Background: an optimization exercise with open tools, aiming at small area and a short achievable clock period. Do not read the settings as production practice.
Where RTL was checked, it was by simulation tests only, not by an equivalence proof against the original.
Some runs may be left out. An edit can pass the tests and still lose a function that they never use.
The RTL of runs 2 to 5 was laid out without a check of its function.

Figure 1. PDN straps and rails (run 1).
Drawn at 1 px/um. Pins as bars on the die edge. Tap cells in grey.
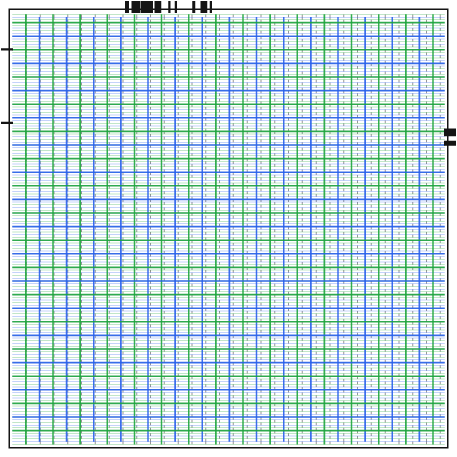
Figure 2. Placed cells, one colour a class (run 1).
Drawn at 1 px/um. Fill, decap, tap and diode cells in grey.
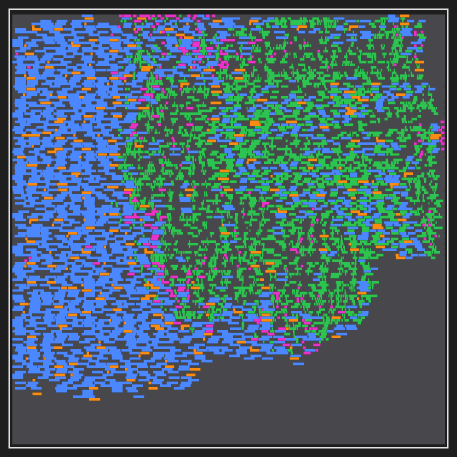
Figure 3. Clock wires, drivers and flops (run 1).
Drawn at 1 px/um.
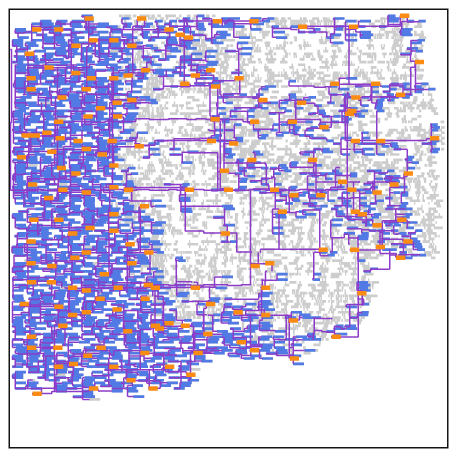
==> flow/design.v, too long to show whole: its modules and the start of the top module <==
// module mac9: 7139 lines
// module fa_cell: 4 lines
// module ha_cell: 4 lines
// module nand2_cell: 3 lines
// module nand3_cell: 3 lines
// module and3_cell: 3 lines
// module sel3n: 3 lines
// module linebuffer_3x3: 59 lines
// module conv_top: 69 lines
module conv_top (
  input  logic               clk,
  input  logic               rstn,
  input  logic               valid_in,
  input  logic [7:0]         px_in,
  input  logic               kernel_wr,
  input  logic [3:0]         kernel_addr,
  input  logic signed [15:0] kernel_data,
  output logic               valid_out,
  output logic [7:0]         px_out
);
  // ...
==> flow/run.sh <==
#!/bin/bash
# synth_recipe.tcl (not shown) runs the flow's synth.tcl, then flattens the netlist and writes it again
# the make line also repeats each setting of config.mk as NAME=value (left out here)
make -C /OpenROAD-flow-scripts/flow DESIGN_CONFIG=/design/flow/config.mk WORK_HOME=/design/flow/orfs CLKGATE_MAP_FILE= SYNTH_SCRIPT=/design/flow/synth_recipe.tcl finish
==> flow/config.mk <==
export PLATFORM = sky130hd
export DESIGN_NAME = conv_top
export DESIGN_NICKNAME = conv_top
export VERILOG_FILES = /design/flow/design.v
export SDC_FILE = /design/flow/constraint.sdc
export NUM_CORES = 4
export LEC_CHECK = 0
export ABC_CLOCK_PERIOD_IN_PS = 2500
export CAP_MARGIN = 20
export CORE_MARGIN = 2
export CORE_UTILIZATION = 40
export PLACE_DENSITY = 0.6
export SETUP_SLACK_MARGIN = 5
export SLEW_MARGIN = 20
export SYNTH_HIERARCHICAL = 1
export SYNTH_MINIMUM_KEEP_SIZE = 0
==> flow/constraint.sdc <==
create_clock -name core_clock -period 8.0 [get_ports {clk}]
set_input_delay 1.6000 -clock core_clock [delete_from_list [all_inputs] [get_ports {clk}]]
set_output_delay 1.6000 -clock core_clock [all_outputs]
set_load 0.01 [all_outputs]
==> metrics.yaml, run 1 <==
run_status:
  status: "no timing/DRC/antenna violations"
detailed_routing:
  vias: 45470
  vias_per_cell: 5.329
  met3_length_um: 21050
  wl_met2_um: 95170
  ant_nets: 0
  route.detailed.drc: 0
  first_pass_iters: 6
  avgRoutedWirePerCell_um: 25.68
  wl_met1_um: 92360
  dr.first_iter.drc_count: 5766
  drt_wl_total_um: 219100
  highest_layer: "met5"
clock_tree:
  numCtsBuffers: 166
  cts_resized: 37
  htree_levels: 4
  root_buffer: "clkbuf_16"
  clock_latency_ns: 0.81
  clkTransAtPathRegs_ns: 0.06
  cts_hold_buffers: 0
  cts.path.max_buffers: 3
  postCtsSetupRepairBufs: 117
  clkSinkCount: 1685
  cts_tree: "yes"
yosys:
  synth_area_sq_um: 74960
  ys_seq_elements: 1685
  synth_area_per_cell_sq_um: 13.64
  synthSimpleGateAreaFrac_pct: 15.21
  synthArstFlopShare_pct: 0
  synth_compound_area_share_pct: 1.758
  ys_warn_count: 11
  synth_largest_area_cell: "edfxtp_1"
  synth_top_family_by_area: "adder cells"
  syn_inst: 5496
  seq_area_frac_synth_pct: 62.09
  syn_nets: 6293
  synth_ff_type: "edfxtp_1"
  synth_xor_area_share_pct: 1.063
  synthAdderAreaFrac_pct: 19.03
  muxShareOfSynthArea_pct: 0.1202
  synth_edf_count: 1280
  synth_area_leaders: "edfxtp_1 (51%), fa_1 (17%), dfxtp_1 (11%), nand2_1 (8.3%), nand3_1 (3.6%)"
  synth_top_area_share_pct: 51.27
  yosysUniqueCellTypes: 65
finish:
  largest_reg_flops: 1040
  syn_to_final_growth_pct: 16.04
  drive_above_1_share_pct: 8.999
  mostFrequentLayoutCell: "nand2_1"
  layout_common_cells: "nand2_1 (1662), edfxtp_1 (1280), fa_1 (625)"
  fillers: 16200
  stdcell_area_sq_um: 86990
  nNetsFinal: 6703
floorplan:
  die_w_um: 436.9
  coreArea_sq_um: 185800
  dieArea_sq_um: 190900
  dieHeight_um: 436.9
  row_count: 158
  pin_count: 41
  start_util_pct: 40.34
sta:
  fmax_mhz: 327.6
  fin_crit_sh_pct: 38.16
  rsz0062_at_grt: "true"
  skew_ns: 0.04510
  relSlewSlack_pct: 19.41
  timing.final.ws_setup_ns: 4.948
  maxSlewViolCount: 0
  setup_viol: 0
  worst_pin_slew_ns: 1.207
  whs_ns: 0.3250
  hold_viol: 0
  min_period_ns: 3.052
critical_path:
  end_kind: "register"
  crit_type: "register to register"
  worstSetupStartpointType: "register"
  required_ns: 8.68
  cp_max_fo: 5
  reg2reg_depth: 12
  worstPathArrival_ns: 3.73
  reg2reg_slack_ns: 4.95
grt:
  antenna_found_initial: 10
  grt_max_degree: 196
  grt_pass1_wl_um: 314000
  grt_overflow: 0
  grt_usage_pct: 22.75
  grt_pass1_vias: 43310
placed_design:
  port_buffers: 40
  dp_hpwl_um: 151800
  placedInstanceArea_sq_um: 78600
  gp_congestion: 0.9761
  preCtsSetupSlack_ns: 4.682
job:
  maxCapViolations: 0
worst_hold_path:
  holdPathStages: 0
  hold_class: "register to register"
About Figure 1:
| net | colour |
|---|---|
| VDD | blue |
| VSS | green |
met1 rails: 159
rows: 158
tap cells: 2480
met4 straps: 31

About Figure 2:
| class | colour | cells |
|---|---|---|
| clock drivers and dummy loads | orange | 307 |
| remaining buffers and delay cells | magenta | 264 |
| remaining logic cells | green | 3789 |
| sequential cells | blue | 1685 |

About Figure 3:
[clock-net drivers] orange | count: 166
[clock wires] purple | length: 20.1 mm
[flip-flops] blue | count: 1685
flops lie: spread over the die

[run 1: through the flow]
stage / cells / util [%] / TNS, ns
after floorplan: 5496 / - / -594.10
after global placement: 8016 / 42.30 / 0
after detailed placement: 8016 / 42.30 / 0
after CTS: 8440 / 46.13 / 0
after global routing: 8526 / 46.80 / 0
final: 8532 / 46.81 / 0
[run 1: worst max-delay path, cell delays in order (launching register included)]
cell and delay [ns]:
dfxtp_2 0.32, fa_1 0.58, inv_2 0.06, ha_4 0.29, nor2_4 0.04, o31a_1 0.35
o2111a_1 0.29, nor3_4 0.25, buf_4 0.15, buf_6 0.10, nand2_4 0.07, o2111a_1 0.18
o311ai_2 0.27
[run 1: per-layer routing]
| layer | up-vias | track usage [%] |
|---|---|---|
| met5 | - | 0 |
| met4 | 2 | 9.405 |
| li1 | 19790 | - |
| met3 | 430 | 5.542 |
| met1 | 22980 | 32.38 |
| met2 | 2269 | 33.36 |
[run 1: cell type report]
type,instances,area [sq um],area share [%]
sequential,1685,46560,53.53
multi-input combinational,3674,28100,32.30
clock buffer,204,4537,5.216
tap,2480,3103,3.567
timing repair buffer,264,3053,3.510
clock inverter,103,1184,1.361
inverter,115,431.7,0.4962
antenna,7,17.52,0.02014
[run 1: synth_stat cells (5+ instances only)]
master / count
dfxtp_1: 405
edfxtp_1: 1280
nand3_1: 535
fa_1: 625
a221oi_1: 6
buf_4: 9
nor2b_1: 66
o21bai_1: 15
o21a_1: 7
a21o_1: 19
o21ai_0: 32
and2_1: 180
o22ai_1: 5
nor2_1: 64
nor3_1: 23
mux2i_1: 9
o211ai_1: 9
a31oi_1: 6
xnor2_1: 69
nor4_1: 9
clkbuf_1: 11
nand2b_1: 5
and3_1: 33
a21oi_1: 52
nand4_1: 14
inv_1: 115
nand2_1: 1664
ha_1: 140
xor2_1: 22
Figure 4. Routed metal, one colour a layer (run 1).
Drawn at 1 px/um. Two of the layers only.
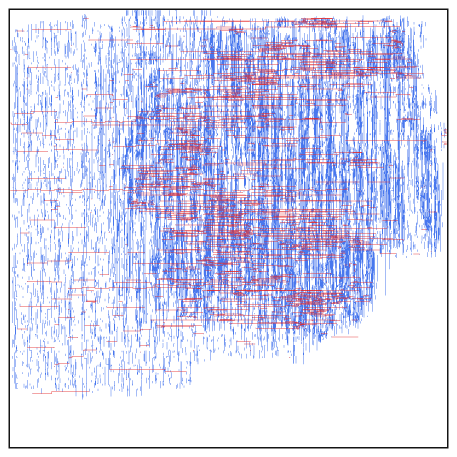

## Run 2: files that changed since run 1, shown whole
==> flow/design.v <==
module mac9 #(
  parameter PIX_W  = 8,
  parameter COEF_W = 16,
  parameter ACC_W  = 32
)(
  input  logic                clk,
  input  logic                rstn,
  input  logic [PIX_W-1:0]    px0, px1, px2,
  input  logic [PIX_W-1:0]    px3, px4, px5,
  input  logic [PIX_W-1:0]    px6, px7, px8,
  input  logic signed [COEF_W-1:0] k0,k1,k2,k3,k4,k5,k6,k7,k8,
  output logic signed [ACC_W-1:0] acc_out
);
  logic signed [COEF_W+PIX_W-1:0] p0,p1,p2,p3,p4,p5,p6,p7,p8;
  always_ff @(posedge clk) begin
    if (!rstn) begin
      p0 <= '0; p1 <= '0; p2 <= '0;
      p3 <= '0; p4 <= '0; p5 <= '0;
      p6 <= '0; p7 <= '0; p8 <= '0;
      acc_out <= '0;
    end else begin
      p0 <= $signed({{(COEF_W){1'b0}}, px0}) * k0;
      p1 <= $signed({{(COEF_W){1'b0}}, px1}) * k1;
      p2 <= $signed({{(COEF_W){1'b0}}, px2}) * k2;
      p3 <= $signed({{(COEF_W){1'b0}}, px3}) * k3;
      p4 <= $signed({{(COEF_W){1'b0}}, px4}) * k4;
      p5 <= $signed({{(COEF_W){1'b0}}, px5}) * k5;
      p6 <= $signed({{(COEF_W){1'b0}}, px6}) * k6;
      p7 <= $signed({{(COEF_W){1'b0}}, px7}) * k7;
      p8 <= $signed({{(COEF_W){1'b0}}, px8}) * k8;
      acc_out <= p0 + p1 + p2 + p3 + p4 + p5 + p6 + p7 + p8;
    end
  end
endmodule
module linebuffer_3x3 #(
  parameter PIX_W = 8,
  parameter IMG_W = 128
)(
  input  logic                 clk,
  input  logic                 rstn,
  input  logic                 valid_in,
  input  logic [PIX_W-1:0]     px_in,
  output logic [PIX_W-1:0] w00, w01, w02,
  output logic [PIX_W-1:0] w10, w11, w12,
  output logic [PIX_W-1:0] w20, w21, w22,
  output logic                 valid_out
);
  logic [PIX_W-1:0] line0 [0:IMG_W-1];  
  logic [PIX_W-1:0] line1 [0:IMG_W-1];  
  logic [PIX_W-1:0] sreg0, sreg1;
  integer col;
  integer row;
  integer c0, c1, c2;
  logic first_rows_filled;
  logic [$clog2(IMG_W)-1:0] wcol;
  assign wcol = (col >= 2) ? col - 2 : col + IMG_W - 2;
  always_ff @(posedge clk) begin
    if (!rstn) begin
      col <= 0;
      row <= 0;
      first_rows_filled <= 1'b0;
      valid_out <= 1'b0;
    end else begin
      if (valid_in) begin
        sreg1 <= sreg0;
        sreg0 <= px_in;
        w20 <= line1[col];  
        line0[wcol] <= line1[wcol];
        line1[wcol] <= sreg1;
        if (col == IMG_W-1) begin
          col <= 0;
          row <= row + 1;
          if (row >= 1) first_rows_filled <= 1'b1;
        end else begin
          col <= col + 1;
        end
        c0 = (col >= 2) ? (col-2) : -1;
        c1 = (col >= 1) ? (col-1) : -1;
        c2 = col;
        if (c0 == -1) w00 <= 0; else w00 <= line0[c0];
        if (c1 == -1) w01 <= 0; else w01 <= line0[c1];
        w02 <= line0[c2];
        if (c0 == -1) w10 <= 0; else w10 <= line1[c0];
        if (c1 == -1) w11 <= 0; else w11 <= line1[c1];
        w12 <= line1[c2];
        w20 <= (c0 == -1) ? 0 :   ( (c0 == col) ? px_in : (c0 == col-1 ? sreg0 : sreg1) );
        w21 <= (c1 == -1) ? 0 : ( (c1 == col) ? px_in : (c1 == col-1 ? sreg0 : sreg1) );
        w22 <= ( (c2 == col) ? px_in : (c2 == col-1 ? sreg0 : sreg1) );
        if (first_rows_filled && col >= 2) valid_out <= 1'b1;
        else valid_out <= 1'b0;
      end else begin
        valid_out <= 1'b0;
      end
    end
  end
endmodule
module conv_top #(
  parameter PIX_W   = 8,     
  parameter COEF_W  = 16,    
  parameter ACC_W   = 32,    
  parameter IMG_W   = 64,    
  parameter USE_ABS = 1,   
  parameter SHIFT = 2
)(
  input  logic                 clk,
  input  logic                 rstn,
  input  logic                 valid_in,
  input  logic [PIX_W-1:0]     px_in,
  input  logic                 kernel_wr,
  input  logic [3:0]           kernel_addr,  
  input  logic signed [COEF_W-1:0] kernel_data,
  output logic                 valid_out,
  output logic [PIX_W-1:0]     px_out
);
  logic signed [COEF_W-1:0] kernel [0:8];
  integer i;
  always_ff @(posedge clk) begin
    if (!rstn) begin
      for (i=0;i<9;i=i+1) kernel[i] <= '0;
    end else begin
      if (kernel_wr) kernel[kernel_addr] <= kernel_data;
    end
  end
  logic [PIX_W-1:0] w00, w01, w02;
  logic [PIX_W-1:0] w10, w11, w12;
  logic [PIX_W-1:0] w20, w21, w22;
  logic window_valid;
  linebuffer_3x3 #(.PIX_W(PIX_W), .IMG_W(IMG_W)) lb (
    .clk(clk), .rstn(rstn),
    .valid_in(valid_in), .px_in(px_in),
    .w00(w00), .w01(w01), .w02(w02),
    .w10(w10), .w11(w11), .w12(w12),
    .w20(w20), .w21(w21), .w22(w22),
    .valid_out(window_valid)
  );
  logic signed [ACC_W-1:0] acc_out;
  mac9 #(.PIX_W(PIX_W), .COEF_W(COEF_W), .ACC_W(ACC_W)) mac (
    .clk(clk), .rstn(rstn),
    .px0(w00), .px1(w01), .px2(w02),
    .px3(w10), .px4(w11), .px5(w12),
    .px6(w20), .px7(w21), .px8(w22),
    .k0(kernel[0]), .k1(kernel[1]), .k2(kernel[2]),
    .k3(kernel[3]), .k4(kernel[4]), .k5(kernel[5]),
    .k6(kernel[6]), .k7(kernel[7]), .k8(kernel[8]),
    .acc_out(acc_out)
  );
  logic signed [ACC_W-1:0] acc_proc;
  logic signed [ACC_W-1:0] acc_shifted;
  logic signed [ACC_W-1:0] acc_abs;
  logic signed [ACC_W-1:0] acc_norm;
  always_comb begin
    if (USE_ABS && acc_out[ACC_W-1])
      acc_abs = -acc_out;
    else
      acc_abs = acc_out;
    acc_norm = acc_abs >>> SHIFT;
  end
  logic window_valid_d1, window_valid_d2;
  always_ff @(posedge clk) begin
    if (!rstn) begin
      window_valid_d1 <= 1'b0;
      window_valid_d2 <= 1'b0;
    end else begin
      window_valid_d1 <= window_valid;
      window_valid_d2 <= window_valid_d1;
    end
  end
  always_ff @(posedge clk) begin
  if (!rstn) begin
    px_out    <= '0;
    valid_out <= 1'b0;
  end else begin
    if (window_valid_d2) begin
      if (acc_norm <= 0)
        px_out <= '0;
      else if (acc_norm >= (1<<PIX_W)-1)
        px_out <= {(PIX_W){1'b1}};
      else
        px_out <= acc_norm[PIX_W-1:0];
      valid_out <= 1'b1;
    end else begin
      valid_out <= 1'b0;
    end
  end
end
endmodule
==> flow/config.mk <==
export PLATFORM = sky130hd
export DESIGN_NAME = conv_top
export DESIGN_NICKNAME = conv_top
export VERILOG_FILES = /design/flow/design.v
export SDC_FILE = /design/flow/constraint.sdc
export NUM_CORES = 4
export LEC_CHECK = 0
export CAP_MARGIN = 20
export CORE_MARGIN = 2
export CORE_UTILIZATION = 40
export PLACE_DENSITY = 0.6
export SLEW_MARGIN = 20
Figure 5. Routed metal, one colour a layer (run 2).
Drawn at 1 px/um. Two of the layers only.
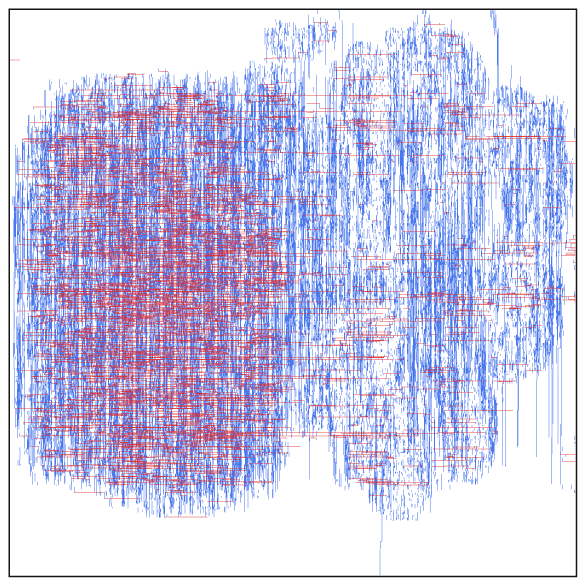
| layer | colour | wire length |
|---|---|---|
| M3 | red | 59.0 mm |
| M2 | blue | 206 mm |

==> run 2 against run 1 <==
Against the previous run:
- first-iteration DRC count rose by 140%
- clock-buffer cell count rose by 11
- synthesized cell count rose by 120%
- worst hold slack improved by 0.14 ns
- critical path depth rose by 15
- setup slack got worse by 4.2 ns
- non-clock buffer count rose by 53
- critical path type unchanged
- critical endpoint is now mac.acc_out[28]
==> metrics.yaml, run 2 <==
yosys:
  synth_ff_type: "edfxtp_1"  # unchanged
  synth_largest_area_cell: "edfxtp_1"  # unchanged
  seq_area_frac_synth_pct: 34.84  # was 62.09%
  yosysUniqueCellTypes: 103  # was 65
  ys_warn_count: 3  # was 11
  syn_inst: 11980  # was 5496
  synth_area_leaders: "edfxtp_1 (30%), fa_1 (17%), mux4_2 (6.2%), dfxtp_1 (5.2%), ha_1 (4.8%)"  # was edfxtp_1 (51%), fa_1 (17%), dfxtp_1 (11%), nand2_1 (8.3%), nand3_1 (3.6%)
  ys_seq_elements: 1573  # was 1685
  synth_area_sq_um: 126200  # was 74960 sq um
  synth_edf_count: 1248  # was 1280
  synth_most_common_cell: "inv_1"  # was nand2_1
  ys_top_cells_by_count: "inv_1 (1445), edfxtp_1 (1248), nand2_1 (1210), fa_1 (1053), and2_1 (969)"  # was nand2_1 (1664), edfxtp_1 (1280), fa_1 (625), nand3_1 (535), dfxtp_1 (405)
  syn_nets: 13550  # was 6293
  synthArstFlopShare_pct: 0  # unchanged
  synth_top_area_share_pct: 29.69  # was 51.27%
  synth_area_per_cell_sq_um: 10.54  # was 13.64 sq um
critical_path:
  worstPathArrival_ns: 8.00  # was 3.73 ns
  critPathBufInv: 3  # unchanged
  cp_slowest_cell: "o41ai_1"  # was fa_1
  end_kind: "register"  # unchanged
  crit_family: "compound AO/OA/AOI/OAI gates"  # unchanged
  crit_type: "register to register"  # unchanged
  worstSetupStartpointType: "register"  # unchanged
  slowest_delay_ns: 0.54  # was 0.58 ns
  reg2reg_depth: 27  # was 12
  critPathMostFrequentCell: "fa_1"  # was o2111a_1
  cp.depth: 27  # was 12
  required_ns: 8.72  # was 8.68 ns
  reg2reg_slack_ns: 0.71  # was 4.95 ns
  cp_max_fo: 4  # was 5
detailed_routing:
  ant_nets: 0  # unchanged
  drt_wl_total_um: 480800  # was 219100 um
  dr.first_iter.drc_count: 13900  # was 5766
  first_pass_iters: 7  # was 6
  route.detailed.drc: 0  # unchanged
  vias: 98550  # was 45.47k
  avgRoutedWirePerCell_um: 29.63  # was 25.68 um
  vias_per_cell: 6.073  # was 5.329
finish:
  drive_above_1_share_pct: 10.77  # was 8.999%
  seqCellArea_sq_um: 44000  # was 46560 sq um
  mostFrequentLayoutCell: "inv_1"  # was nand2_1
  multiInputGateArea_sq_um: 74930  # was 28100 sq um
  layout_common_cells: "inv_1 (1444), edfxtp_1 (1248), nand2_1 (1204)"  # was nand2_1 (1662), edfxtp_1 (1280), fa_1 (625)
  final_util_pct: 44.17  # was 46.81%
  nNetsFinal: 13420  # was 6703
  fillers: 29580  # was 16.20k
  syn_to_final_growth_pct: 10.04  # was 16.04%
grt:
  grt_overflow: 0  # unchanged
  grt_pass1_vias: 94830  # was 43.31k
  grt_max_degree: 142  # was 196
  grt_pass1_wl_um: 691100  # was 314000 um
  grt_usage_pct: 29.91  # was 22.75%
  antenna_found_initial: 73  # was 10
placed_design:
  gp_congestion: 1.014  # was 0.9761
  port_buffers: 40  # unchanged
  dp_hpwl_um: 329900  # was 151800 um
clock_tree:
  root_buffer: "clkbuf_16"  # unchanged
  cts_tree: "yes"  # unchanged
  cts_resized: 0  # was 37
  clkSinkCount: 1573  # was 1685
  numCtsBuffers: 188  # was 166
  clkTransAtPathRegs_ns: 0.07  # was 0.06 ns
  cts.path.max_buffers: 4  # was 3
  htree_levels: 4  # unchanged
  clock_latency_ns: 0.91  # was 0.81 ns
  cts_hold_buffers: 0  # unchanged
  postCtsSetupRepairBufs: 0  # was 117
run_status:
  status: "no timing/DRC/antenna violations"  # unchanged
sta:
  min_period_ns: 7.286  # was 3.052 ns
  skew_ns: 0.1082  # was 0.04510 ns
  tns_ns: 0  # unchanged
  relSlewSlack_pct: 7.170  # was 19.41%
  worst_pin_slew_ns: 1.390  # was 1.207 ns
  fin_crit_sh_pct: 91.08  # was 38.16%
  hold_viol: 0  # unchanged
  setup_viol: 0  # unchanged
  rsz0062_at_grt: "false"  # was true
  maxSlewViolCount: 0  # unchanged
  fmax_mhz: 137.2  # was 327.6 MHz
floorplan:
  start_util_pct: 40.14  # was 40.34%
  pin_count: 41  # unchanged
  row_count: 206  # was 158
  dieArea_sq_um: 320100  # was 190900 sq um
worst_hold_path:
  hold_class: "register to register"  # unchanged
  holdPathStages: 1  # was 0
job:
  maxCapViolations: 0  # unchanged
Figure 6. PDN straps and rails (run 2).
Pins as bars on the die edge. Tap cells in grey.
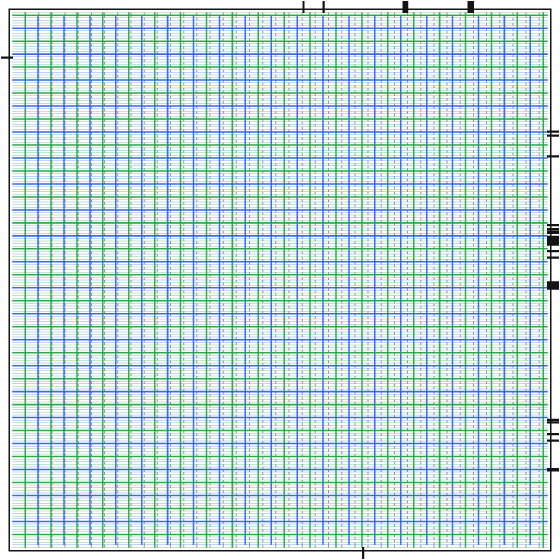
Die X: 565.8 um
die height: 565.8 um
CORE AREA: 314500 sq um

[run 2: final cells by class]
| cell class | count | area share [%] |
|---|---|---|
| tap | 4160 | 3.747 |
| antenna | 74 | 0.1333 |
| sequential | 1573 | 31.68 |
| timing repair buffer | 317 | 2.024 |
| clock inverter | 122 | 0.9476 |
| clock buffer | 215 | 3.596 |
| multi-input combinational | 8314 | 53.94 |
| inverter | 1452 | 3.934 |
[run 2: logic make-up after synthesis]
logic type / share of synthesized area (%)
fa+ha+maj: 21.55
compound gates: 9.497
xor+xnor: 2.130
flops: 34.84
buf+inv: 6.463
simple gates: 14.44
mux: 11.08
[run 2: per-layer routing]
layer  up-vias  share of wire [%]  track usage [%]
met2      6610                 43            44.41
met1     48680                 36            37.29
met5         -              0.060                0
met4        44                8.4            20.80
met3      1762                 12            9.075
li1      41450                  -                -
[run 2: worst register-to-register path: stages, from the launching register on]
cell	delay [ns]
dfxtp_1	0.31
ha_1	0.23
inv_1	0.08
fa_1	0.21
nor2b_1	0.05
o21ai_0	0.19
a21boi_0	0.15
o41ai_1	0.54
o21ai_0	0.34
a221oi_1	0.35
xnor2_1	0.18
fa_1	0.43
inv_1	0.08
fa_1	0.42
fa_1	0.49
inv_1	0.05
fa_1	0.44
ha_1	0.33
a21o_1	0.19
a21o_1	0.18
a21o_1	0.21
nand2_1	0.07
o311a_1	0.24
o221ai_1	0.18
o311a_1	0.33
or4_1	0.46
a41o_1	0.29
mux2i_1	0.13
[run 2: per-stage QoR]
stage	hold slack [ns]	cells	setup slack (ns)	cell area, sq um
after floorplan	0.4119	11980	1.550	126200
after global placement	0.4441	15810	0.6912	132300
after detailed placement	0.4512	15810	0.7594	132300
after CTS	0.4766	16150	0.7005	138600
after global routing	0.4935	16170	0.2610	138800
final	0.4651	16230	0.7139	138900
Figure 7. Path with the least slack (run 2).
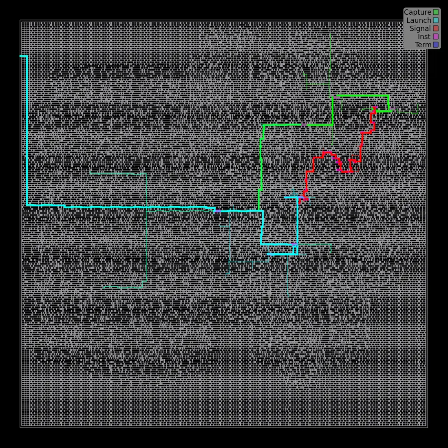

--- run 3: outline of the changes from run 2 ---
flow/design.v: 186 -> 4797 lines; modules unchanged: 0
  mac9: edited, 34 -> 4691 lines
  linebuffer_3x3: edited, 62 -> 47 lines
  conv_top: edited, 90 -> 59 lines
==> module linebuffer_3x3 as of run 3 <==
module linebuffer_3x3 #(
  parameter IMG_W = 64
)(
  input  logic       clk,
  input  logic       rstn,
  input  logic       valid_in,
  input  logic [7:0] px_in,
  output logic [7:0] w00, w01, w02,
  output logic [7:0] w10, w11, w12,
  output logic [7:0] w20, w21, w22,
  output logic       valid_out     
);
  localparam N = 2*IMG_W + 3;
  logic       v_q;
  logic [7:0] px_q;
  always_ff @(posedge clk) begin
    v_q  <= rstn & valid_in;
    px_q <= px_in;
  end
  logic [8*N-1:0] chain;
  always_ff @(posedge clk)
    if (v_q) chain <= {chain[8*N-9:0], px_q};
  logic [$clog2(IMG_W)-1:0] col;
  logic [1:0]               row;    
  always_ff @(posedge clk) begin
    if (!rstn) begin
      col <= '0;
      row <= '0;
      valid_out <= 1'b0;
    end else begin
      valid_out <= v_q && row[1] && col >= 2;
      if (v_q) begin
        col <= col + 1'b1;
        if (col == IMG_W-1 && !row[1]) row <= row + 1'b1;
      end
    end
  end
  assign w22 = chain[8*0   +: 8];
  assign w21 = chain[8*1   +: 8];
  assign w20 = chain[8*2   +: 8];
  assign w12 = chain[8*IMG_W     +: 8];
  assign w11 = chain[8*(IMG_W+1) +: 8];
  assign w10 = chain[8*(IMG_W+2) +: 8];
  assign w02 = chain[8*(2*IMG_W)   +: 8];
  assign w01 = chain[8*(2*IMG_W+1) +: 8];
  assign w00 = chain[8*(2*IMG_W+2) +: 8];
endmodule
==> module conv_top as of run 3 <==
module conv_top (
  input  logic               clk,
  input  logic               rstn,
  input  logic               valid_in,
  input  logic [7:0]         px_in,
  input  logic               kernel_wr,
  input  logic [3:0]         kernel_addr,
  input  logic signed [15:0] kernel_data,
  output logic               valid_out,
  output logic [7:0]         px_out
);
  localparam MAC_LAT = 2;    
  logic rst_q;
  always_ff @(posedge clk) rst_q <= ~rstn;
  logic signed [15:0] kernel [0:8];
  genvar gi;
  generate
    for (gi = 0; gi < 9; gi = gi + 1) begin : g_k
      always_ff @(posedge clk) begin
        if (rstn && kernel_wr && kernel_addr == gi)
          kernel[gi] <= kernel_data;
        else if (rst_q)
          kernel[gi] <= '0;
      end
    end
  endgenerate
  logic [7:0] w00, w01, w02, w10, w11, w12, w20, w21, w22;
  logic       window_valid;
  linebuffer_3x3 lb (
    .clk(clk), .rstn(rstn),
    .valid_in(valid_in), .px_in(px_in),
    .w00(w00), .w01(w01), .w02(w02),
    .w10(w10), .w11(w11), .w12(w12),
    .w20(w20), .w21(w21), .w22(w22),
    .valid_out(window_valid)
  );
  logic [7:0] r;
  mac9 mac (
    .clk(clk),
    .px0(w00), .px1(w01), .px2(w02),
    .px3(w10), .px4(w11), .px5(w12),
    .px6(w20), .px7(w21), .px8(w22),
    .k0(kernel[0]), .k1(kernel[1]), .k2(kernel[2]),
    .k3(kernel[3]), .k4(kernel[4]), .k5(kernel[5]),
    .k6(kernel[6]), .k7(kernel[7]), .k8(kernel[8]),
    .r(r)
  );
  logic [MAC_LAT:0] vpipe;
  assign vpipe[0] = window_valid;
  generate
    for (gi = 1; gi <= MAC_LAT; gi = gi + 1) begin : g_v
      always_ff @(posedge clk) vpipe[gi] <= rstn & vpipe[gi-1];
    end
  endgenerate
  always_ff @(posedge clk) begin
    valid_out <= rstn & vpipe[MAC_LAT];
    px_out    <= r;
  end
endmodule
--- a/flow/config.mk
+++ b/flow/config.mk
@@ -6,7 +6,9 @@
 export NUM_CORES = 4
 export LEC_CHECK = 0
+export ABC_CLOCK_PERIOD_IN_PS = 2500
 export CAP_MARGIN = 20
 export CORE_MARGIN = 2
 export CORE_UTILIZATION = 40
 export PLACE_DENSITY = 0.6
+export SETUP_SLACK_MARGIN = 5
 export SLEW_MARGIN = 20
Figure 8. Path with the least slack (run 3).
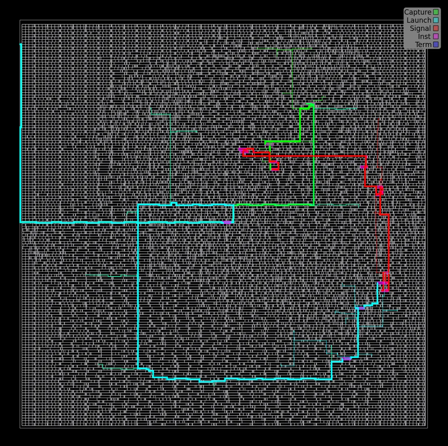
Cell Count, Final, Fillers Out: 8353
Worst Slack Setup Final: 4.351 ns
Final Util: 48.59%
minimum clock period: 3.649 ns
Setup TNS: 0 ns

Figure 9. Placed cells, one colour a class (run 3).
Drawn at 1 px/um. Fill, decap, tap and diode cells in grey.
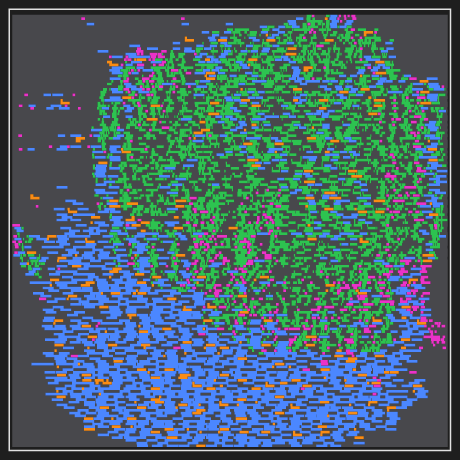
| class | colour | cells |
|---|---|---|
| sequential cells | blue | 1546 |
| remaining buffers and delay cells | magenta | 530 |
| remaining logic cells | green | 3449 |
| clock drivers and dummy loads | orange | 307 |

==> run 3 against run 2 <==
Against the previous run:
- still clean on timing, DRC and antenna
- non-clock buffer count increased by 213
- synthesized area decreased by 40%
- utilization increased by 4.4 points
- critical endpoint is now mac.r1826
- highest routed layer unchanged
==> metrics.yaml, run 3 <==
sta:
  worst_pin_slew_ns: 1.006  # was 1.390 ns
  hold_viol: 0  # unchanged
  rsz0062_at_grt: "true"  # was false
  fin_crit_sh_pct: 45.62  # was 91.08%
  maxSlewViolCount: 0  # unchanged
  fmax_mhz: 274.0  # was 137.2 MHz
  skew_ns: 0.06149  # was 0.1082 ns
  relSlewSlack_pct: 32.92  # was 7.170%
  setup_viol: 0  # unchanged
  whs_ns: 0.3834  # was 0.4651 ns
critical_path:
  reg2reg_depth: 11  # was 27
  slowest_delay_ns: 0.54  # about the same
  worstPathArrival_ns: 4.41  # was 8.00 ns
  worstSetupStartpointType: "register"  # unchanged
  critPathMostFrequentCell: "fa_2"  # was fa_1
  end_kind: "register"  # unchanged
  reg2reg_slack_ns: 4.35  # was 0.71 ns
  required_ns: 8.76  # was 8.72 ns
  crit_chain: "buf_6 > buf_12 > buf_6 > mux2_4 > a22oi_2 > fa_1 > inv_2 > fa_2 > fa_2 > inv_2 > fa_2"
  cp_slowest_cell: "fa_2"  # was o41ai_1
  cp_max_fo: 5  # was 4
  crit_type: "register to register"  # unchanged
yosys:
  synth_area_sq_um: 75980  # was 126200 sq um
  ys_top_cells_by_count: "edfxtp_1 (1192), inv_1 (627), fa_1 (625), mux2_2 (448), dfxtp_1 (354)"  # was inv_1 (1445), edfxtp_1 (1248), nand2_1 (1210), fa_1 (1053), and2_1 (969)
  synth_ff_type: "edfxtp_1"  # unchanged
  synth_area_per_cell_sq_um: 14.39  # was 10.54 sq um
  ys_seq_elements: 1546  # was 1573
  yosysUniqueCellTypes: 84  # was 103
  ys_warn_count: 5  # was 3
  syn_inst: 5281  # was 11.98k
  syn_nets: 6063  # was 13.55k
  synth_top_area_share_pct: 47.11  # was 29.69%
  synth_largest_area_cell: "edfxtp_1"  # unchanged
  synthArstFlopShare_pct: 0  # unchanged
  synth_area_leaders: "edfxtp_1 (47%), fa_1 (16%), dfxtp_1 (9.3%), mux2_2 (6.6%), a22oi_1 (3.4%)"  # was edfxtp_1 (30%), fa_1 (17%), mux4_2 (6.2%), dfxtp_1 (5.2%), ha_1 (4.8%)
  synth_most_common_cell: "edfxtp_1"  # was inv_1
  synth_edf_count: 1192  # was 1248
  seq_area_frac_synth_pct: 56.44  # was 34.84%
clock_tree:
  cts.path.max_buffers: 3  # was 4
  cts_tree: "yes"  # unchanged
  numCtsBuffers: 166  # was 188
  htree_levels: 4  # unchanged
  clkTransAtPathRegs_ns: 0.06  # was 0.07 ns
  clkSinkCount: 1546  # was 1573
  root_buffer: "clkbuf_16"  # unchanged
  clock_latency_ns: 0.84  # was 0.91 ns
detailed_routing:
  first_pass_iters: 9  # was 7
  highest_layer: "met5"  # unchanged
  met3_length_um: 26040  # was 59010 um
  wl_met1_um: 101600  # was 175300 um
  dr.first_iter.drc_count: 5728  # was 13.90k
  wl_met2_um: 103200  # was 205600 um
  vias_per_cell: 5.529  # was 6.073
  ant_nets: 0  # unchanged
  avgRoutedWirePerCell_um: 29.52  # was 29.63 um
  route.detailed.drc: 0  # unchanged
  vias: 46180  # was 98.55k
  drt_wl_total_um: 246600  # was 480800 um
finish:
  drive_above_1_share_pct: 32.80  # was 10.77%
  multiInputGateArea_sq_um: 31890  # was 74930 sq um
  syn_to_final_growth_pct: 20.34  # was 10.04%
  fillers: 16240  # was 29.58k
  seqCellArea_sq_um: 42890  # was 44000 sq um
  nNetsFinal: 6475  # was 13.42k
  largest_reg_flops: 1048
  layout_common_cells: "edfxtp_1 (1192), inv_1 (471), mux2_2 (431)"  # was inv_1 (1444), edfxtp_1 (1248), nand2_1 (1204)
  mostFrequentLayoutCell: "edfxtp_1"  # was inv_1
grt:
  grt_max_degree: 168  # was 142
  antenna_found_initial: 23  # was 73
  grt_usage_pct: 25.32  # was 29.91%
  grt_pass1_vias: 46100  # was 94.83k
  grt_overflow: 0  # unchanged
  grt_pass1_wl_um: 345000  # was 691100 um
floorplan:
  coreArea_sq_um: 188200  # was 314500 sq um
  row_count: 159  # was 206
  die_w_um: 439.8  # was 565.8 um
  dieHeight_um: 439.8  # was 565.8 um
  start_util_pct: 40.37  # was 40.14%
  pin_count: 41  # unchanged
  dieArea_sq_um: 193500  # was 320100 sq um
worst_hold_path:
  holdPathStages: 0  # was 1
  hold_class: "register to register"  # unchanged
placed_design:
  dp_hpwl_um: 167800  # was 329900 um
  preCtsSetupSlack_ns: 3.496  # was 0.7594 ns
  gp_congestion: 1.062  # was 1.014
  port_buffers: 40  # unchanged
  dp.cells: 7601  # was 15.81k
job:
  maxCapViolations: 0  # unchanged
run_status:
  status: "no timing/DRC/antenna violations"  # unchanged
[run 3: cell families (layout without fill, tap and decap cells)]
family	Yosys count	after routing	share of synthesized area, %
flip-flops	1546	1546	56.44
other	0	26	0
AND/OR/NAND/NOR	759	765	5.088
XOR/XNOR	78	78	0.8991
adder cells (fa/ha/maj)	750	750	18.53
multiplexers	450	450	6.666
buffers and inverters	921	1466	4.563
AO/OA/AOI/OAI	777	777	7.822
[run 3: stage by stage]
stage                     cell area [sq um]  TNS, ns
after floorplan                       76180  -0.7613
after global placement                79070        0
after detailed placement              79080        0
after CTS                             89650        0
after global routing                  91390        0
final                                 91440        0
[run 3: critical path, delay by kind of cell, from the launching register on]
family,cells,cell delay (ns)
adders and majority gates,4,2.00
buffers and inverters,5,0.63
DFF,1,0.41
muxes,1,0.29
AOI/OAI and AO/OA,1,0.22
[run 3: metal layers]
metal / GRT usage [%] / up-vias
li1: - / 19390
met1: 34.51 / 23720
met2: 36.06 / 2444
met3: 7.971 / 630
met4: 13.48 / 4
met5: 0 / -
[run 3: cell type report]
type,instances,share of cell area (%)
Sequential cell,1546,46.91
Clock buffer,214,4.952
Multi-Input combinational cell,2820,34.88
Tap cell,2495,3.414
Clock inverter,93,1.123
Timing Repair Buffer,530,6.007
Antenna cell,26,0.07115
Inverter,629,2.642
[run 3: timing repair]
action                                  4_1_cts  5_1_grt
resized for setup                           681      325
buffers inserted                            311       78
cloned                                       24        6
endpoints found under the setup margin      337      280
pin swaps                                   192      180
hold endpoints to repair                      0        0
hold buffers                                  0        0
Figure 10. Clock wires, drivers and flops (run 3).
Drawn at 1 px/um.
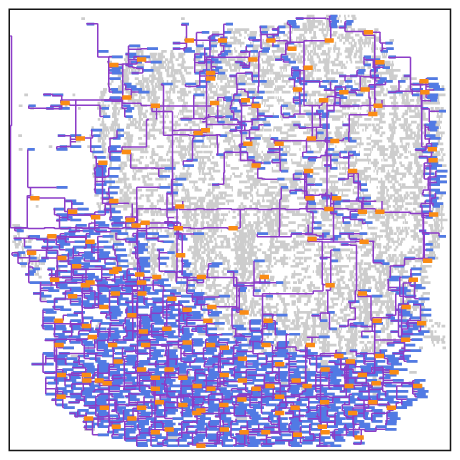

==> run 4: too many edits to list; what changed since run 3 <==
flow/design.v: 4797 -> 4241 lines; modules unchanged: 1
  mac9: edited, 4691 -> 4117 lines
  fa_cell: new, 4 lines
  ha_cell: new, 4 lines
  sel3n: new, 3 lines
  conv_top: edited, 59 -> 66 lines
==> module fa_cell as of run 4 <==
module fa_cell (input logic a, b, c, output logic s, co);
  assign s  = a ^ b ^ c;
  assign co = (a & b) | (a & c) | (b & c);
endmodule
==> module ha_cell as of run 4 <==
module ha_cell (input logic a, b, output logic s, co);
  assign s  = a ^ b;
  assign co = a & b;
endmodule
==> module sel3n as of run 4 <==
module sel3n (input logic e0, a, e1, b, e2, c, output logic y);
  assign y = ~((e0 & a) | (e1 & b) | (e2 & c));
endmodule
==> module conv_top as of run 4 <==
module conv_top (
  input  logic               clk,
  input  logic               rstn,
  input  logic               valid_in,
  input  logic [7:0]         px_in,
  input  logic               kernel_wr,
  input  logic [3:0]         kernel_addr,
  input  logic signed [15:0] kernel_data,
  output logic               valid_out,
  output logic [7:0]         px_out
);
  localparam MAC_LAT = 2;    
  logic               rst_q, kw_q;
  logic [3:0]         ka_q;
  logic signed [15:0] kd_q;
  always_ff @(posedge clk) begin
    rst_q <= ~rstn;
    kw_q  <= rstn & kernel_wr;
    ka_q  <= kernel_addr;
    kd_q  <= kernel_data;
  end
  logic signed [15:0] kernel [0:8];
  genvar gi;
  generate
    for (gi = 0; gi < 9; gi = gi + 1) begin : g_k
      always_ff @(posedge clk) begin
        if (rst_q)
          kernel[gi] <= '0;
        else if (kw_q && ka_q == gi)
          kernel[gi] <= kd_q;
      end
    end
  endgenerate
  logic [7:0] w00, w01, w02, w10, w11, w12, w20, w21, w22;
  logic       window_valid;
  linebuffer_3x3 lb (
    .clk(clk), .rstn(rstn),
    .valid_in(valid_in), .px_in(px_in),
    .w00(w00), .w01(w01), .w02(w02),
    .w10(w10), .w11(w11), .w12(w12),
    .w20(w20), .w21(w21), .w22(w22),
    .valid_out(window_valid)
  );
  logic [7:0] r;
  mac9 mac (
    .clk(clk),
    .px0(w00), .px1(w01), .px2(w02),
    .px3(w10), .px4(w11), .px5(w12),
    .px6(w20), .px7(w21), .px8(w22),
    .k0(kernel[0]), .k1(kernel[1]), .k2(kernel[2]),
    .k3(kernel[3]), .k4(kernel[4]), .k5(kernel[5]),
    .k6(kernel[6]), .k7(kernel[7]), .k8(kernel[8]),
    .r(r)
  );
  logic [MAC_LAT:0] vpipe;
  assign vpipe[0] = window_valid;
  generate
    for (gi = 1; gi <= MAC_LAT; gi = gi + 1) begin : g_v
      always_ff @(posedge clk) vpipe[gi] <= rstn & vpipe[gi-1];
    end
  endgenerate
  always_ff @(posedge clk) begin
    valid_out <= rstn & vpipe[MAC_LAT];
    px_out    <= r;
  end
endmodule
--- a/flow/config.mk
+++ b/flow/config.mk
@@ -9,6 +9,8 @@
 export CAP_MARGIN = 20
 export CORE_MARGIN = 2
-export CORE_UTILIZATION = 40
-export PLACE_DENSITY = 0.6
+export CORE_UTILIZATION = 50
+export PLACE_DENSITY = 0.65
 export SETUP_SLACK_MARGIN = 5
 export SLEW_MARGIN = 20
+export SYNTH_HIERARCHICAL = 1
+export SYNTH_MINIMUM_KEEP_SIZE = 0
Figure 11. Clock wires, drivers and flops (run 4).
Drawn at 1 px/um.
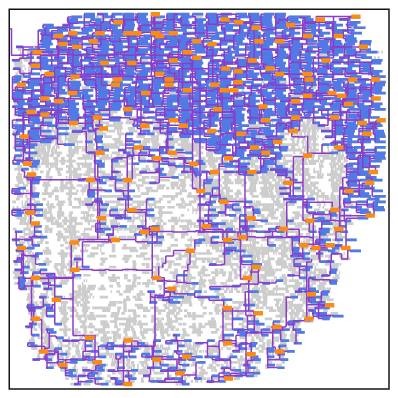
[clock wires] purple | length: 18400 um
[flip-flops] blue | count: 1576
[clock-net drivers] orange | count: 160
flops lie: spread over the die
routed clock nets: 161

==> run 4 against run 3 <==
Against the previous run:
- setup slack better by 0.33 ns
- cell count fell by 21%
- first-iteration DRC count grew 61%
- register-to-register slack improved by 0.33 ns
- synthesized area decreased by 7.9%
- non-clock buffer count decreased by 205
- critical path depth down 5
- via count decreased by 7.7%
- sequential share of layout area rose by 4.5 points
- highest routed layer unchanged
==> metrics.yaml, run 4 <==
critical_path:
  required_ns: 8.64  # was 8.76 ns
  critPathBufInv: 1  # was 5
  cp_slowest_cell: "fa_1"  # was fa_2
  reg2reg_depth: 6  # was 11
  cp.depth: 6  # was 11
  cp_max_fo: 5  # unchanged
  critPathMostFrequentCell: "fa_2"  # unchanged
  worstSetupStartpointType: "register"  # unchanged
  crit_type: "register to register"  # unchanged
  worstPathArrival_ns: 3.96  # was 4.41 ns
  end_kind: "register"  # unchanged
  crit_family: "adder cells"  # unchanged
  crit_chain: "buf_6 > and2_4 > a222oi_1 > fa_1 > fa_2 > fa_2"  # was buf_6 > buf_12 > buf_6 > mux2_4 > a22oi_2 > fa_1 > inv_2 > fa_2 > fa_2 > inv_2 > fa_2
  reg2reg_slack_ns: 4.68  # was 4.35 ns
  slowest_delay_ns: 0.61  # was 0.54 ns
sta:
  relSlewSlack_pct: 25.49  # was 32.92%
  rsz0062_at_grt: "true"  # unchanged
  skew_ns: 0.05670  # was 0.06149 ns
  maxSlewViolCount: 0  # unchanged
  min_period_ns: 3.320  # was 3.649 ns
  hold_viol: 0  # unchanged
  tns_ns: 0  # unchanged
  fmax_mhz: 301.2  # was 274.0 MHz
  setup_viol: 0  # unchanged
  worst_pin_slew_ns: 1.118  # was 1.006 ns
  fin_crit_sh_pct: 41.50  # was 45.62%
detailed_routing:
  avgRoutedWirePerCell_um: 31.70  # was 29.52 um
  ant_nets: 0  # unchanged
  first_pass_iters: 20  # was 9
  dr.first_iter.drc_count: 9221  # was 5728
  drt_wl_total_um: 209000  # was 246600 um
  route.detailed.drc: 0  # unchanged
  vias: 42650  # was 46.18k
  vias_per_cell: 6.469  # was 5.529
floorplan:
  coreArea_sq_um: 139200  # was 188200 sq um
  pin_count: 41  # unchanged
  dieArea_sq_um: 143000  # was 193500 sq um
  die_w_um: 378.1  # was 439.8 um
  dieHeight_um: 378.1  # was 439.8 um
  start_util_pct: 50.28  # was 40.37%
  row_count: 137  # was 159
yosys:
  syn_inst: 4223  # was 5281
  ys_top_cells_by_count: "edfxtp_1 (1048), fa_1 (623), a222oi_1 (544), dfxtp_1 (528), nand2b_1 (170)"  # was edfxtp_1 (1192), inv_1 (627), fa_1 (625), mux2_2 (448), dfxtp_1 (354)
  synthArstFlopShare_pct: 0  # unchanged
  synth_area_sq_um: 69990  # was 75980 sq um
  synth_most_common_cell: "edfxtp_1"  # unchanged
  synth_largest_area_cell: "edfxtp_1"  # unchanged
  synth_edf_count: 1048  # was 1192
  ys_seq_elements: 1576  # was 1546
  ys_warn_count: 11  # was 5
  synth_ff_type: "edfxtp_1"  # unchanged
  syn_nets: 5002  # was 6063
  yosysUniqueCellTypes: 82  # was 84
  synth_area_per_cell_sq_um: 16.57  # was 14.39 sq um
  synth_area_leaders: "edfxtp_1 (45%), fa_1 (18%), dfxtp_1 (15%), a222oi_1 (7.8%), ha_1 (2.2%)"  # was edfxtp_1 (47%), fa_1 (16%), dfxtp_1 (9.3%), mux2_2 (6.6%), a22oi_1 (3.4%)
  seq_area_frac_synth_pct: 60.07  # was 56.44%
  synth_top_area_share_pct: 44.96  # was 47.11%
placed_design:
  port_buffers: 40  # unchanged
  gp_congestion: 1.031  # was 1.062
  dp_hpwl_um: 144900  # was 167800 um
grt:
  antenna_found_initial: 10  # was 23
  grt_max_degree: 203  # was 168
  grt_overflow: 0  # unchanged
  grt_pass1_wl_um: 292500  # was 345000 um
  grt_pass1_vias: 41750  # was 46.10k
  grt_usage_pct: 28.60  # was 25.32%
finish:
  layout_common_cells: "edfxtp_1 (1048), a222oi_1 (544), dfxtp_1 (483)"  # was edfxtp_1 (1192), inv_1 (471), mux2_2 (431)
  syn_to_final_growth_pct: 17.05  # was 20.34%
  fillers: 10550  # was 16.24k
  nNetsFinal: 5357  # was 6475
  mostFrequentLayoutCell: "edfxtp_1"  # unchanged
  largest_reg_flops: 1048  # unchanged
  drive_above_1_share_pct: 20.93  # was 32.80%
worst_hold_path:
  hold_class: "register to register"  # unchanged
  holdPathStages: 0  # unchanged
clock_tree:
  cts.path.max_buffers: 3  # unchanged
  clkTransAtPathRegs_ns: 0.07  # was 0.06 ns
  clock_latency_ns: 0.81  # was 0.84 ns
  clkSinkCount: 1576  # was 1546
  root_buffer: "clkbuf_16"  # unchanged
  numCtsBuffers: 160  # was 166
  htree_levels: 4  # unchanged
  cts_tree: "yes"  # unchanged
  cts_hold_buffers: 0  # unchanged
run_status:
  status: "no timing/DRC/antenna violations"  # unchanged
job:
  maxCapViolations: 0  # unchanged
Figure 12. PDN straps and rails (run 4).
Drawn at 1 px/um. Pins as bars on the die edge. Tap cells in grey.
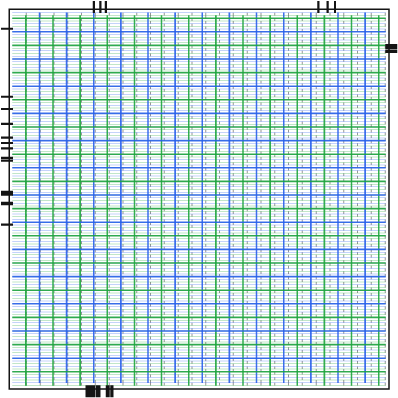
| net | colour |
|---|---|
| VSS | green |
| VDD | blue |
met4 straps: 27
tap cells: 1876
met5 straps: 27

run 4: layout make-up:
| cell class | count | area, sq um | share of cell area, % |
|---|---|---|---|
| clock buffers | 204 | 4374 | 5.339 |
| clock inverters | 95 | 1170 | 1.428 |
| well taps | 1876 | 2347 | 2.865 |
| multi-input cells | 2389 | 28170 | 34.39 |
| diodes | 2 | 5.005 | 0.006109 |
| flip-flops and latches | 1576 | 42140 | 51.44 |
| inverters | 126 | 473.0 | 0.5773 |
| repair buffers | 325 | 3243 | 3.959 |
run 4: worst reg2reg max path, delay by kind of cell, from the launching register on:
kind | cells | cell delay, ns
adder cells (fa/ha/maj) | 3 | 1.61
buffers and inverters | 1 | 0.22
AO/OA/AOI/OAI | 1 | 0.58
flip-flops | 1 | 0.56
AND/OR/NAND/NOR | 1 | 0.19
run 4: metal layers:
metal	up-vias	wire length [um]	GRT usage, %
met1	21610	79320	38.03
li1	17300	-	-
met4	4	14150	15.50
met5	-	22	0
met2	2975	87620	40.86
met3	755	27870	10.47
run 4: metrics by stage:
| step | cell area (sq um) | cells | setup slack, ns | hold slack (ns) | utilization, % |
|---|---|---|---|---|---|
| final | 81930 | 6593 | 4.680 | 0.3261 | 58.86 |
| after global placement | 72690 | 6061 | 4.253 | 0.3166 | 52.22 |
| after floorplan | 70240 | 4223 | -0.8651 | 0.3095 | - |
| after detailed placement | 72700 | 6063 | 4.181 | 0.3153 | 52.23 |
| after CTS | 80490 | 6513 | 4.719 | 0.3284 | 57.83 |
| after global routing | 81920 | 6591 | 4.578 | 0.3412 | 58.86 |
run 4: kinds of logic after synthesis:
group | after synthesis | share of synthesized area, %
flip-flops | 1576 | 60.07
AO/OA/AOI/OAI | 749 | 9.746
adder cells (fa/ha/maj) | 747 | 20.04
AND/OR/NAND/NOR | 649 | 5.041
buffers and inverters | 269 | 1.932
multiplexers | 147 | 2.102
XOR/XNOR | 86 | 1.076
run 4: repair_timing:
item,in CTS,in global routing
pin swaps,293,258
gates resized for setup,356,240
setup endpoints to repair,244,194
buffers inserted,142,61
gates cloned,9,17
Figure 13. Path with the least slack (run 4).
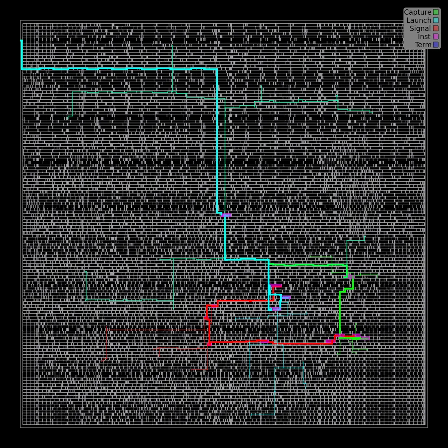

==> run 5: changes to the inputs <==
--- a/flow/design.v
+++ b/flow/design.v
@@ -2273,54 +2273,54 @@
   logic c2260;
   logic s2261;
   logic c2262;
-  logic s2263;
-  logic c2264;
-  logic s2265;
-  logic c2266;
-  logic s2267;
-  logic c2268;
-  logic s2269;
-  logic c2270;
-  logic s2271;
-  logic c2272;
-  logic s2273;
-  logic c2274;
-  logic s2275;
-  logic c2276;
-  logic s2277;
-  logic c2278;
-  logic s2279;
-  logic c2280;
-  logic s2281;
-  logic c2282;
-  logic s2283;
-  logic c2284;
-  logic s2285;
-  logic c2286;
-  logic s2287;
-  logic c2288;
-  logic s2289;
-  logic c2290;
-  logic s2291;
-  logic c2292;
-  logic s2293;
-  logic c2294;
-  logic s2295;
-  logic c2296;
-  logic s2297;
-  logic c2298;
-  logic s2299;
-  logic c2300;
-  logic s2301;
-  logic c2302;
-  logic s2303;
-  logic c2304;
-  logic s2305;
-  logic c2306;
-  logic s2307;
-  logic c2308;
-  logic s2309;
-  logic c2310;
+  logic r2263;
+  logic r2264;
+  logic r2265;
+  logic r2266;
+  logic r2267;
+  logic r2268;
+  logic r2269;
+  logic r2270;
+  logic r2271;
+  logic r2272;
+  logic r2273;
+  logic r2274;
+  logic r2275;
+  logic r2276;
+  logic r2277;
+  logic r2278;
+  logic r2279;
+  logic r2280;
+  logic r2281;
+  logic r2282;
+  logic r2283;
+  logic r2284;
+  logic r2285;
+  logic r2286;
+  logic r2287;
+  logic r2288;
+  logic r2289;
+  logic r2290;
+  logic r2291;
+  logic r2292;
+  logic r2293;
+  logic r2294;
+  logic r2295;
+  logic r2296;
+  logic r2297;
+  logic r2298;
+  logic r2299;
+  logic r2300;
+  logic r2301;
+  logic r2302;
+  logic r2303;
+  logic r2304;
+  logic r2305;
+  logic r2306;
+  logic r2307;
+  logic r2308;
+  logic r2309;
+  logic r2310;
   logic r2311;
   logic r2312;
   logic r2313;
@@ -2346,34 +2346,54 @@
   logic r2333;
   logic r2334;
   logic r2335;
-  logic r2336;
-  logic r2337;
-  logic r2338;
-  logic r2339;
-  logic r2340;
-  logic r2341;
-  logic r2342;
-  logic r2343;
-  logic r2344;
-  logic r2345;
-  logic r2346;
-  logic r2347;
-  logic r2348;
-  logic r2349;
-  logic r2350;
-  logic r2351;
-  logic r2352;
-  logic r2353;
-  logic r2354;
-  logic r2355;
-  logic r2356;
-  logic r2357;
-  logic r2358;
-  logic r2359;
-  logic r2360;
-  logic r2361;
-  logic r2362;
-  logic r2363;
+  logic s2336;
+  logic c2337;
+  logic s2338;
+  logic c2339;
+  logic s2340;
+  logic c2341;
+  logic s2342;
+  logic c2343;
+  logic s2344;
+  logic c2345;
+  logic s2346;
+  logic c2347;
+  logic s2348;
+  logic c2349;
+  logic s2350;
+  logic c2351;
+  logic s2352;
+  logic c2353;
+  logic s2354;
+  logic c2355;
+  logic s2356;
+  logic c2357;
+  logic s2358;
+  logic c2359;
+  logic s2360;
+  logic c2361;
+  logic s2362;
+  logic c2363;
+  logic s2364;
+  logic c2365;
+  logic s2366;
+  logic c2367;
+  logic s2368;
+  logic c2369;
+  logic s2370;
+  logic c2371;
+  logic s2372;
+  logic c2373;
+  logic s2374;
+  logic c2375;
+  logic s2376;
+  logic c2377;
+  logic s2378;
+  logic c2379;
+  logic s2380;
+  logic c2381;
+  logic s2382;
+  logic c2383;
   assign e1 = px0[0] & ~px1[0];
   assign e2 = ~px0[0] & px1[0];
   assign e3 = px0[0] & px1[0];
@@ -3809,33 +3829,33 @@
   fa_cell us2257 (.a(c2208), .b(c2210), .c(s2211), .s(s2257), .co(c2258));
   fa_cell us2259 (.a(c2212), .b(c2214), .c(s2215), .s(s2259), .co(c2260));
   ha_cell us2261 (.a(c2216), .b(r1948), .s(s2261), .co(c2262));
-  ha_cell us2263 (.a(r1740), .b(r1741), .s(s2263), .co(c2264));
-  fa_cell us2265 (.a(s2217), .b(r1745), .c(r1746), .s(s2265), .co(c2266));
-  assign s2267 = c2218 ^ s2219 ^ 1'b1;
-  assign c2268 = (c2218 & s2219) | (c2218 & 1'b1) | (s2219 & 1'b1);
-  fa_cell us2269 (.a(c2220), .b(s2221), .c(r1759), .s(s2269), .co(c2270));
-  fa_cell us2271 (.a(c2222), .b(s2223), .c(s2145), .s(s2271), .co(c2272));
-  fa_cell us2273 (.a(c2224), .b(s2225), .c(s2149), .s(s2273), .co(c2274));
-  fa_cell us2275 (.a(c2226), .b(s2227), .c(s2153), .s(s2275), .co(c2276));
-  fa_cell us2277 (.a(c2228), .b(s2229), .c(s2157), .s(s2277), .co(c2278));
-  fa_cell us2279 (.a(c2230), .b(s2231), .c(s2161), .s(s2279), .co(c2280));
-  fa_cell us2281 (.a(c2232), .b(s2233), .c(s2165), .s(s2281), .co(c2282));
-  fa_cell us2283 (.a(c2234), .b(s2235), .c(s2169), .s(s2283), .co(c2284));
-  fa_cell us2285 (.a(c2236), .b(s2237), .c(s2173), .s(s2285), .co(c2286));
-  fa_cell us2287 (.a(c2238), .b(s2239), .c(s2177), .s(s2287), .co(c2288));
-  fa_cell us2289 (.a(c2240), .b(s2241), .c(s2181), .s(s2289), .co(c2290));
-  fa_cell us2291 (.a(c2242), .b(s2243), .c(s2185), .s(s2291), .co(c2292));
-  fa_cell us2293 (.a(c2244), .b(s2245), .c(s2189), .s(s2293), .co(c2294));
-  fa_cell us2295 (.a(c2246), .b(s2247), .c(s2193), .s(s2295), .co(c2296));
-  fa_cell us2297 (.a(c2248), .b(s2249), .c(s2197), .s(s2297), .co(c2298));
-  fa_cell us2299 (.a(c2250), .b(s2251), .c(s2201), .s(s2299), .co(c2300));
-  fa_cell us2301 (.a(c2252), .b(s2253), .c(s2205), .s(s2301), .co(c2302));
-  fa_cell us2303 (.a(c2254), .b(s2255), .c(s2209), .s(s2303), .co(c2304));
-  fa_cell us2305 (.a(c2256), .b(s2257), .c(s2213), .s(s2305), .co(c2306));
-  assign s2307 = c2258 ^ s2259 ^ 1'b1;
-  assign c2308 = (c2258 & s2259) | (c2258 & 1'b1) | (s2259 & 1'b1);
-  assign s2309 = c2260 ^ s2261 ^ 1'b1;
-  assign c2310 = (c2260 & s2261) | (c2260 & 1'b1) | (s2261 & 1'b1);
+  ha_cell us2336 (.a(r2266), .b(r2267), .s(s2336), .co(c2337));
+  fa_cell us2338 (.a(r2269), .b(r2270), .c(r2271), .s(s2338), .co(c2339));
+  assign s2340 = r2272 ^ r2273 ^ 1'b1;
+  assign c2341 = (r2272 & r2273) | (r2272 & 1'b1) | (r2273 & 1'b1);
+  fa_cell us2342 (.a(r2274), .b(r2275), .c(r2276), .s(s2342), .co(c2343));
+  fa_cell us2344 (.a(r2277), .b(r2278), .c(r2279), .s(s2344), .co(c2345));
+  fa_cell us2346 (.a(r2280), .b(r2281), .c(r2282), .s(s2346), .co(c2347));
+  fa_cell us2348 (.a(r2283), .b(r2284), .c(r2285), .s(s2348), .co(c2349));
+  fa_cell us2350 (.a(r2286), .b(r2287), .c(r2288), .s(s2350), .co(c2351));
+  fa_cell us2352 (.a(r2289), .b(r2290), .c(r2291), .s(s2352), .co(c2353));
+  fa_cell us2354 (.a(r2292), .b(r2293), .c(r2294), .s(s2354), .co(c2355));
+  fa_cell us2356 (.a(r2295), .b(r2296), .c(r2297), .s(s2356), .co(c2357));
+  fa_cell us2358 (.a(r2298), .b(r2299), .c(r2300), .s(s2358), .co(c2359));
+  fa_cell us2360 (.a(r2301), .b(r2302), .c(r2303), .s(s2360), .co(c2361));
+  fa_cell us2362 (.a(r2304), .b(r2305), .c(r2306), .s(s2362), .co(c2363));
+  fa_cell us2364 (.a(r2307), .b(r2308), .c(r2309), .s(s2364), .co(c2365));
+  fa_cell us2366 (.a(r2310), .b(r2311), .c(r2312), .s(s2366), .co(c2367));
+  fa_cell us2368 (.a(r2313), .b(r2314), .c(r2315), .s(s2368), .co(c2369));
+  fa_cell us2370 (.a(r2316), .b(r2317), .c(r2318), .s(s2370), .co(c2371));
+  fa_cell us2372 (.a(r2319), .b(r2320), .c(r2321), .s(s2372), .co(c2373));
+  fa_cell us2374 (.a(r2322), .b(r2323), .c(r2324), .s(s2374), .co(c2375));
+  fa_cell us2376 (.a(r2325), .b(r2326), .c(r2327), .s(s2376), .co(c2377));
+  fa_cell us2378 (.a(r2328), .b(r2329), .c(r2330), .s(s2378), .co(c2379));
+  assign s2380 = r2331 ^ r2332 ^ 1'b1;
+  assign c2381 = (r2331 & r2332) | (r2331 & 1'b1) | (r2332 & 1'b1);
+  assign s2382 = r2333 ^ r2334 ^ 1'b1;
+  assign c2383 = (r2333 & r2334) | (r2333 & 1'b1) | (r2334 & 1'b1);
   always_ff @(posedge clk) begin
     r1737 <= s801;
     r1738 <= s803;
@@ -4049,71 +4069,106 @@
     r1946 <= c1734;
     r1947 <= s1735;
     r1948 <= c1736;
-    r2311 <= r1737;
-    r2312 <= r1739;
-    r2313 <= s2263;
-    r2314 <= c2264;
-    r2315 <= c2266;
-    r2316 <= c2268;
-    r2317 <= c2270;
-    r2318 <= c2272;
-    r2319 <= c2274;
-    r2320 <= c2276;
-    r2321 <= c2278;
-    r2322 <= c2280;
-    r2323 <= c2282;
-    r2324 <= c2284;
-    r2325 <= c2286;
-    r2326 <= c2288;
-    r2327 <= c2290;
-    r2328 <= c2292;
-    r2329 <= c2294;
-    r2330 <= c2296;
-    r2331 <= c2298;
-    r2332 <= c2300;
-    r2333 <= c2302;
-    r2334 <= c2304;
-    r2335 <= c2306;
-    r2336 <= c2308;
-    r2337 <= c2310;
-    r2338 <= r1738;
-    r2339 <= r1742;
-    r2340 <= s2265;
-    r2341 <= s2267;
-    r2342 <= s2269;
-    r2343 <= s2271;
-    r2344 <= s2273;
-    r2345 <= s2275;
-    r2346 <= s2277;
-    r2347 <= s2279;
-    r2348 <= s2281;
-    r2349 <= s2283;
-    r2350 <= s2285;
-    r2351 <= s2287;
-    r2352 <= s2289;
-    r2353 <= s2291;
-    r2354 <= s2293;
-    r2355 <= s2295;
-    r2356 <= s2297;
-    r2357 <= s2299;
-    r2358 <= s2301;
-    r2359 <= s2303;
-    r2360 <= s2305;
-    r2361 <= s2307;
-    r2362 <= s2309;
-    r2363 <= c2262;
+    r2263 <= r1737;
+    r2264 <= r1738;
+    r2265 <= r1739;
+    r2266 <= r1740;
+    r2267 <= r1741;
+    r2268 <= r1742;
+    r2269 <= s2217;
+    r2270 <= r1745;
+    r2271 <= r1746;
+    r2272 <= c2218;
+    r2273 <= s2219;
+    r2274 <= c2220;
+    r2275 <= s2221;
+    r2276 <= r1759;
+    r2277 <= c2222;
+    r2278 <= s2223;
+    r2279 <= s2145;
+    r2280 <= c2224;
+    r2281 <= s2225;
+    r2282 <= s2149;
+    r2283 <= c2226;
+    r2284 <= s2227;
+    r2285 <= s2153;
+    r2286 <= c2228;
+    r2287 <= s2229;
+    r2288 <= s2157;
+    r2289 <= c2230;
+    r2290 <= s2231;
+    r2291 <= s2161;
+    r2292 <= c2232;
+    r2293 <= s2233;
+    r2294 <= s2165;
+    r2295 <= c2234;
+    r2296 <= s2235;
+    r2297 <= s2169;
+    r2298 <= c2236;
+    r2299 <= s2237;
+    r2300 <= s2173;
+    r2301 <= c2238;
+    r2302 <= s2239;
+    r2303 <= s2177;
+    r2304 <= c2240;
+    r2305 <= s2241;
+    r2306 <= s2181;
+    r2307 <= c2242;
+    r2308 <= s2243;
+    r2309 <= s2185;
+    r2310 <= c2244;
+    r2311 <= s2245;
+    r2312 <= s2189;
+    r2313 <= c2246;
+    r2314 <= s2247;
+    r2315 <= s2193;
+    r2316 <= c2248;
+    r2317 <= s2249;
+    r2318 <= s2197;
+    r2319 <= c2250;
+    r2320 <= s2251;
+    r2321 <= s2201;
+    r2322 <= c2252;
+    r2323 <= s2253;
+    r2324 <= s2205;
+    r2325 <= c2254;
+    r2326 <= s2255;
+    r2327 <= s2209;
+    r2328 <= c2256;
+    r2329 <= s2257;
+    r2330 <= s2213;
+    r2331 <= c2258;
+    r2332 <= s2259;
+    r2333 <= c2260;
+    r2334 <= s2261;
+    r2335 <= c2262;
   end
   logic [27:0] ra, rb, t, m;
-  assign ra = {1'b1, r2337, r2336, r2335, r2334, r2333, r2332, r2331, r2330, r2329, r2328, r2327, r2326, r2325, r2324, r2323, r2322, r2321, r2320, r2319, r2318, r2317, r2316, r2315, r2314, r2313, r2312, r2311};
-  assign rb = {1'b0, r2363, r2362, r2361, r2360, r2359, r2358, r2357, r2356, r2355, r2354, r2353, r2352, r2351, r2350, r2349, r2348, r2347, r2346, r2345, r2344, r2343, r2342, r2341, r2340, r2339, 1'b0, r2338};
-  assign t = ra + rb;
-  logic neg, sat;
-  logic [10:0] a;
-  assign neg = t[27];
-  assign m = t ^ {28{neg}};
-  assign a = {1'b0, m[9:0]} + {10'd0, neg};    
-  assign sat = (|m[26:10]) | (a >= 11'd1020);
-  assign r = sat ? 8'hff : a[9:2];
+  assign ra = {1'b1, c2383, c2381, c2379, c2377, c2375, c2373, c2371, c2369, c2367, c2365, c2363, c2361, c2359, c2357, c2355, c2353, c2351, c2349, c2347, c2345, c2343, c2341, c2339, c2337, s2336, r2265, r2263};
+  assign rb = {1'b0, r2335, s2382, s2380, s2378, s2376, s2374, s2372, s2370, s2368, s2366, s2364, s2362, s2360, s2358, s2356, s2354, s2352, s2350, s2348, s2346, s2344, s2342, s2340, s2338, r2268, 1'b0, r2264};
+  logic [10:0] lo;
+  logic [17:0] ux, uo, un;
+  logic zr, onr, isz, iso;
+  logic [9:0] nl;
+  logic [10:0] np1;
+  assign lo  = {1'b0, ra[9:0]} + {1'b0, rb[9:0]};
+  assign ux  = ra[27:10] ^ rb[27:10];
+  assign uo  = ra[26:10] | rb[26:10];
+  assign un  = ra[26:10] & rb[26:10];
+  assign zr  = &(~(ux[17:1] ^ uo[16:0]));
+  assign onr = &(ux[17:1] ^ un[16:0]);
+  assign isz = zr & (ux[0] == lo[10]);     
+  assign iso = onr & (ux[0] != lo[10]);    
+  assign nl  = ~lo[9:0];                   
+  assign np1 = {1'b0, nl} + 11'd1;
+  always_comb begin
+    if (isz)
+      r = (lo[9:0] >= 10'd1020) ? 8'hff : lo[9:2];
+    else if (iso)
+      r = (nl >= 10'd1019) ? 8'hff : np1[9:2];
+    else
+      r = 8'hff;
+  end
 endmodule
 module fa_cell (input logic a, b, c, output logic s, co);
   assign s  = a ^ b ^ c;
--- a/flow/config.mk
+++ b/flow/config.mk
@@ -8,8 +8,9 @@
 export ABC_CLOCK_PERIOD_IN_PS = 2500
 export CAP_MARGIN = 20
 export CORE_MARGIN = 2
-export CORE_UTILIZATION = 50
-export PLACE_DENSITY = 0.65
+export CORE_UTILIZATION = 40
+export CTS_CLUSTER_SIZE = 24
+export PLACE_DENSITY = 0.6
 export SETUP_SLACK_MARGIN = 5
 export SLEW_MARGIN = 20
 export SYNTH_HIERARCHICAL = 1
Figure 14. Path with the least slack (run 5).
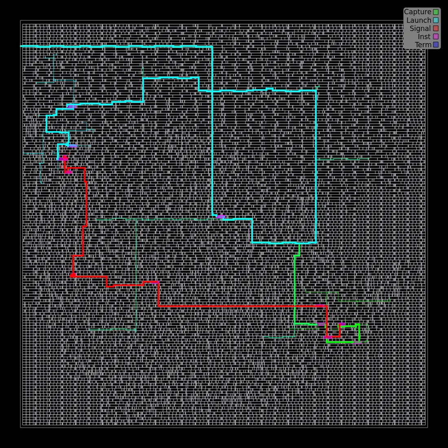
Cell Count, Final, Fillers Out: 6995
minimum clock period: 3.471 ns

Figure 15. Placed cells, one colour a class (run 5).
Drawn at 1.5 px/um. Fill, decap, tap and diode cells in grey.
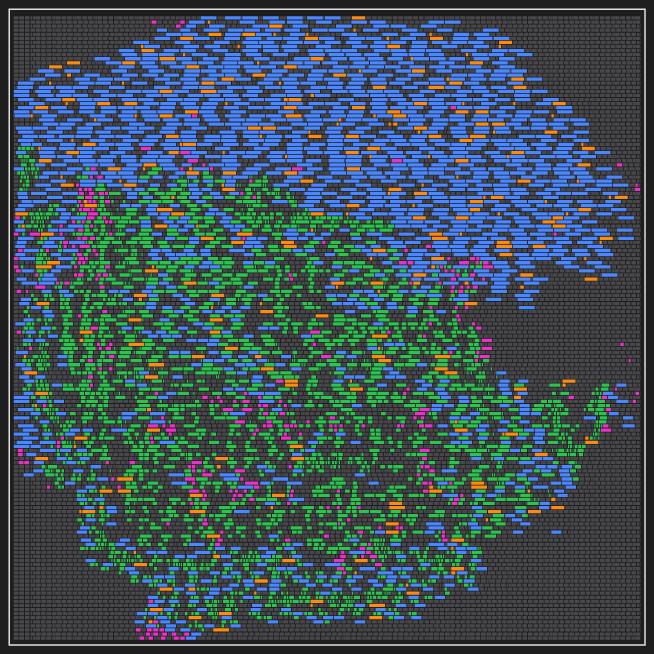
| class | colour | cells |
|---|---|---|
| remaining logic cells | green | 2442 |
| sequential cells | blue | 1596 |
| clock drivers and dummy loads | orange | 309 |
| remaining buffers and delay cells | magenta | 319 |

==> run 5 against run 4 <==
Against the previous run:
- sequential cell count rose by 20
- critical endpoint unchanged
- cell count rose by 6.1%
- routed wire length grew 1.7%
- setup slack got worse by 0.15 ns
==> metrics.yaml, run 5 <==
critical_path:
  worstPathArrival_ns: 4.15  # was 3.96 ns
  reg2reg_slack_ns: 4.53  # was 4.68 ns
  crit_type: "register to register"  # unchanged
  critPathBufInv: 1  # unchanged
  cp_slowest_cell: "a222oi_1"  # was fa_1
  required_ns: 8.68  # was 8.64 ns
  crit_chain: "and2_4 > buf_12 > a222oi_1 > fa_2 > fa_2 > fa_2"  # was buf_6 > and2_4 > a222oi_1 > fa_1 > fa_2 > fa_2
  reg2reg_depth: 6  # unchanged
  end_kind: "register"  # unchanged
  worstSetupStartpointType: "register"  # unchanged
  critPathMostFrequentCell: "fa_2"  # unchanged
  cp.depth: 6  # unchanged
  crit_family: "adder cells"  # unchanged
  cp_max_fo: 4  # was 5
  slowest_delay_ns: 0.77  # was 0.61 ns
clock_tree:
  clkTransAtPathRegs_ns: 0.06  # was 0.07 ns
  htree_levels: 4  # unchanged
  cts_hold_buffers: 0  # unchanged
  root_buffer: "clkbuf_16"  # unchanged
  clock_latency_ns: 0.84  # was 0.81 ns
  cts_tree: "yes"  # unchanged
  clkSinkCount: 1596  # was 1576
  numCtsBuffers: 166  # was 160
  cts.path.max_buffers: 3  # unchanged
detailed_routing:
  route.detailed.drc: 0  # unchanged
  ant_nets: 0  # unchanged
  vias: 41450  # was 42.65k
  avgRoutedWirePerCell_um: 30.38  # was 31.70 um
  vias_per_cell: 5.926  # was 6.469
  dr.first_iter.drc_count: 8694  # was 9221
  first_pass_iters: 17  # was 20
  drt_wl_total_um: 212500  # was 209000 um
grt:
  antenna_found_initial: 7  # was 10
  grt_pass1_vias: 41630  # was 41.75k
  grt_pass1_wl_um: 300800  # was 292500 um
  grt_usage_pct: 23.35  # was 28.60%
  grt_overflow: 0  # unchanged
  grt_max_degree: 189  # was 203
finish:
  drive_above_1_share_pct: 18.92  # was 20.93%
  largest_reg_flops: 1048  # unchanged
  final_util_pct: 47.19  # was 58.86%
  syn_to_final_growth_pct: 17.04  # was 17.05%
  mostFrequentLayoutCell: "edfxtp_1"  # unchanged
  fillers: 14720  # was 10.55k
  seqCellArea_sq_um: 42480  # was 42140 sq um
  multiInputGateArea_sq_um: 27390  # was 28170 sq um
  stdcell_area_sq_um: 82120  # was 81930 sq um
  layout_common_cells: "edfxtp_1 (1048), a222oi_1 (544), dfxtp_1 (527)"  # was edfxtp_1 (1048), a222oi_1 (544), dfxtp_1 (483)
  nNetsFinal: 5320  # was 5357
placed_design:
  dp_hpwl_um: 151100  # was 144900 um
  placedInstanceArea_sq_um: 73320  # was 72700 sq um
  port_buffers: 40  # unchanged
  gp_congestion: 1.009  # was 1.031
  dp.cells: 6479  # was 6063
  preCtsSetupSlack_ns: 4.429  # was 4.181 ns
yosys:
  yosysUniqueCellTypes: 79  # was 82
  synth_area_per_cell_sq_um: 16.80  # was 16.57 sq um
  syn_nets: 4971  # was 5002
  ys_top_cells_by_count: "edfxtp_1 (1048), fa_1 (623), dfxtp_1 (548), a222oi_1 (544), nand2b_1 (167)"  # was edfxtp_1 (1048), fa_1 (623), a222oi_1 (544), dfxtp_1 (528), nand2b_1 (170)
  synth_area_leaders: "edfxtp_1 (45%), fa_1 (18%), dfxtp_1 (16%), a222oi_1 (7.8%), ha_1 (2.5%)"  # was edfxtp_1 (45%), fa_1 (18%), dfxtp_1 (15%), a222oi_1 (7.8%), ha_1 (2.2%)
  ys_warn_count: 11  # unchanged
  ys_seq_elements: 1596  # was 1576
  synthArstFlopShare_pct: 0  # unchanged
  synth_largest_area_cell: "edfxtp_1"  # unchanged
  seq_area_frac_synth_pct: 60.49  # was 60.07%
  synth_edf_count: 1048  # unchanged
  synth_ff_type: "edfxtp_1"  # unchanged
  synth_most_common_cell: "edfxtp_1"  # unchanged
  syn_inst: 4176  # was 4223
  synth_top_area_share_pct: 44.85  # was 44.96%
  synth_area_sq_um: 70160  # was 69990 sq um
floorplan:
  pin_count: 41  # unchanged
  coreArea_sq_um: 174000  # was 139200 sq um
  dieHeight_um: 422.8  # was 378.1 um
  row_count: 153  # was 137
  dieArea_sq_um: 178800  # was 143000 sq um
  start_util_pct: 40.32  # was 50.28%
  die_w_um: 422.8  # was 378.1 um
sta:
  setup_viol: 0  # unchanged
  whs_ns: 0.3301  # was 0.3261 ns
  fmax_mhz: 288.1  # was 301.2 MHz
  worst_pin_slew_ns: 1.178  # was 1.118 ns
  tns_ns: 0  # unchanged
  rsz0062_at_grt: "true"  # unchanged
  skew_ns: 0.07215  # was 0.05670 ns
  timing.final.ws_setup_ns: 4.529  # was 4.680 ns
  hold_viol: 0  # unchanged
  maxSlewViolCount: 0  # unchanged
  relSlewSlack_pct: 21.46  # was 25.49%
  fin_crit_sh_pct: 43.39  # was 41.50%
worst_hold_path:
  hold_class: "register to register"  # unchanged
  holdPathStages: 0  # unchanged
run_status:
  status: "no timing/DRC/antenna violations"  # unchanged
job:
  maxCapViolations: 0  # unchanged
==> run 5: cell types whose count changed in the layout (fill, tap and decap cells not counted), sizes merged, moves of 7 or more <==
cell	change
nand2	-27
nand3	-25
inv	+21
a21oi	-20
dfxtp	+20
ha	+16
nor3	-9
o31ai	-9
xor2	+9
a221oi	+8
and2	-8
xnor2	-8
o21ai	+7
==> run 5: worst register-to-register path, cell delays in order, from the launching register on <==
cell      delay [ns]
edfxtp_1        0.43
and2_4          0.20
buf_12          0.14
a222oi_1        0.78
fa_2            0.73
fa_2            0.61
fa_2            0.43
==> run 5: repair_timing <==
action                                  4_1_cts  5_1_grt
setup buffers                               131       61
gates resized for setup                     339      180
pin swaps                                   269      188
cloned                                        7        4
endpoints found under the setup margin      221      268
==> run 5: logic make-up after synthesis <==
kind of cell               count (synthesis)  share of synthesized area, %
DFF                                     1596                         60.49
adders and majority gates                763                         20.27
AOI/OAI and AO/OA                        720                         9.444
and+or+nand+nor                          581                         4.619
buffers and inverters                    282                         1.995
muxes                                    147                         2.097
xor gates and xnor gates                  87                         1.086
==> run 5: final cells by class <==
class,count,area share [%]
inverters,140,0.6399
well taps,2325,3.542
clock inverters,103,1.373
diodes,4,0.01219
multi-input cells,2302,33.35
clock buffers,206,5.432
repair buffers,319,3.922
flip-flops and latches,1596,51.73
==> run 5: routing by layer <==
metal	track usage [%]	part of all wire [%]
met4	12.08	6.5
met3	7.346	11
met5	0	0.021
met1	30.92	40
met2	34.48	43
Figure 16. Routed metal, one colour a layer (run 5).
Drawn at 1 px/um. Two of the layers only.
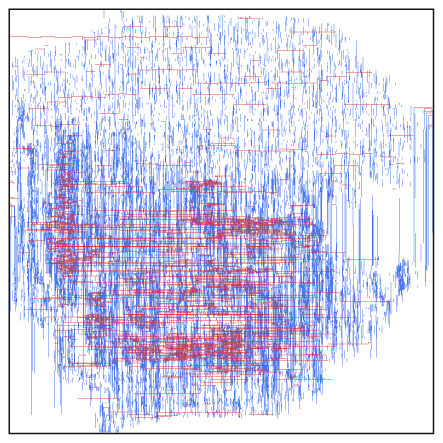

==> run 6: too many edits to list; what changed since run 5 <==
flow/design.v: 4296 -> 7459 lines; modules unchanged: 4
  mac9: edited, 4172 -> 7329 lines
  nand2_cell: new, 3 lines
  nand3_cell: new, 3 lines
  and3_cell: new, 3 lines
  conv_top: edited, 66 -> 63 lines
==> module nand3_cell as of run 6 <==
module nand3_cell (input logic a, b, c, output logic y);
  assign y = ~(a & b & c);
endmodule
==> module conv_top as of run 6 <==
module conv_top (
  input  logic               clk,
  input  logic               rstn,
  input  logic               valid_in,
  input  logic [7:0]         px_in,
  input  logic               kernel_wr,
  input  logic [3:0]         kernel_addr,
  input  logic signed [15:0] kernel_data,
  output logic               valid_out,
  output logic [7:0]         px_out
);
  localparam MAC_LAT = 2;    
  logic               rst_q, kw_q;
  logic [3:0]         ka_q;
  logic signed [15:0] kd_q;
  always_ff @(posedge clk) begin
    rst_q <= ~rstn;
    kw_q  <= rstn & kernel_wr;
    ka_q  <= kernel_addr;
    kd_q  <= rstn ? kernel_data : 16'sd0;
  end
  logic signed [15:0] kernel [0:8];
  genvar gi;
  generate
    for (gi = 0; gi < 9; gi = gi + 1) begin : g_k
      always_ff @(posedge clk)
        if (rst_q || (kw_q && ka_q == gi))
          kernel[gi] <= kd_q;
    end
  endgenerate
  logic [7:0] w00, w01, w02, w10, w11, w12, w20, w21, w22;
  logic       window_valid;
  linebuffer_3x3 lb (
    .clk(clk), .rstn(rstn),
    .valid_in(valid_in), .px_in(px_in),
    .w00(w00), .w01(w01), .w02(w02),
    .w10(w10), .w11(w11), .w12(w12),
    .w20(w20), .w21(w21), .w22(w22),
    .valid_out(window_valid)
  );
  logic [7:0] r;
  mac9 mac (
    .clk(clk),
    .px0(w00), .px1(w01), .px2(w02),
    .px3(w10), .px4(w11), .px5(w12),
    .px6(w20), .px7(w21), .px8(w22),
    .k0(kernel[0]), .k1(kernel[1]), .k2(kernel[2]),
    .k3(kernel[3]), .k4(kernel[4]), .k5(kernel[5]),
    .k6(kernel[6]), .k7(kernel[7]), .k8(kernel[8]),
    .r(r)
  );
  logic [MAC_LAT:0] vpipe;
  assign vpipe[0] = window_valid;
  generate
    for (gi = 1; gi <= MAC_LAT; gi = gi + 1) begin : g_v
      always_ff @(posedge clk) vpipe[gi] <= rstn & vpipe[gi-1];
    end
  endgenerate
  always_ff @(posedge clk) begin
    valid_out <= rstn & vpipe[MAC_LAT];
    px_out    <= r;
  end
endmodule
==> module nand2_cell as of run 6 <==
module nand2_cell (input logic a, b, output logic y);
  assign y = ~(a & b);
endmodule
==> module and3_cell as of run 6 <==
module and3_cell (input logic a, b, c, output logic y);
  assign y = a & b & c;
endmodule
--- a/flow/config.mk
+++ b/flow/config.mk
@@ -10,5 +10,4 @@
 export CORE_MARGIN = 2
 export CORE_UTILIZATION = 40
-export CTS_CLUSTER_SIZE = 24
 export PLACE_DENSITY = 0.6
 export SETUP_SLACK_MARGIN = 5
Figure 17. Routed metal, one colour a layer (run 6).
Drawn at 1 px/um. Two of the layers only.
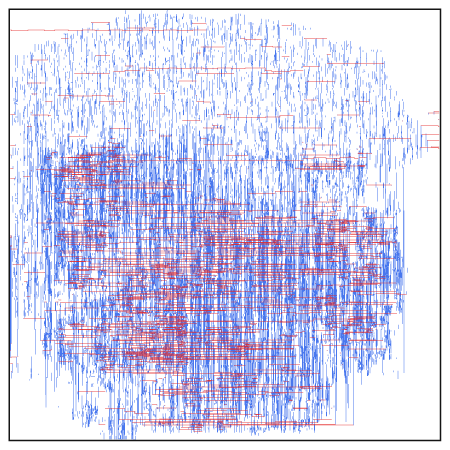
| layer | colour | wire length |
|---|---|---|
| M3 | red | 24.7 mm |
| M2 | blue | 99.9 mm |

Figure 18. Clock wires, drivers and flops (run 6).
Drawn at 1 px/um.
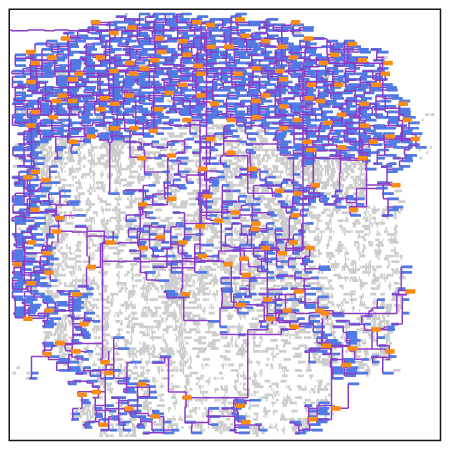
[clock wires] purple | length: 19700 um
[flip-flops] blue | count: 1597
[clock-net drivers] orange | count: 168
routed clock nets: 169
flops lie: spread over the die

==> run 6 against run 5 <==
Against the previous run:
- die area is 3.3% higher
- the layout now fails its checks (antenna rules)
- highest routed layer unchanged
- clock skew is 0.0043 ns higher
==> metrics.yaml, run 6 <==
clock_tree:
  root_buffer: "clkbuf_16"  # unchanged
  clock_latency_ns: 0.85  # was 0.84 ns
  numCtsBuffers: 168  # was 166
  clkSinkCount: 1597  # was 1596
  htree_levels: 4  # unchanged
  cts_hold_buffers: 0  # unchanged
  clkTransAtPathRegs_ns: 0.06  # about the same
  cts_tree: "yes"  # unchanged
detailed_routing:
  route.detailed.drc: 0  # unchanged
  first_pass_iters: 9  # was 17
  avgRoutedWirePerCell_um: 28.50  # was 30.38 um
  drt_wl_total_um: 236400  # was 212500 um
  vias: 45120  # was 41.45k
  ant_nets: 1  # was 0
  vias_per_cell: 5.440  # was 5.926
  dr.first_iter.drc_count: 6220  # was 8694
grt:
  grt_max_degree: 197  # was 189
  grt_pass1_vias: 43430  # was 41.63k
  grt_pass1_wl_um: 329000  # was 300800 um
  grt_usage_pct: 25.33  # was 23.35%
  antenna_found_initial: 22  # was 7
yosys:
  synth_edf_count: 1192  # was 1048
  ys_top_cells_by_count: "nand2_1 (1666), edfxtp_1 (1192), fa_1 (625), nand3_1 (521), dfxtp_1 (405)"  # was edfxtp_1 (1048), fa_1 (623), dfxtp_1 (548), a222oi_1 (544), nand2b_1 (167)
  synth_top_area_share_pct: 49.38  # was 44.85%
  syn_inst: 5410  # was 4176
  synth_area_per_cell_sq_um: 13.40  # was 16.80 sq um
  ys_seq_elements: 1597  # was 1596
  yosysUniqueCellTypes: 65  # was 79
  synth_largest_area_cell: "edfxtp_1"  # unchanged
  synth_ff_type: "edfxtp_1"  # unchanged
  synth_area_leaders: "edfxtp_1 (49%), fa_1 (17%), dfxtp_1 (11%), nand2_1 (8.6%), nand3_1 (3.6%)"  # was edfxtp_1 (45%), fa_1 (18%), dfxtp_1 (16%), a222oi_1 (7.8%), ha_1 (2.5%)
  syn_nets: 6207  # was 4971
  seq_area_frac_synth_pct: 60.57  # was 60.49%
  synth_most_common_cell: "nand2_1"  # was edfxtp_1
  synth_area_sq_um: 72480  # was 70160 sq um
  ys_warn_count: 11  # unchanged
worst_hold_path:
  hold_class: "register to register"  # unchanged
  holdPathStages: 0  # unchanged
sta:
  min_period_ns: 3.075  # was 3.471 ns
  fmax_mhz: 325.2  # was 288.1 MHz
  worst_pin_slew_ns: 1.192  # was 1.178 ns
  tns_ns: 0  # unchanged
  maxSlewViolCount: 0  # unchanged
  hold_viol: 0  # unchanged
  setup_viol: 0  # unchanged
  fin_crit_sh_pct: 38.43  # was 43.39%
  rsz0062_at_grt: "true"  # unchanged
  whs_ns: 0.3123  # was 0.3301 ns
  relSlewSlack_pct: 20.54  # was 21.46%
critical_path:
  cp_max_fo: 8  # was 4
  critPathBufInv: 2  # was 1
  cp_slowest_cell: "fa_1"  # was a222oi_1
  reg2reg_depth: 8  # was 6
  worstSetupStartpointType: "register"  # unchanged
  reg2reg_slack_ns: 4.93  # was 4.53 ns
  crit_family: "adder cells"  # unchanged
  end_kind: "register"  # unchanged
  required_ns: 8.68  # about the same
  critPathMostFrequentCell: "fa_1"  # was fa_2
  crit_chain: "buf_12 > nor2b_4 > buf_2 > nand2_1 > nand3_1 > fa_2 > fa_1 > fa_1"  # was and2_4 > buf_12 > a222oi_1 > fa_2 > fa_2 > fa_2
  crit_type: "register to register"  # unchanged
floorplan:
  pin_count: 41  # unchanged
  coreArea_sq_um: 180400  # was 174000 sq um
  dieArea_sq_um: 184600  # was 178800 sq um
  row_count: 156  # was 153
  start_util_pct: 40.19  # was 40.32%
  die_w_um: 429.7  # was 422.8 um
finish:
  drive_above_1_share_pct: 12.53  # was 18.92%
  layout_common_cells: "nand2_1 (1665), edfxtp_1 (1192), fa_1 (542)"  # was edfxtp_1 (1048), a222oi_1 (544), dfxtp_1 (527)
  nNetsFinal: 6569  # was 5320
  mostFrequentLayoutCell: "nand2_1"  # was edfxtp_1
  largest_reg_flops: 1048  # unchanged
  syn_to_final_growth_pct: 16.41  # was 17.04%
placed_design:
  gp_congestion: 1.072  # was 1.009
  dp_hpwl_um: 168400  # was 151100 um
  port_buffers: 40  # unchanged
run_status:
  status: "complete, but fails checks"  # was no timing/DRC/antenna violations
  so_faults: "antenna rules"
job:
  maxCapViolations: 0  # unchanged
-- run 6: changes by cell type in the layout (fill, tap and decap cells not counted), moves of 27 or more --
cell | previous run | this run
a222oi_1 | 544 | 0
mux2i_1 | 147 | 5
inv_1 | 136 | 92
nand2b_1 | 166 | 8
and3_1 | 2 | 32
fa_1 | 445 | 542
nand3_1 | 11 | 497
nand2_1 | 130 | 1665
dfxtp_1 | 527 | 398
fa_2 | 178 | 83
buf_6 | 70 | 7
edfxtp_1 | 1048 | 1192
xnor2_1 | 51 | 78
and2_1 | 31 | 144
-- run 6: cell families after synthesis --
| group | Yosys count | share of synthesized area (%) |
|---|---|---|
| and+or+nand+nor | 2581 | 15.48 |
| buffers and inverters | 186 | 1.348 |
| AOI/OAI and AO/OA | 177 | 1.659 |
| muxes | 5 | 0.06905 |
| xor gates and xnor gates | 99 | 1.196 |
| DFF | 1597 | 60.57 |
| adders and majority gates | 765 | 19.68 |
-- run 6: per-stage QoR --
step	area [sq um]	std cells	util, %	setup slack (ns)
detailed placement	75850	7791	42.06	4.277
floorplan	72480	5410	-	-0.8651
global placement	75820	7790	42.04	4.159
global route	84350	8286	46.77	4.872
CTS	83180	8211	46.12	4.977
finish	84370	8295	46.78	4.925
-- run 6: repair_timing --
action	CTS	global route
gates resized for setup	197	126
gates cloned	1	7
pin swaps	25	35
setup endpoints to repair	219	233
setup buffers	105	67
-- run 6: metal layers --
layer  up-vias  track usage [%]  part of all wire, %
met2      2327            36.31                   42
li1      19230                -                    -
met3       514            7.388                   10
met1     23040            35.48                   42
met4        16            11.76                  5.6
met5         -                0                0.046
-- run 6: area by class of cell --
cell class                 count  area, sq um
clock inverter               102         1164
multi-input combinational   3630        28550
tap                         2370         2965
inverter                      99        376.6
clock buffer                 212         4483
sequential                  1597        43920
antenna                        9        22.52
fill                       15870        95980
timing repair buffer         276         2897
Figure 19. Path with the least slack (run 6).
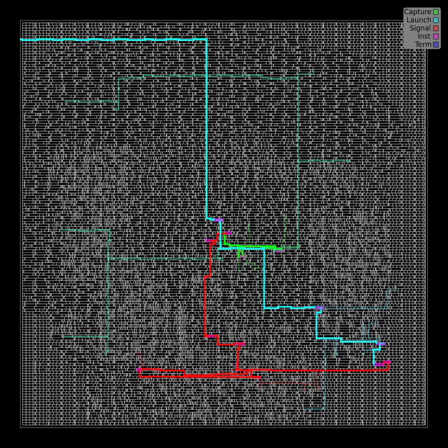

==> run 7: changes to the inputs <==
--- a/flow/config.mk
+++ b/flow/config.mk
@@ -8,8 +8,10 @@
 export ABC_CLOCK_PERIOD_IN_PS = 2500
 export CAP_MARGIN = 20
 export CORE_MARGIN = 2
-export CORE_UTILIZATION = 40
-export PLACE_DENSITY = 0.6
+export CORE_UTILIZATION = 45
+export CTS_CLUSTER_DIAMETER = 110
+export CTS_CLUSTER_SIZE = 20
+export PLACE_DENSITY = 0.65
 export SETUP_SLACK_MARGIN = 5
 export SLEW_MARGIN = 20
 export SYNTH_HIERARCHICAL = 1
Figure 20. Path with the least slack (run 7).
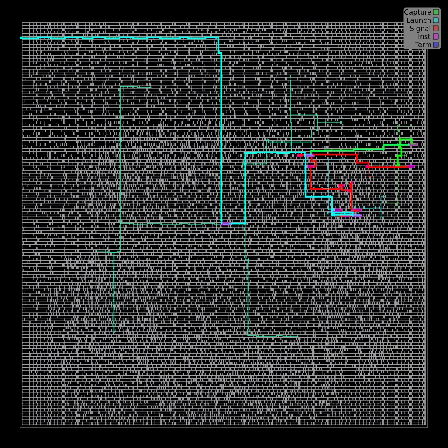
minimum clock period: 3.081 ns
Final Util: 50.74%
Worst Slack Setup Final: 4.919 ns

Figure 21. Clock wires, drivers and flops (run 7).
Drawn at 1 px/um.
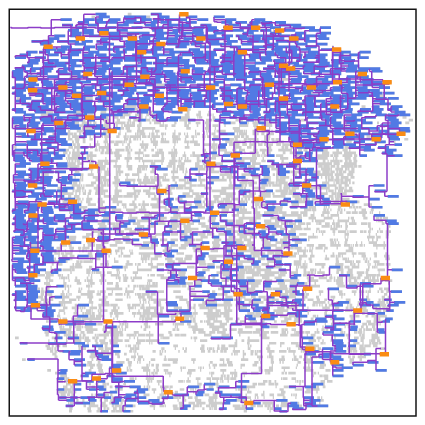
[clock wires] purple | length: 17700 um
[flip-flops] blue | count: 1597
[clock-net drivers] orange | count: 94
routed clock nets: 95
flops lie: spread over the die

==> run 7 against run 6 <==
Against the previous run:
- the run now finishes clean
- worst hold slack better by 0.018 ns
- setup slack worse by 0.0066 ns
- design area is 3.7% lower
- global-route usage is 2.8 points higher
- via count is 1.0% lower
- largest cell class unchanged
==> metrics.yaml, run 7 <==
run_status:
  status: "no timing/DRC/antenna violations"  # was complete, but fails checks
yosys:
  synth_largest_area_cell: "edfxtp_1"  # unchanged
  syn_nets: 6207  # unchanged
  synthArstFlopShare_pct: 0  # unchanged
  syn_inst: 5410  # unchanged
  yosysUniqueCellTypes: 65  # unchanged
  synth_edf_count: 1192  # unchanged
  seq_area_frac_synth_pct: 60.57  # unchanged
  ys_warn_count: 11  # unchanged
  ys_seq_elements: 1597  # unchanged
  synth_top_area_share_pct: 49.38  # unchanged
  synth_area_sq_um: 72480  # unchanged
  synth_ff_type: "edfxtp_1"  # unchanged
  synth_area_per_cell_sq_um: 13.40  # unchanged
  synth_area_leaders: "edfxtp_1 (49%), fa_1 (17%), dfxtp_1 (11%), nand2_1 (8.6%), nand3_1 (3.6%)"  # unchanged
  ys_top_cells_by_count: "nand2_1 (1666), edfxtp_1 (1192), fa_1 (625), nand3_1 (521), dfxtp_1 (405)"  # unchanged
  synth_most_common_cell: "nand2_1"  # unchanged
detailed_routing:
  dr.first_iter.drc_count: 6319  # was 6220
  avgRoutedWirePerCell_um: 29.09  # was 28.50 um
  vias: 44670  # was 45.12k
  drt_wl_total_um: 230800  # was 236400 um
  vias_per_cell: 5.630  # was 5.440
  ant_nets: 0  # was 1
  first_pass_iters: 8  # was 9
  route.detailed.drc: 0  # unchanged
sta:
  setup_viol: 0  # unchanged
  fin_crit_sh_pct: 38.51  # was 38.43%
  hold_viol: 0  # unchanged
  worst_pin_slew_ns: 1.206  # was 1.192 ns
  fmax_mhz: 324.6  # was 325.2 MHz
  tns_ns: 0  # unchanged
  skew_ns: 0.05216  # was 0.07645 ns
  rsz0062_at_grt: "true"  # unchanged
  relSlewSlack_pct: 19.52  # was 20.54%
  maxSlewViolCount: 0  # unchanged
critical_path:
  cp_max_fo: 5  # was 8
  reg2reg_slack_ns: 4.92  # was 4.93 ns
  end_kind: "register"  # unchanged
  crit_type: "register to register"  # unchanged
  reg2reg_depth: 9  # was 8
  worstSetupStartpointType: "register"  # unchanged
  worstPathArrival_ns: 3.72  # was 3.75 ns
  required_ns: 8.64  # was 8.68 ns
finish:
  multiInputGateArea_sq_um: 28530  # was 28550 sq um
  syn_to_final_growth_pct: 12.16  # was 16.41%
  drive_above_1_share_pct: 10.16  # was 12.53%
  mostFrequentLayoutCell: "nand2_1"  # unchanged
  nNetsFinal: 6490  # was 6569
  largest_reg_flops: 1048  # unchanged
  fillers: 13420  # was 15.87k
  seqCellArea_sq_um: 43910  # was 43920 sq um
  layout_common_cells: "nand2_1 (1666), edfxtp_1 (1192), fa_1 (549)"  # was nand2_1 (1665), edfxtp_1 (1192), fa_1 (542)
floorplan:
  die_w_um: 405.3  # was 429.7 um
  start_util_pct: 45.24  # was 40.19%
  dieHeight_um: 405.3  # was 429.7 um
  row_count: 147  # was 156
  dieArea_sq_um: 164300  # was 184600 sq um
  coreArea_sq_um: 160200  # was 180400 sq um
  pin_count: 41  # unchanged
grt:
  grt_max_degree: 172  # was 197
  grt_usage_pct: 28.14  # was 25.33%
  antenna_found_initial: 16  # was 22
  grt_pass1_wl_um: 322400  # was 329000 um
  grt_overflow: 0  # unchanged
  grt_pass1_vias: 42450  # was 43.43k
clock_tree:
  cts_hold_buffers: 0  # unchanged
  clkSinkCount: 1597  # unchanged
  htree_levels: 3  # was 4
  cts_tree: "yes"  # unchanged
  clock_latency_ns: 0.77  # was 0.85 ns
  numCtsBuffers: 94  # was 168
  cts.path.max_buffers: 3  # unchanged
  root_buffer: "clkbuf_16"  # unchanged
  clkTransAtPathRegs_ns: 0.09  # was 0.06 ns
placed_design:
  gp_congestion: 1.043  # was 1.072
  port_buffers: 40  # unchanged
  dp_hpwl_um: 166200  # was 168400 um
  preCtsSetupSlack_ns: 4.266  # was 4.277 ns
job:
  maxCapViolations: 0  # unchanged
worst_hold_path:
  holdPathStages: 0  # unchanged
  hold_class: "register to register"  # unchanged
-- run 7: stage by stage --
step	hold slack, ns	cells	util [%]	instance area [sq um]
2_1_floorplan	0.3096	5410	-	72480
3_3_place_gp	0.3150	7571	47.15	75540
3_5_place_dp	0.3128	7571	47.16	75550
4_1_cts	0.3317	7856	50.06	80200
5_1_grt	0.3432	7926	50.73	81270
6_report	0.3305	7934	50.74	81290
-- run 7: what timing repair did --
action | CTS | global route
resized for setup | 186 | 108
setup endpoints to repair | 218 | 96
setup buffers | 115 | 66
pin swaps | 26 | 41
cloned | 1 | 4
-- run 7: worst max-delay path: stages, from the launching register on --
cell and delay [ns]:
dfxtp_2 0.33, fa_1 0.56, inv_2 0.05, ha_4 0.29
inv_4 0.03, or4_4 0.54, a21oi_4 0.20, o21ai_4 0.08
a2111o_2 0.59, o22a_1 0.27
-- run 7: layout make-up --
class                           count  area share (%)
Sequential cell                  1597           54.02
Antenna cell                        8         0.02463
Inverter                           99          0.4602
Multi-Input combinational cell   3629           35.09
Tap cell                         2160           3.325
Clock inverter                     18          0.3432
Timing Repair Buffer              272           3.526
Clock buffer                      151           3.209
-- run 7: layer usage --
layer,part of all wire [%],global-route usage (%)
met4,5.6,13.02
met1,41,39.42
met2,42,40.58
met3,11,8.082
met5,0.018,0
-- run 7: logic make-up after synthesis --
logic type	count (synthesis)	synth area share, %
AOI/OAI and AO/OA	177	1.659
xor gates and xnor gates	99	1.196
adders and majority gates	765	19.68
buffers and inverters	186	1.348
DFF	1597	60.57
muxes	5	0.06905
and+or+nand+nor	2581	15.48
Figure 22. PDN straps and rails (run 7).
Drawn at 1 px/um. Pins as bars on the die edge. Tap cells in grey.
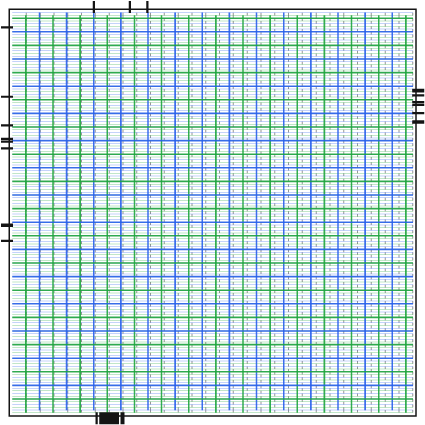

## Run 8: large edit since run 7, in outline
flow/design.v: 7459 -> 7479 lines; modules unchanged: 7
  mac9: edited, 7329 -> 7349 lines
  conv_top: edited, 63 -> 63 lines
==> module conv_top as of run 8 <==
module conv_top (
  input  logic               clk,
  input  logic               rstn,
  input  logic               valid_in,
  input  logic [7:0]         px_in,
  input  logic               kernel_wr,
  input  logic [3:0]         kernel_addr,
  input  logic signed [15:0] kernel_data,
  output logic               valid_out,
  output logic [7:0]         px_out
);
  localparam MAC_LAT = 4;    
  logic               rst_q, kw_q;
  logic [3:0]         ka_q;
  logic signed [15:0] kd_q;
  always_ff @(posedge clk) begin
    rst_q <= ~rstn;
    kw_q  <= rstn & kernel_wr;
    ka_q  <= kernel_addr;
    kd_q  <= rstn ? kernel_data : 16'sd0;
  end
  logic signed [15:0] kernel [0:8];
  genvar gi;
  generate
    for (gi = 0; gi < 9; gi = gi + 1) begin : g_k
      always_ff @(posedge clk)
        if (rst_q || (kw_q && ka_q == gi))
          kernel[gi] <= kd_q;
    end
  endgenerate
  logic [7:0] w00, w01, w02, w10, w11, w12, w20, w21, w22;
  logic       window_valid;
  linebuffer_3x3 lb (
    .clk(clk), .rstn(rstn),
    .valid_in(valid_in), .px_in(px_in),
    .w00(w00), .w01(w01), .w02(w02),
    .w10(w10), .w11(w11), .w12(w12),
    .w20(w20), .w21(w21), .w22(w22),
    .valid_out(window_valid)
  );
  logic [7:0] r;
  mac9 mac (
    .clk(clk),
    .px0(w00), .px1(w01), .px2(w02),
    .px3(w10), .px4(w11), .px5(w12),
    .px6(w20), .px7(w21), .px8(w22),
    .k0(kernel[0]), .k1(kernel[1]), .k2(kernel[2]),
    .k3(kernel[3]), .k4(kernel[4]), .k5(kernel[5]),
    .k6(kernel[6]), .k7(kernel[7]), .k8(kernel[8]),
    .r(r)
  );
  logic [MAC_LAT:0] vpipe;
  assign vpipe[0] = window_valid;
  generate
    for (gi = 1; gi <= MAC_LAT; gi = gi + 1) begin : g_v
      always_ff @(posedge clk) vpipe[gi] <= rstn & vpipe[gi-1];
    end
  endgenerate
  always_ff @(posedge clk) begin
    valid_out <= rstn & vpipe[MAC_LAT];
    px_out    <= r;
  end
endmodule
==> flow/flow/run.sh (new file) <==
#!/bin/bash
# The standard layout, with two changes to how it is optimised:
#  - the port buffers that buffer_ports inserts are plain buffers
#    (sky130_fd_sc_hd__buf_4) instead of the default delay buffers;
#  - ORFS's timing repair aims for a setup slack of 5.25 ns at the design's
#    clock period (SETUP_SLACK_MARGIN), so that it keeps improving paths
#    the global-route estimate already sees as meeting 3 ns.
# The clock period and constraints are the design's.  The full output of
# the run goes to standard.log in this folder; ORFS also keeps its per-step
# logs under orfs/logs.
set -euo pipefail
export BUFFER_PORTS_ARGS="-buffer_cell sky130_fd_sc_hd__buf_4"
export SETUP_SLACK_MARGIN=5.25
bash standard.sh > standard.log 2>&1
==> flow/standard.sh (new file) <==
#!/bin/bash
# synth_recipe.tcl (not shown) runs the flow's synth.tcl, then flattens the netlist and writes it again
# the make line also repeats each setting of config.mk as NAME=value (left out here)
make -C /OpenROAD-flow-scripts/flow DESIGN_CONFIG=/design/flow/config.mk WORK_HOME=/design/flow/orfs CLKGATE_MAP_FILE= SYNTH_SCRIPT=/design/flow/synth_recipe.tcl "${@:-finish}"
--- a/flow/config.mk
+++ b/flow/config.mk
@@ -13,5 +13,4 @@
 export CTS_CLUSTER_SIZE = 20
 export PLACE_DENSITY = 0.65
-export SETUP_SLACK_MARGIN = 5
 export SLEW_MARGIN = 20
 export SYNTH_HIERARCHICAL = 1
removed: flow/run.sh
Figure 23. PDN straps and rails (run 8).
Drawn at 1 px/um. Pins as bars on the die edge. Tap cells in grey.
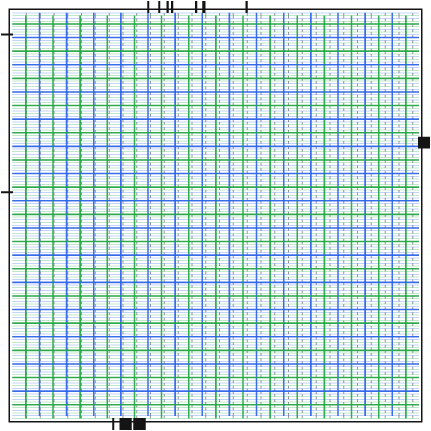
| net | colour |
|---|---|
| VDD | blue |
| VSS | green |
met4 straps: 29
tap cells: 2189
signal pins: 41
rows: 149
met1 rails: 150

==> run 8 against run 7 <==
Against the previous run:
- global-route usage fell by 1.1 points
- sequential share of layout area barely moved
- register-to-register slack better by 0.29 ns
- synthesized cell count increased by 2.5%
- non-clock buffer count increased by 121
- critical path depth fell by 8
- setup slack better by 0.28 ns
- worst hold slack barely moved
- cell count grew 3.7%
- design area up 4.7%
- first-iteration DRC count is 5.3% higher
- largest cell class unchanged
==> metrics.yaml, run 8 <==
run_status:
  status: "no timing/DRC/antenna violations"  # unchanged
sta:
  maxSlewViolCount: 0  # unchanged
  min_period_ns: 2.801  # was 3.081 ns
  worst_pin_slew_ns: 1.286  # was 1.206 ns
  fmax_mhz: 357.0  # was 324.6 MHz
  relSlewSlack_pct: 14.12  # was 19.52%
  fin_crit_sh_pct: 35.01  # was 38.51%
  hold_viol: 0  # unchanged
  timing.final.ws_setup_ns: 5.199  # was 4.919 ns
  rsz0062_at_grt: "true"  # unchanged
  setup_viol: 0  # unchanged
  skew_ns: 0.05789  # was 0.05216 ns
critical_path:
  required_ns: 6.40  # was 8.64 ns
  reg2reg_slack_ns: 5.21  # was 4.92 ns
  critPathBufInv: 1  # was 2
  cp.depth: 1  # was 9
  cp_max_fo: 1  # was 5
  slowest_delay_ns: 0.33  # was 0.59 ns
  reg2reg_depth: 7  # was 9
  worstSetupStartpointType: "register"  # unchanged
  worstPathArrival_ns: 1.20  # was 3.72 ns
  crit_chain: "buf_6"  # was fa_1 > inv_2 > ha_4 > inv_4 > or4_4 > a21oi_4 > o21ai_4 > a2111o_2 > o22a_1
  crit_type: "register to output port"  # was register to register
  crit_family: "flip-flops"  # was compound AO/OA/AOI/OAI gates
  end_kind: "output port"  # was register
  cp_slowest_cell: "dfxtp_2"  # was a2111o_2
detailed_routing:
  route.detailed.drc: 0  # unchanged
  wl_met1_um: 99460  # was 94040 um
  vias_per_cell: 5.591  # was 5.630
  drt_wl_total_um: 235300  # was 230800 um
  ant_nets: 0  # unchanged
  met3_length_um: 22110  # was 25970 um
  wl_met2_um: 100900  # was 97760 um
  highest_layer: "met5"  # unchanged
  dr.first_iter.drc_count: 6657  # was 6319
  first_pass_iters: 8  # unchanged
  vias: 46020  # was 44.67k
  avgRoutedWirePerCell_um: 28.59  # was 29.09 um
clock_tree:
  cts.path.max_buffers: 3  # unchanged
  clock_latency_ns: 0.77  # about the same
  cts_tree: "yes"  # unchanged
  numCtsBuffers: 98  # was 94
  clkSinkCount: 1693  # was 1597
  htree_levels: 3  # unchanged
  root_buffer: "clkbuf_16"  # unchanged
  clkTransAtPathRegs_ns: 0.08  # was 0.09 ns
floorplan:
  die_w_um: 411.1  # was 405.3 um
  pin_count: 41  # unchanged
  dieHeight_um: 411.1  # was 405.3 um
  dieArea_sq_um: 169000  # was 164300 sq um
  start_util_pct: 45.25  # was 45.24%
yosys:
  synth_area_sq_um: 74570  # was 72480 sq um
  syn_inst: 5545  # was 5410
  synth_area_leaders: "edfxtp_1 (48%), fa_1 (17%), dfxtp_1 (13%), nand2_1 (8.5%), nand3_1 (3.6%)"  # was edfxtp_1 (49%), fa_1 (17%), dfxtp_1 (11%), nand2_1 (8.6%), nand3_1 (3.6%)
  seq_area_frac_synth_pct: 61.45  # was 60.57%
  synth_area_per_cell_sq_um: 13.45  # was 13.40 sq um
  yosysUniqueCellTypes: 65  # unchanged
  ys_warn_count: 11  # unchanged
  ys_top_cells_by_count: "nand2_1 (1684), edfxtp_1 (1192), fa_1 (625), nand3_1 (531), dfxtp_1 (501)"  # was nand2_1 (1666), edfxtp_1 (1192), fa_1 (625), nand3_1 (521), dfxtp_1 (405)
  synth_ff_type: "edfxtp_1"  # unchanged
  synth_most_common_cell: "nand2_1"  # unchanged
  synth_top_area_share_pct: 48.00  # was 49.38%
  synth_largest_area_cell: "edfxtp_1"  # unchanged
  synthArstFlopShare_pct: 0  # unchanged
  syn_nets: 6342  # was 6207
  synth_edf_count: 1192  # unchanged
  ys_seq_elements: 1693  # was 1597
finish:
  drive_above_1_share_pct: 14.38  # was 10.16%
  syn_to_final_growth_pct: 14.15  # was 12.16%
  nNetsFinal: 6758  # was 6490
  mostFrequentLayoutCell: "nand2_1"  # unchanged
  multiInputGateArea_sq_um: 28940  # was 28530 sq um
  seqCellArea_sq_um: 45940  # was 43910 sq um
  largest_reg_flops: 1048  # unchanged
  layout_common_cells: "nand2_1 (1680), edfxtp_1 (1192), fa_1 (508)"  # was nand2_1 (1666), edfxtp_1 (1192), fa_1 (549)
  fillers: 13780  # was 13.42k
grt:
  antenna_found_initial: 21  # was 16
  grt_pass1_vias: 43110  # was 42.45k
  grt_usage_pct: 27.05  # was 28.14%
  grt_max_degree: 197  # was 172
  grt_overflow: 0  # unchanged
  grt_pass1_wl_um: 322500  # was 322400 um
placed_design:
  dp_hpwl_um: 163100  # was 166200 um
  gp_congestion: 1.012  # was 1.043
  preCtsSetupSlack_ns: 4.594  # was 4.266 ns
  placedInstanceArea_sq_um: 77530  # was 75550 sq um
  port_buffers: 40  # unchanged
worst_hold_path:
  holdPathStages: 0  # unchanged
  hold_class: "register to register"  # unchanged
job:
  maxCapViolations: 0  # unchanged
Figure 24. Placed cells, one colour a class (run 8).
Drawn at 1.5 px/um. Fill, decap, tap and diode cells in grey.
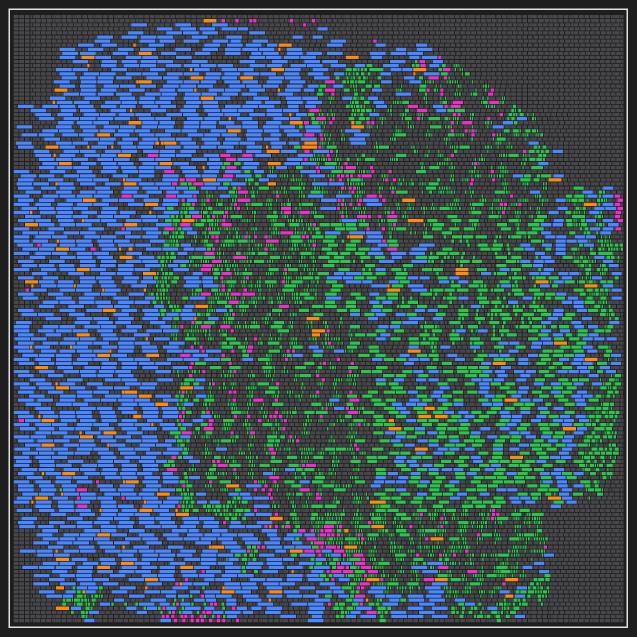
Final Util: 51.65%
Row Count: 149
CORE AREA: 164800 sq um
Seq/total area: 53.97%
Final Instance Area: 85130 sq um

## run 8: stage by stage
| step | setup TNS [ns] | hold slack (ns) | cells |
|---|---|---|---|
| 2_1_floorplan | -6.203 | 0.3096 | 5545 |
| 3_3_place_gp | 0 | 0.3117 | 7732 |
| 3_5_place_dp | 0 | 0.3121 | 7732 |
| 4_1_cts | 0 | 0.3303 | 8126 |
| 5_1_grt | 0 | 0.3414 | 8224 |
| 6_report | 0 | 0.3309 | 8231 |
## run 8: final cells by class
cell class | instances | area share, %
Clock buffer | 159 | 3.200
Timing Repair Buffer | 393 | 4.884
Tap cell | 2189 | 3.217
Antenna cell | 7 | 0.02058
Sequential cell | 1693 | 53.97
Inverter | 98 | 0.4321
Multi-Input combinational cell | 3677 | 33.99
Clock inverter | 15 | 0.2837
## run 8: repair_timing
action | 4_1_cts | 5_1_grt
setup buffers | 217 | 74
setup endpoints to repair | 343 | 111
gates resized for setup | 225 | 226
hold buffers | 0 | 0
pin swaps | 16 | 62
gates cloned | 3 | 24
## run 8: layer usage
layer,GRT usage (%),up-vias
met2,39.45,2505
li1,-,19700
met3,4.989,548
met1,39.57,23260
met4,12.06,10
met5,0,-
## run 8: cells by family (layout without fill, tap and decap cells)
logic type	Yosys count	after routing	synth area share [%]
XOR/XNOR	100	100	1.174
AO/OA/AOI/OAI	196	196	1.772
buffers and inverters	187	665	1.310
AND/OR/NAND/NOR	2603	2615	15.15
adder cells (fa/ha/maj)	765	765	19.13
other	0	7	0
flip-flops	1693	1693	61.45
multiplexers	1	1	0.01342
Figure 25. Clock wires, drivers and flops (run 8).
Drawn at 1 px/um.
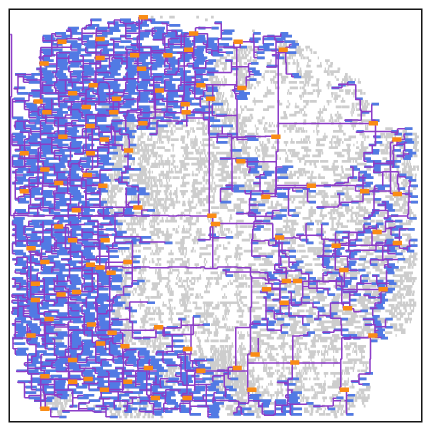

==> run 9: too many edits to list; what changed since run 8 <==
flow/design.v: 7479 -> 7295 lines; modules unchanged: 8
  mac9: edited, 7349 -> 7165 lines
==> flow/run.sh (new file) <==
#!/bin/bash
# synth_recipe.tcl (not shown) runs the flow's synth.tcl, then flattens the netlist and writes it again
# the make line also repeats each setting of config.mk as NAME=value (left out here)
make -C /OpenROAD-flow-scripts/flow DESIGN_CONFIG=/design/flow/config.mk WORK_HOME=/design/flow/orfs CLKGATE_MAP_FILE= SYNTH_SCRIPT=/design/flow/synth_recipe.tcl finish
--- a/flow/config.mk
+++ b/flow/config.mk
@@ -13,4 +13,5 @@
 export CTS_CLUSTER_SIZE = 20
 export PLACE_DENSITY = 0.65
+export SETUP_SLACK_MARGIN = 5
 export SLEW_MARGIN = 20
 export SYNTH_HIERARCHICAL = 1
removed: flow/flow/run.sh
removed: flow/standard.sh
Figure 26. Clock wires, drivers and flops (run 9).
Drawn at 1 px/um.
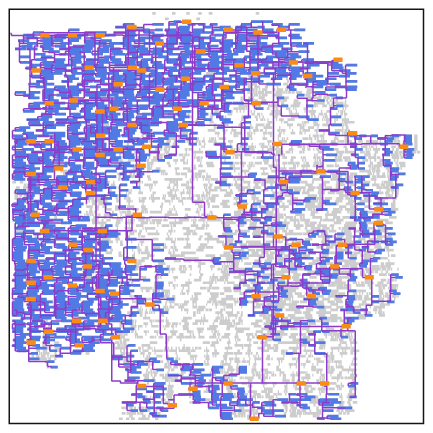
[clock-net drivers] orange | count: 97
[clock wires] purple | length: 18200 um
[flip-flops] blue | count: 1725
routed clock nets: 98
flops lie: spread over the die

Figure 27. Path with the least slack (run 9).
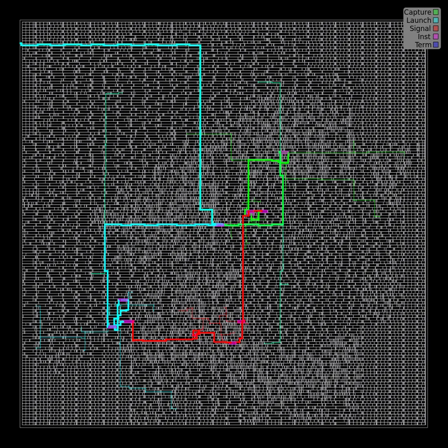
Final Util: 48.68%
minimum clock period: 3.036 ns

==> run 9 against run 8 <==
Against the previous run:
- setup slack got worse by 0.23 ns
- worst hold slack got worse by 0.0057 ns
- non-clock buffer count fell by 316
- first-iteration DRC count down 8.3%
- cell count shrank 3.4%
- clock skew grew 0.0076 ns
==> metrics.yaml, run 9 <==
critical_path:
  reg2reg_depth: 5  # was 7
  crit_type: "register to register"  # was register to output port
  required_ns: 8.65  # was 6.40 ns
  cp_max_fo: 17  # was 1
  reg2reg_slack_ns: 4.96  # was 5.21 ns
  end_kind: "register"  # was output port
  worstSetupStartpointType: "register"  # unchanged
  worstPathArrival_ns: 3.69  # was 1.20 ns
yosys:
  synth_edf_count: 1192  # unchanged
  synth_top_area_share_pct: 47.59  # was 48.00%
  ys_top_cells_by_count: "nand2_1 (1684), edfxtp_1 (1192), fa_1 (625), dfxtp_1 (533), nand3_1 (531)"  # was nand2_1 (1684), edfxtp_1 (1192), fa_1 (625), nand3_1 (531), dfxtp_1 (501)
  syn_inst: 5577  # was 5545
  synthArstFlopShare_pct: 0  # unchanged
  yosysUniqueCellTypes: 65  # unchanged
  syn_nets: 6374  # was 6342
  synth_largest_area_cell: "edfxtp_1"  # unchanged
  synth_area_leaders: "edfxtp_1 (48%), fa_1 (17%), dfxtp_1 (14%), nand2_1 (8.4%), nand3_1 (3.5%)"  # was edfxtp_1 (48%), fa_1 (17%), dfxtp_1 (13%), nand2_1 (8.5%), nand3_1 (3.6%)
  ys_seq_elements: 1725  # was 1693
  synth_ff_type: "edfxtp_1"  # unchanged
  ys_warn_count: 11  # unchanged
  synth_most_common_cell: "nand2_1"  # unchanged
  synth_area_per_cell_sq_um: 13.49  # was 13.45 sq um
  synth_area_sq_um: 75210  # was 74570 sq um
  seq_area_frac_synth_pct: 61.78  # was 61.45%
grt:
  grt_usage_pct: 24.82  # was 27.05%
  grt_pass1_wl_um: 302400  # was 322500 um
  grt_overflow: 0  # unchanged
  antenna_found_initial: 8  # was 21
  grt_max_degree: 214  # was 197
  grt_pass1_vias: 42380  # was 43.11k
run_status:
  status: "no timing/DRC/antenna violations"  # unchanged
detailed_routing:
  vias_per_cell: 5.536  # was 5.591
  avgRoutedWirePerCell_um: 26.64  # was 28.59 um
  ant_nets: 0  # unchanged
  route.detailed.drc: 0  # unchanged
  dr.first_iter.drc_count: 6103  # was 6657
  drt_wl_total_um: 211700  # was 235300 um
  first_pass_iters: 11  # was 8
  vias: 44010  # was 46.02k
worst_hold_path:
  holdPathStages: 0  # unchanged
  hold_class: "register to register"  # unchanged
sta:
  maxSlewViolCount: 0  # unchanged
  hold_viol: 0  # unchanged
  relSlewSlack_pct: 22.79  # was 14.12%
  fmax_mhz: 329.4  # was 357.0 MHz
  setup_viol: 0  # unchanged
  skew_ns: 0.06544  # was 0.05789 ns
  worst_pin_slew_ns: 1.157  # was 1.286 ns
  timing.final.ws_setup_ns: 4.964  # was 5.199 ns
  fin_crit_sh_pct: 37.95  # was 35.01%
  rsz0062_at_grt: "false"  # was true
  tns_ns: 0  # unchanged
finish:
  fillers: 14310  # was 13.78k
  largest_reg_flops: 1048  # unchanged
  multiInputGateArea_sq_um: 27780  # was 28940 sq um
  syn_to_final_growth_pct: 7.859  # was 14.15%
  nNetsFinal: 6461  # was 6758
  mostFrequentLayoutCell: "nand2_1"  # unchanged
  drive_above_1_share_pct: 3.675  # was 14.38%
  layout_common_cells: "nand2_1 (1684), edfxtp_1 (1192), fa_1 (625)"  # was nand2_1 (1680), edfxtp_1 (1192), fa_1 (508)
  seqCellArea_sq_um: 46520  # was 45940 sq um
placed_design:
  gp_congestion: 1.025  # was 1.012
  preCtsSetupSlack_ns: 4.843  # was 4.594 ns
  port_buffers: 40  # unchanged
  dp_hpwl_um: 151300  # was 163100 um
clock_tree:
  cts_hold_buffers: 0  # unchanged
  clock_latency_ns: 0.78  # was 0.77 ns
  numCtsBuffers: 97  # was 98
  clkSinkCount: 1725  # was 1693
  clkTransAtPathRegs_ns: 0.09  # was 0.08 ns
  htree_levels: 3  # unchanged
  cts.path.max_buffers: 3  # unchanged
  root_buffer: "clkbuf_16"  # unchanged
  cts_tree: "yes"  # unchanged
floorplan:
  row_count: 150  # was 149
  dieArea_sq_um: 170400  # was 169000 sq um
  pin_count: 41  # unchanged
  die_w_um: 412.8  # was 411.1 um
  coreArea_sq_um: 166700  # was 164800 sq um
  dieHeight_um: 412.8  # was 411.1 um
  start_util_pct: 45.13  # was 45.25%
job:
  maxCapViolations: 0  # unchanged
-- run 9: layout make-up --
type | count | share of cell area, %
diodes | 4 | 0.01234
flip-flops and latches | 1725 | 57.35
well taps | 2204 | 3.399
clock inverters | 13 | 0.3023
clock buffers | 163 | 3.298
inverters | 98 | 0.4535
repair buffers | 77 | 0.9439
multi-input cells | 3665 | 34.24
-- run 9: kinds of logic (layout without fill, tap and decap cells) --
kind of cell / count (synthesis) / count (layout) / share of synthesized area, %
AND/OR/NAND/NOR: 2603 / 2603 / 15.02
other: 0 / 4 / 0
multiplexers: 1 / 1 / 0.01331
XOR/XNOR: 100 / 100 / 1.164
AO/OA/AOI/OAI: 196 / 196 / 1.757
adder cells (fa/ha/maj): 765 / 765 / 18.96
buffers and inverters: 187 / 351 / 1.299
flip-flops: 1725 / 1725 / 61.78
-- run 9: timing repair --
item | CTS | global route
resized for setup | 27 | 28
setup endpoints to repair | 24 | 227
setup buffers | 0 | 13
-- run 9: stage by stage --
step	cells	hold WS, ns	utilization, %	instance area [sq um]
floorplan	5577	0.3096	-	75220
global placement	7755	0.3121	46.79	77990
detailed placement	7755	0.3150	46.80	77990
CTS	7931	0.3275	48.56	80920
global route	7945	0.3388	48.67	81110
finish	7949	0.3252	48.68	81120
-- run 9: worst max-delay path, stage by stage, from the launching register on --
cell,delay (ns)
edfxtp_1,0.89
nand2_1,0.17
nand3_1,0.21
fa_1,0.49
fa_1,0.71
fa_1,0.45
-- run 9: metal layers --
metal | vias up | wire, um | track usage, %
li1 | 19090 | - | -
met1 | 22080 | 85320 | 33.77
met2 | 2293 | 91960 | 36.35
met3 | 537 | 19870 | 6.067
met4 | 8 | 14530 | 14.51
met5 | - | 47 | 0
Figure 28. Placed cells, one colour a class (run 9).
Drawn at 1.5 px/um. Fill, decap, tap and diode cells in grey.
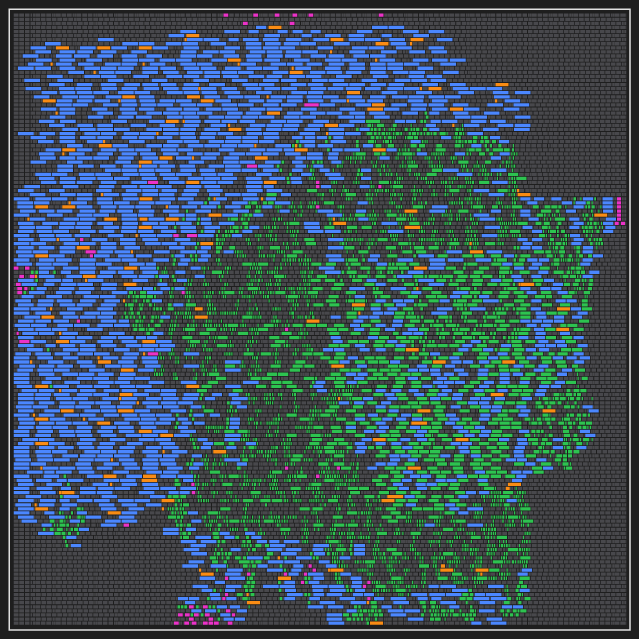

==> run 10: changes to the inputs <==
==> flow/flow/run.sh (new file) <==
#!/bin/bash
# The standard layout, with the port buffers that buffer_ports inserts made
# plain buffers (sky130_fd_sc_hd__buf_4) instead of the default delay buffers.
# The full output of the run goes to standard.log in this folder; ORFS also
# keeps its per-step logs under orfs/logs.
set -euo pipefail
export BUFFER_PORTS_ARGS="-buffer_cell sky130_fd_sc_hd__buf_4"
bash standard.sh > standard.log 2>&1
==> flow/standard.sh (new file) <==
#!/bin/bash
# synth_recipe.tcl (not shown) runs the flow's synth.tcl, then flattens the netlist and writes it again
# the make line also repeats each setting of config.mk as NAME=value (left out here)
make -C /OpenROAD-flow-scripts/flow DESIGN_CONFIG=/design/flow/config.mk WORK_HOME=/design/flow/orfs CLKGATE_MAP_FILE= SYNTH_SCRIPT=/design/flow/synth_recipe.tcl "${@:-finish}"
removed: flow/run.sh
Figure 29. Placed cells, one colour a class (run 10).
Drawn at 1.5 px/um. Fill, decap, tap and diode cells in grey.
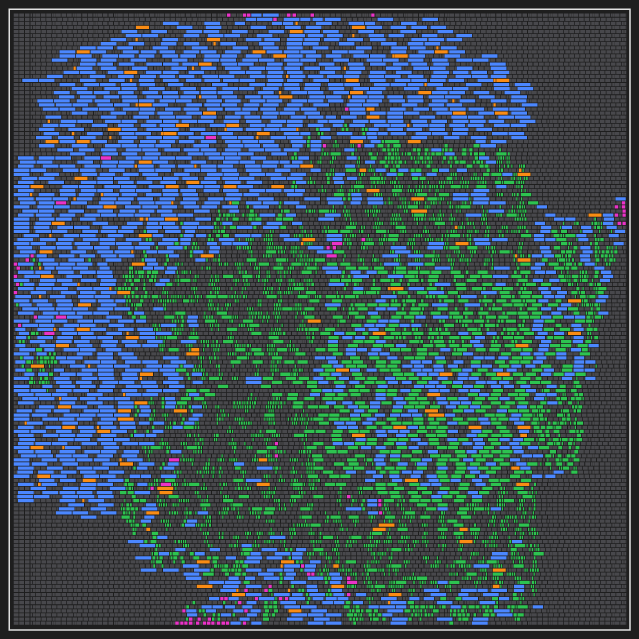
| class | colour | cells |
|---|---|---|
| remaining logic cells | green | 3763 |
| remaining buffers and delay cells | magenta | 79 |
| sequential cells | blue | 1725 |
| clock drivers and dummy loads | orange | 179 |

==> run 10 against run 9 <==
Against the previous run:
- worst hold slack improved by 0.0054 ns
- synthesized area did not move
- sequential cell count did not move
- utilization rose by 0.067 points
- sequential share of layout area fell by 0.083 points
- setup slack improved by 0.012 ns
- critical path type unchanged
- highest routed layer unchanged
==> metrics.yaml, run 10 <==
finish:
  stdcell_area_sq_um: 81230  # was 81120 sq um
  drive_above_1_share_pct: 4.542  # was 3.675%
sta:
  skew_ns: 0.07001  # was 0.06544 ns
  setup_viol: 0  # unchanged
  fmax_mhz: 330.7  # was 329.4 MHz
  hold_viol: 0  # unchanged
  fin_crit_sh_pct: 37.80  # was 37.95%
worst_hold_path:
  hold_class: "register to register"  # unchanged
grt:
  top_usage_layer: "met2"  # unchanged
  grt_overflow: 0  # unchanged
  grt_pass1_wl_um: 302600  # was 302400 um
  antenna_found_initial: 7  # was 8
job:
  maxCapViolations: 0  # unchanged
floorplan:
  dieHeight_um: 412.8  # unchanged
placed_design:
  dp.cells: 7755  # unchanged
  gp_congestion: 1.019  # was 1.025
clock_tree:
  cts_tree: "yes"  # unchanged
  cts.path.max_buffers: 3  # unchanged
  root_buffer: "clkbuf_16"  # unchanged
  clock_latency_ns: 0.80  # was 0.78 ns
  numCtsBuffers: 100  # was 97
run_status:
  status: "no timing/DRC/antenna violations"  # unchanged
critical_path:
  cp_slowest_cell: "dfxtp_1"  # was edfxtp_1
  worstSetupStartpointType: "register"  # unchanged
  critPathMostFrequentCell: "fa_1"  # unchanged
yosys:
  yosysUniqueCellTypes: 65  # unchanged
  synth_most_common_cell: "nand2_1"  # unchanged
  synthArstFlopShare_pct: 0  # unchanged
  synth_edf_count: 1192  # unchanged
  synth_ff_type: "edfxtp_1"  # unchanged
  syn_inst: 5577  # unchanged
  synth_largest_area_cell: "edfxtp_1"  # unchanged
detailed_routing:
  route.detailed.drc: 0  # unchanged
Figure 30. Path with the least slack (run 10).
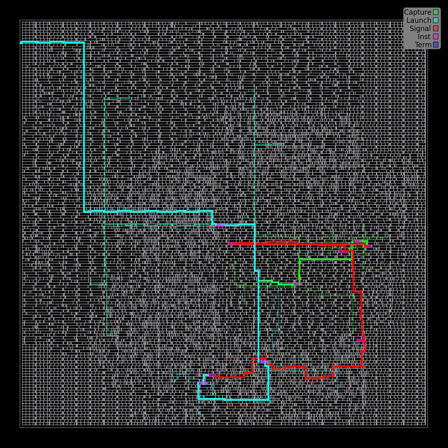
Cell Count, Final, Fillers Out: 7953
minimum clock period: 3.024 ns
Final Util: 48.74%

==> run 10: cell counts after synthesis <==
No cell type changed its count.
==> run 10: cell families after synthesis <==
logic type,synth area share [%]
and+or+nand+nor,15.02
DFF,61.78
adders and majority gates,18.96
AOI/OAI and AO/OA,1.757
buffers and inverters,1.299
xor gates and xnor gates,1.164
muxes,0.01331
==> run 10: per-layer routing <==
metal  part of all wire, %  wire length (um)
met5                 0.019                40
met1                    41             87770
met4                   5.9             12480
met2                    44             93000
met3                   8.9             18860
==> run 10: per-stage QoR <==
step                      setup WS [ns]  hold slack (ns)  utilization (%)
after global placement            4.945           0.3119            46.74
final                             4.976           0.3306            48.74
after CTS                         4.982           0.3359            48.62
after global routing              4.955           0.3375            48.74
after floorplan                 -0.8651           0.3096                -
after detailed placement          4.936           0.3121            46.74
==> run 10: final cells by class <==
| class | instances | area, sq um | share of cell area [%] |
|---|---|---|---|
| Sequential cell | 1725 | 46520 | 57.27 |
| Clock inverter | 17 | 309.0 | 0.3804 |
| Tap cell | 2204 | 2758 | 3.395 |
| Antenna cell | 3 | 7.507 | 0.009241 |
| Multi-Input combinational cell | 3665 | 27790 | 34.21 |
| Clock buffer | 162 | 2765 | 3.404 |
| Inverter | 98 | 367.9 | 0.4528 |
| Timing Repair Buffer | 79 | 718.2 | 0.8841 |
==> run 10: repair_timing <==
action | in CTS | in global routing
gates resized for setup | 8 | 36
buffers inserted | 4 | 12
endpoints found under the setup margin | 6 | 38

-- port drivers added, routing unchanged --
The flow's constraints put no driver on any port. The routed layouts listed below were extracted and timed again, unchanged, in two steps.
Step 1 sets driving cells, clkbuf_16 on the clock port and buf_2 on the other inputs (assumed; they add their load-dependent delay and slew).
Step 2 times the ports against the registers' clock, not the clock port: input delays grow and output delays shrink by t, the midpoint of the rising clock arrivals with the driver on.
Slacks: ideal / step 1 / step 2; pairs: ideal / step 1.
run | t, ns | setup WS [ns] | worst setup path at the end
run 1 | 0.867 | 4.948 / 4.948 / 4.948 | register to register
run 2 | 0.965 | 0.714 / 0.714 / 0.714 | register to register
run 3 | 0.892 | 4.351 / 4.351 / 4.236 | input to register
run 4 | 0.856 | 4.680 / 4.680 / 4.680 | register to register
run 5 | 0.886 | 4.529 / 4.529 / 4.529 | register to register
run 6 | 0.895 | 4.925 / 4.925 / 4.804 | input to register
run 7 | 0.834 | 4.919 / 4.919 / 4.802 | input to register
run 8 | 0.816 | 5.199 / 5.121 / 5.209 | register to register
run 9 | 0.835 | 4.964 / 4.964 / 4.964 | register to register
run 10 | 0.847 | 4.976 / 4.976 / 4.976 | register to register
The setup slack of run 6, which loses most, moves by 0.000 ns with the drivers and by -0.121 ns with both steps.
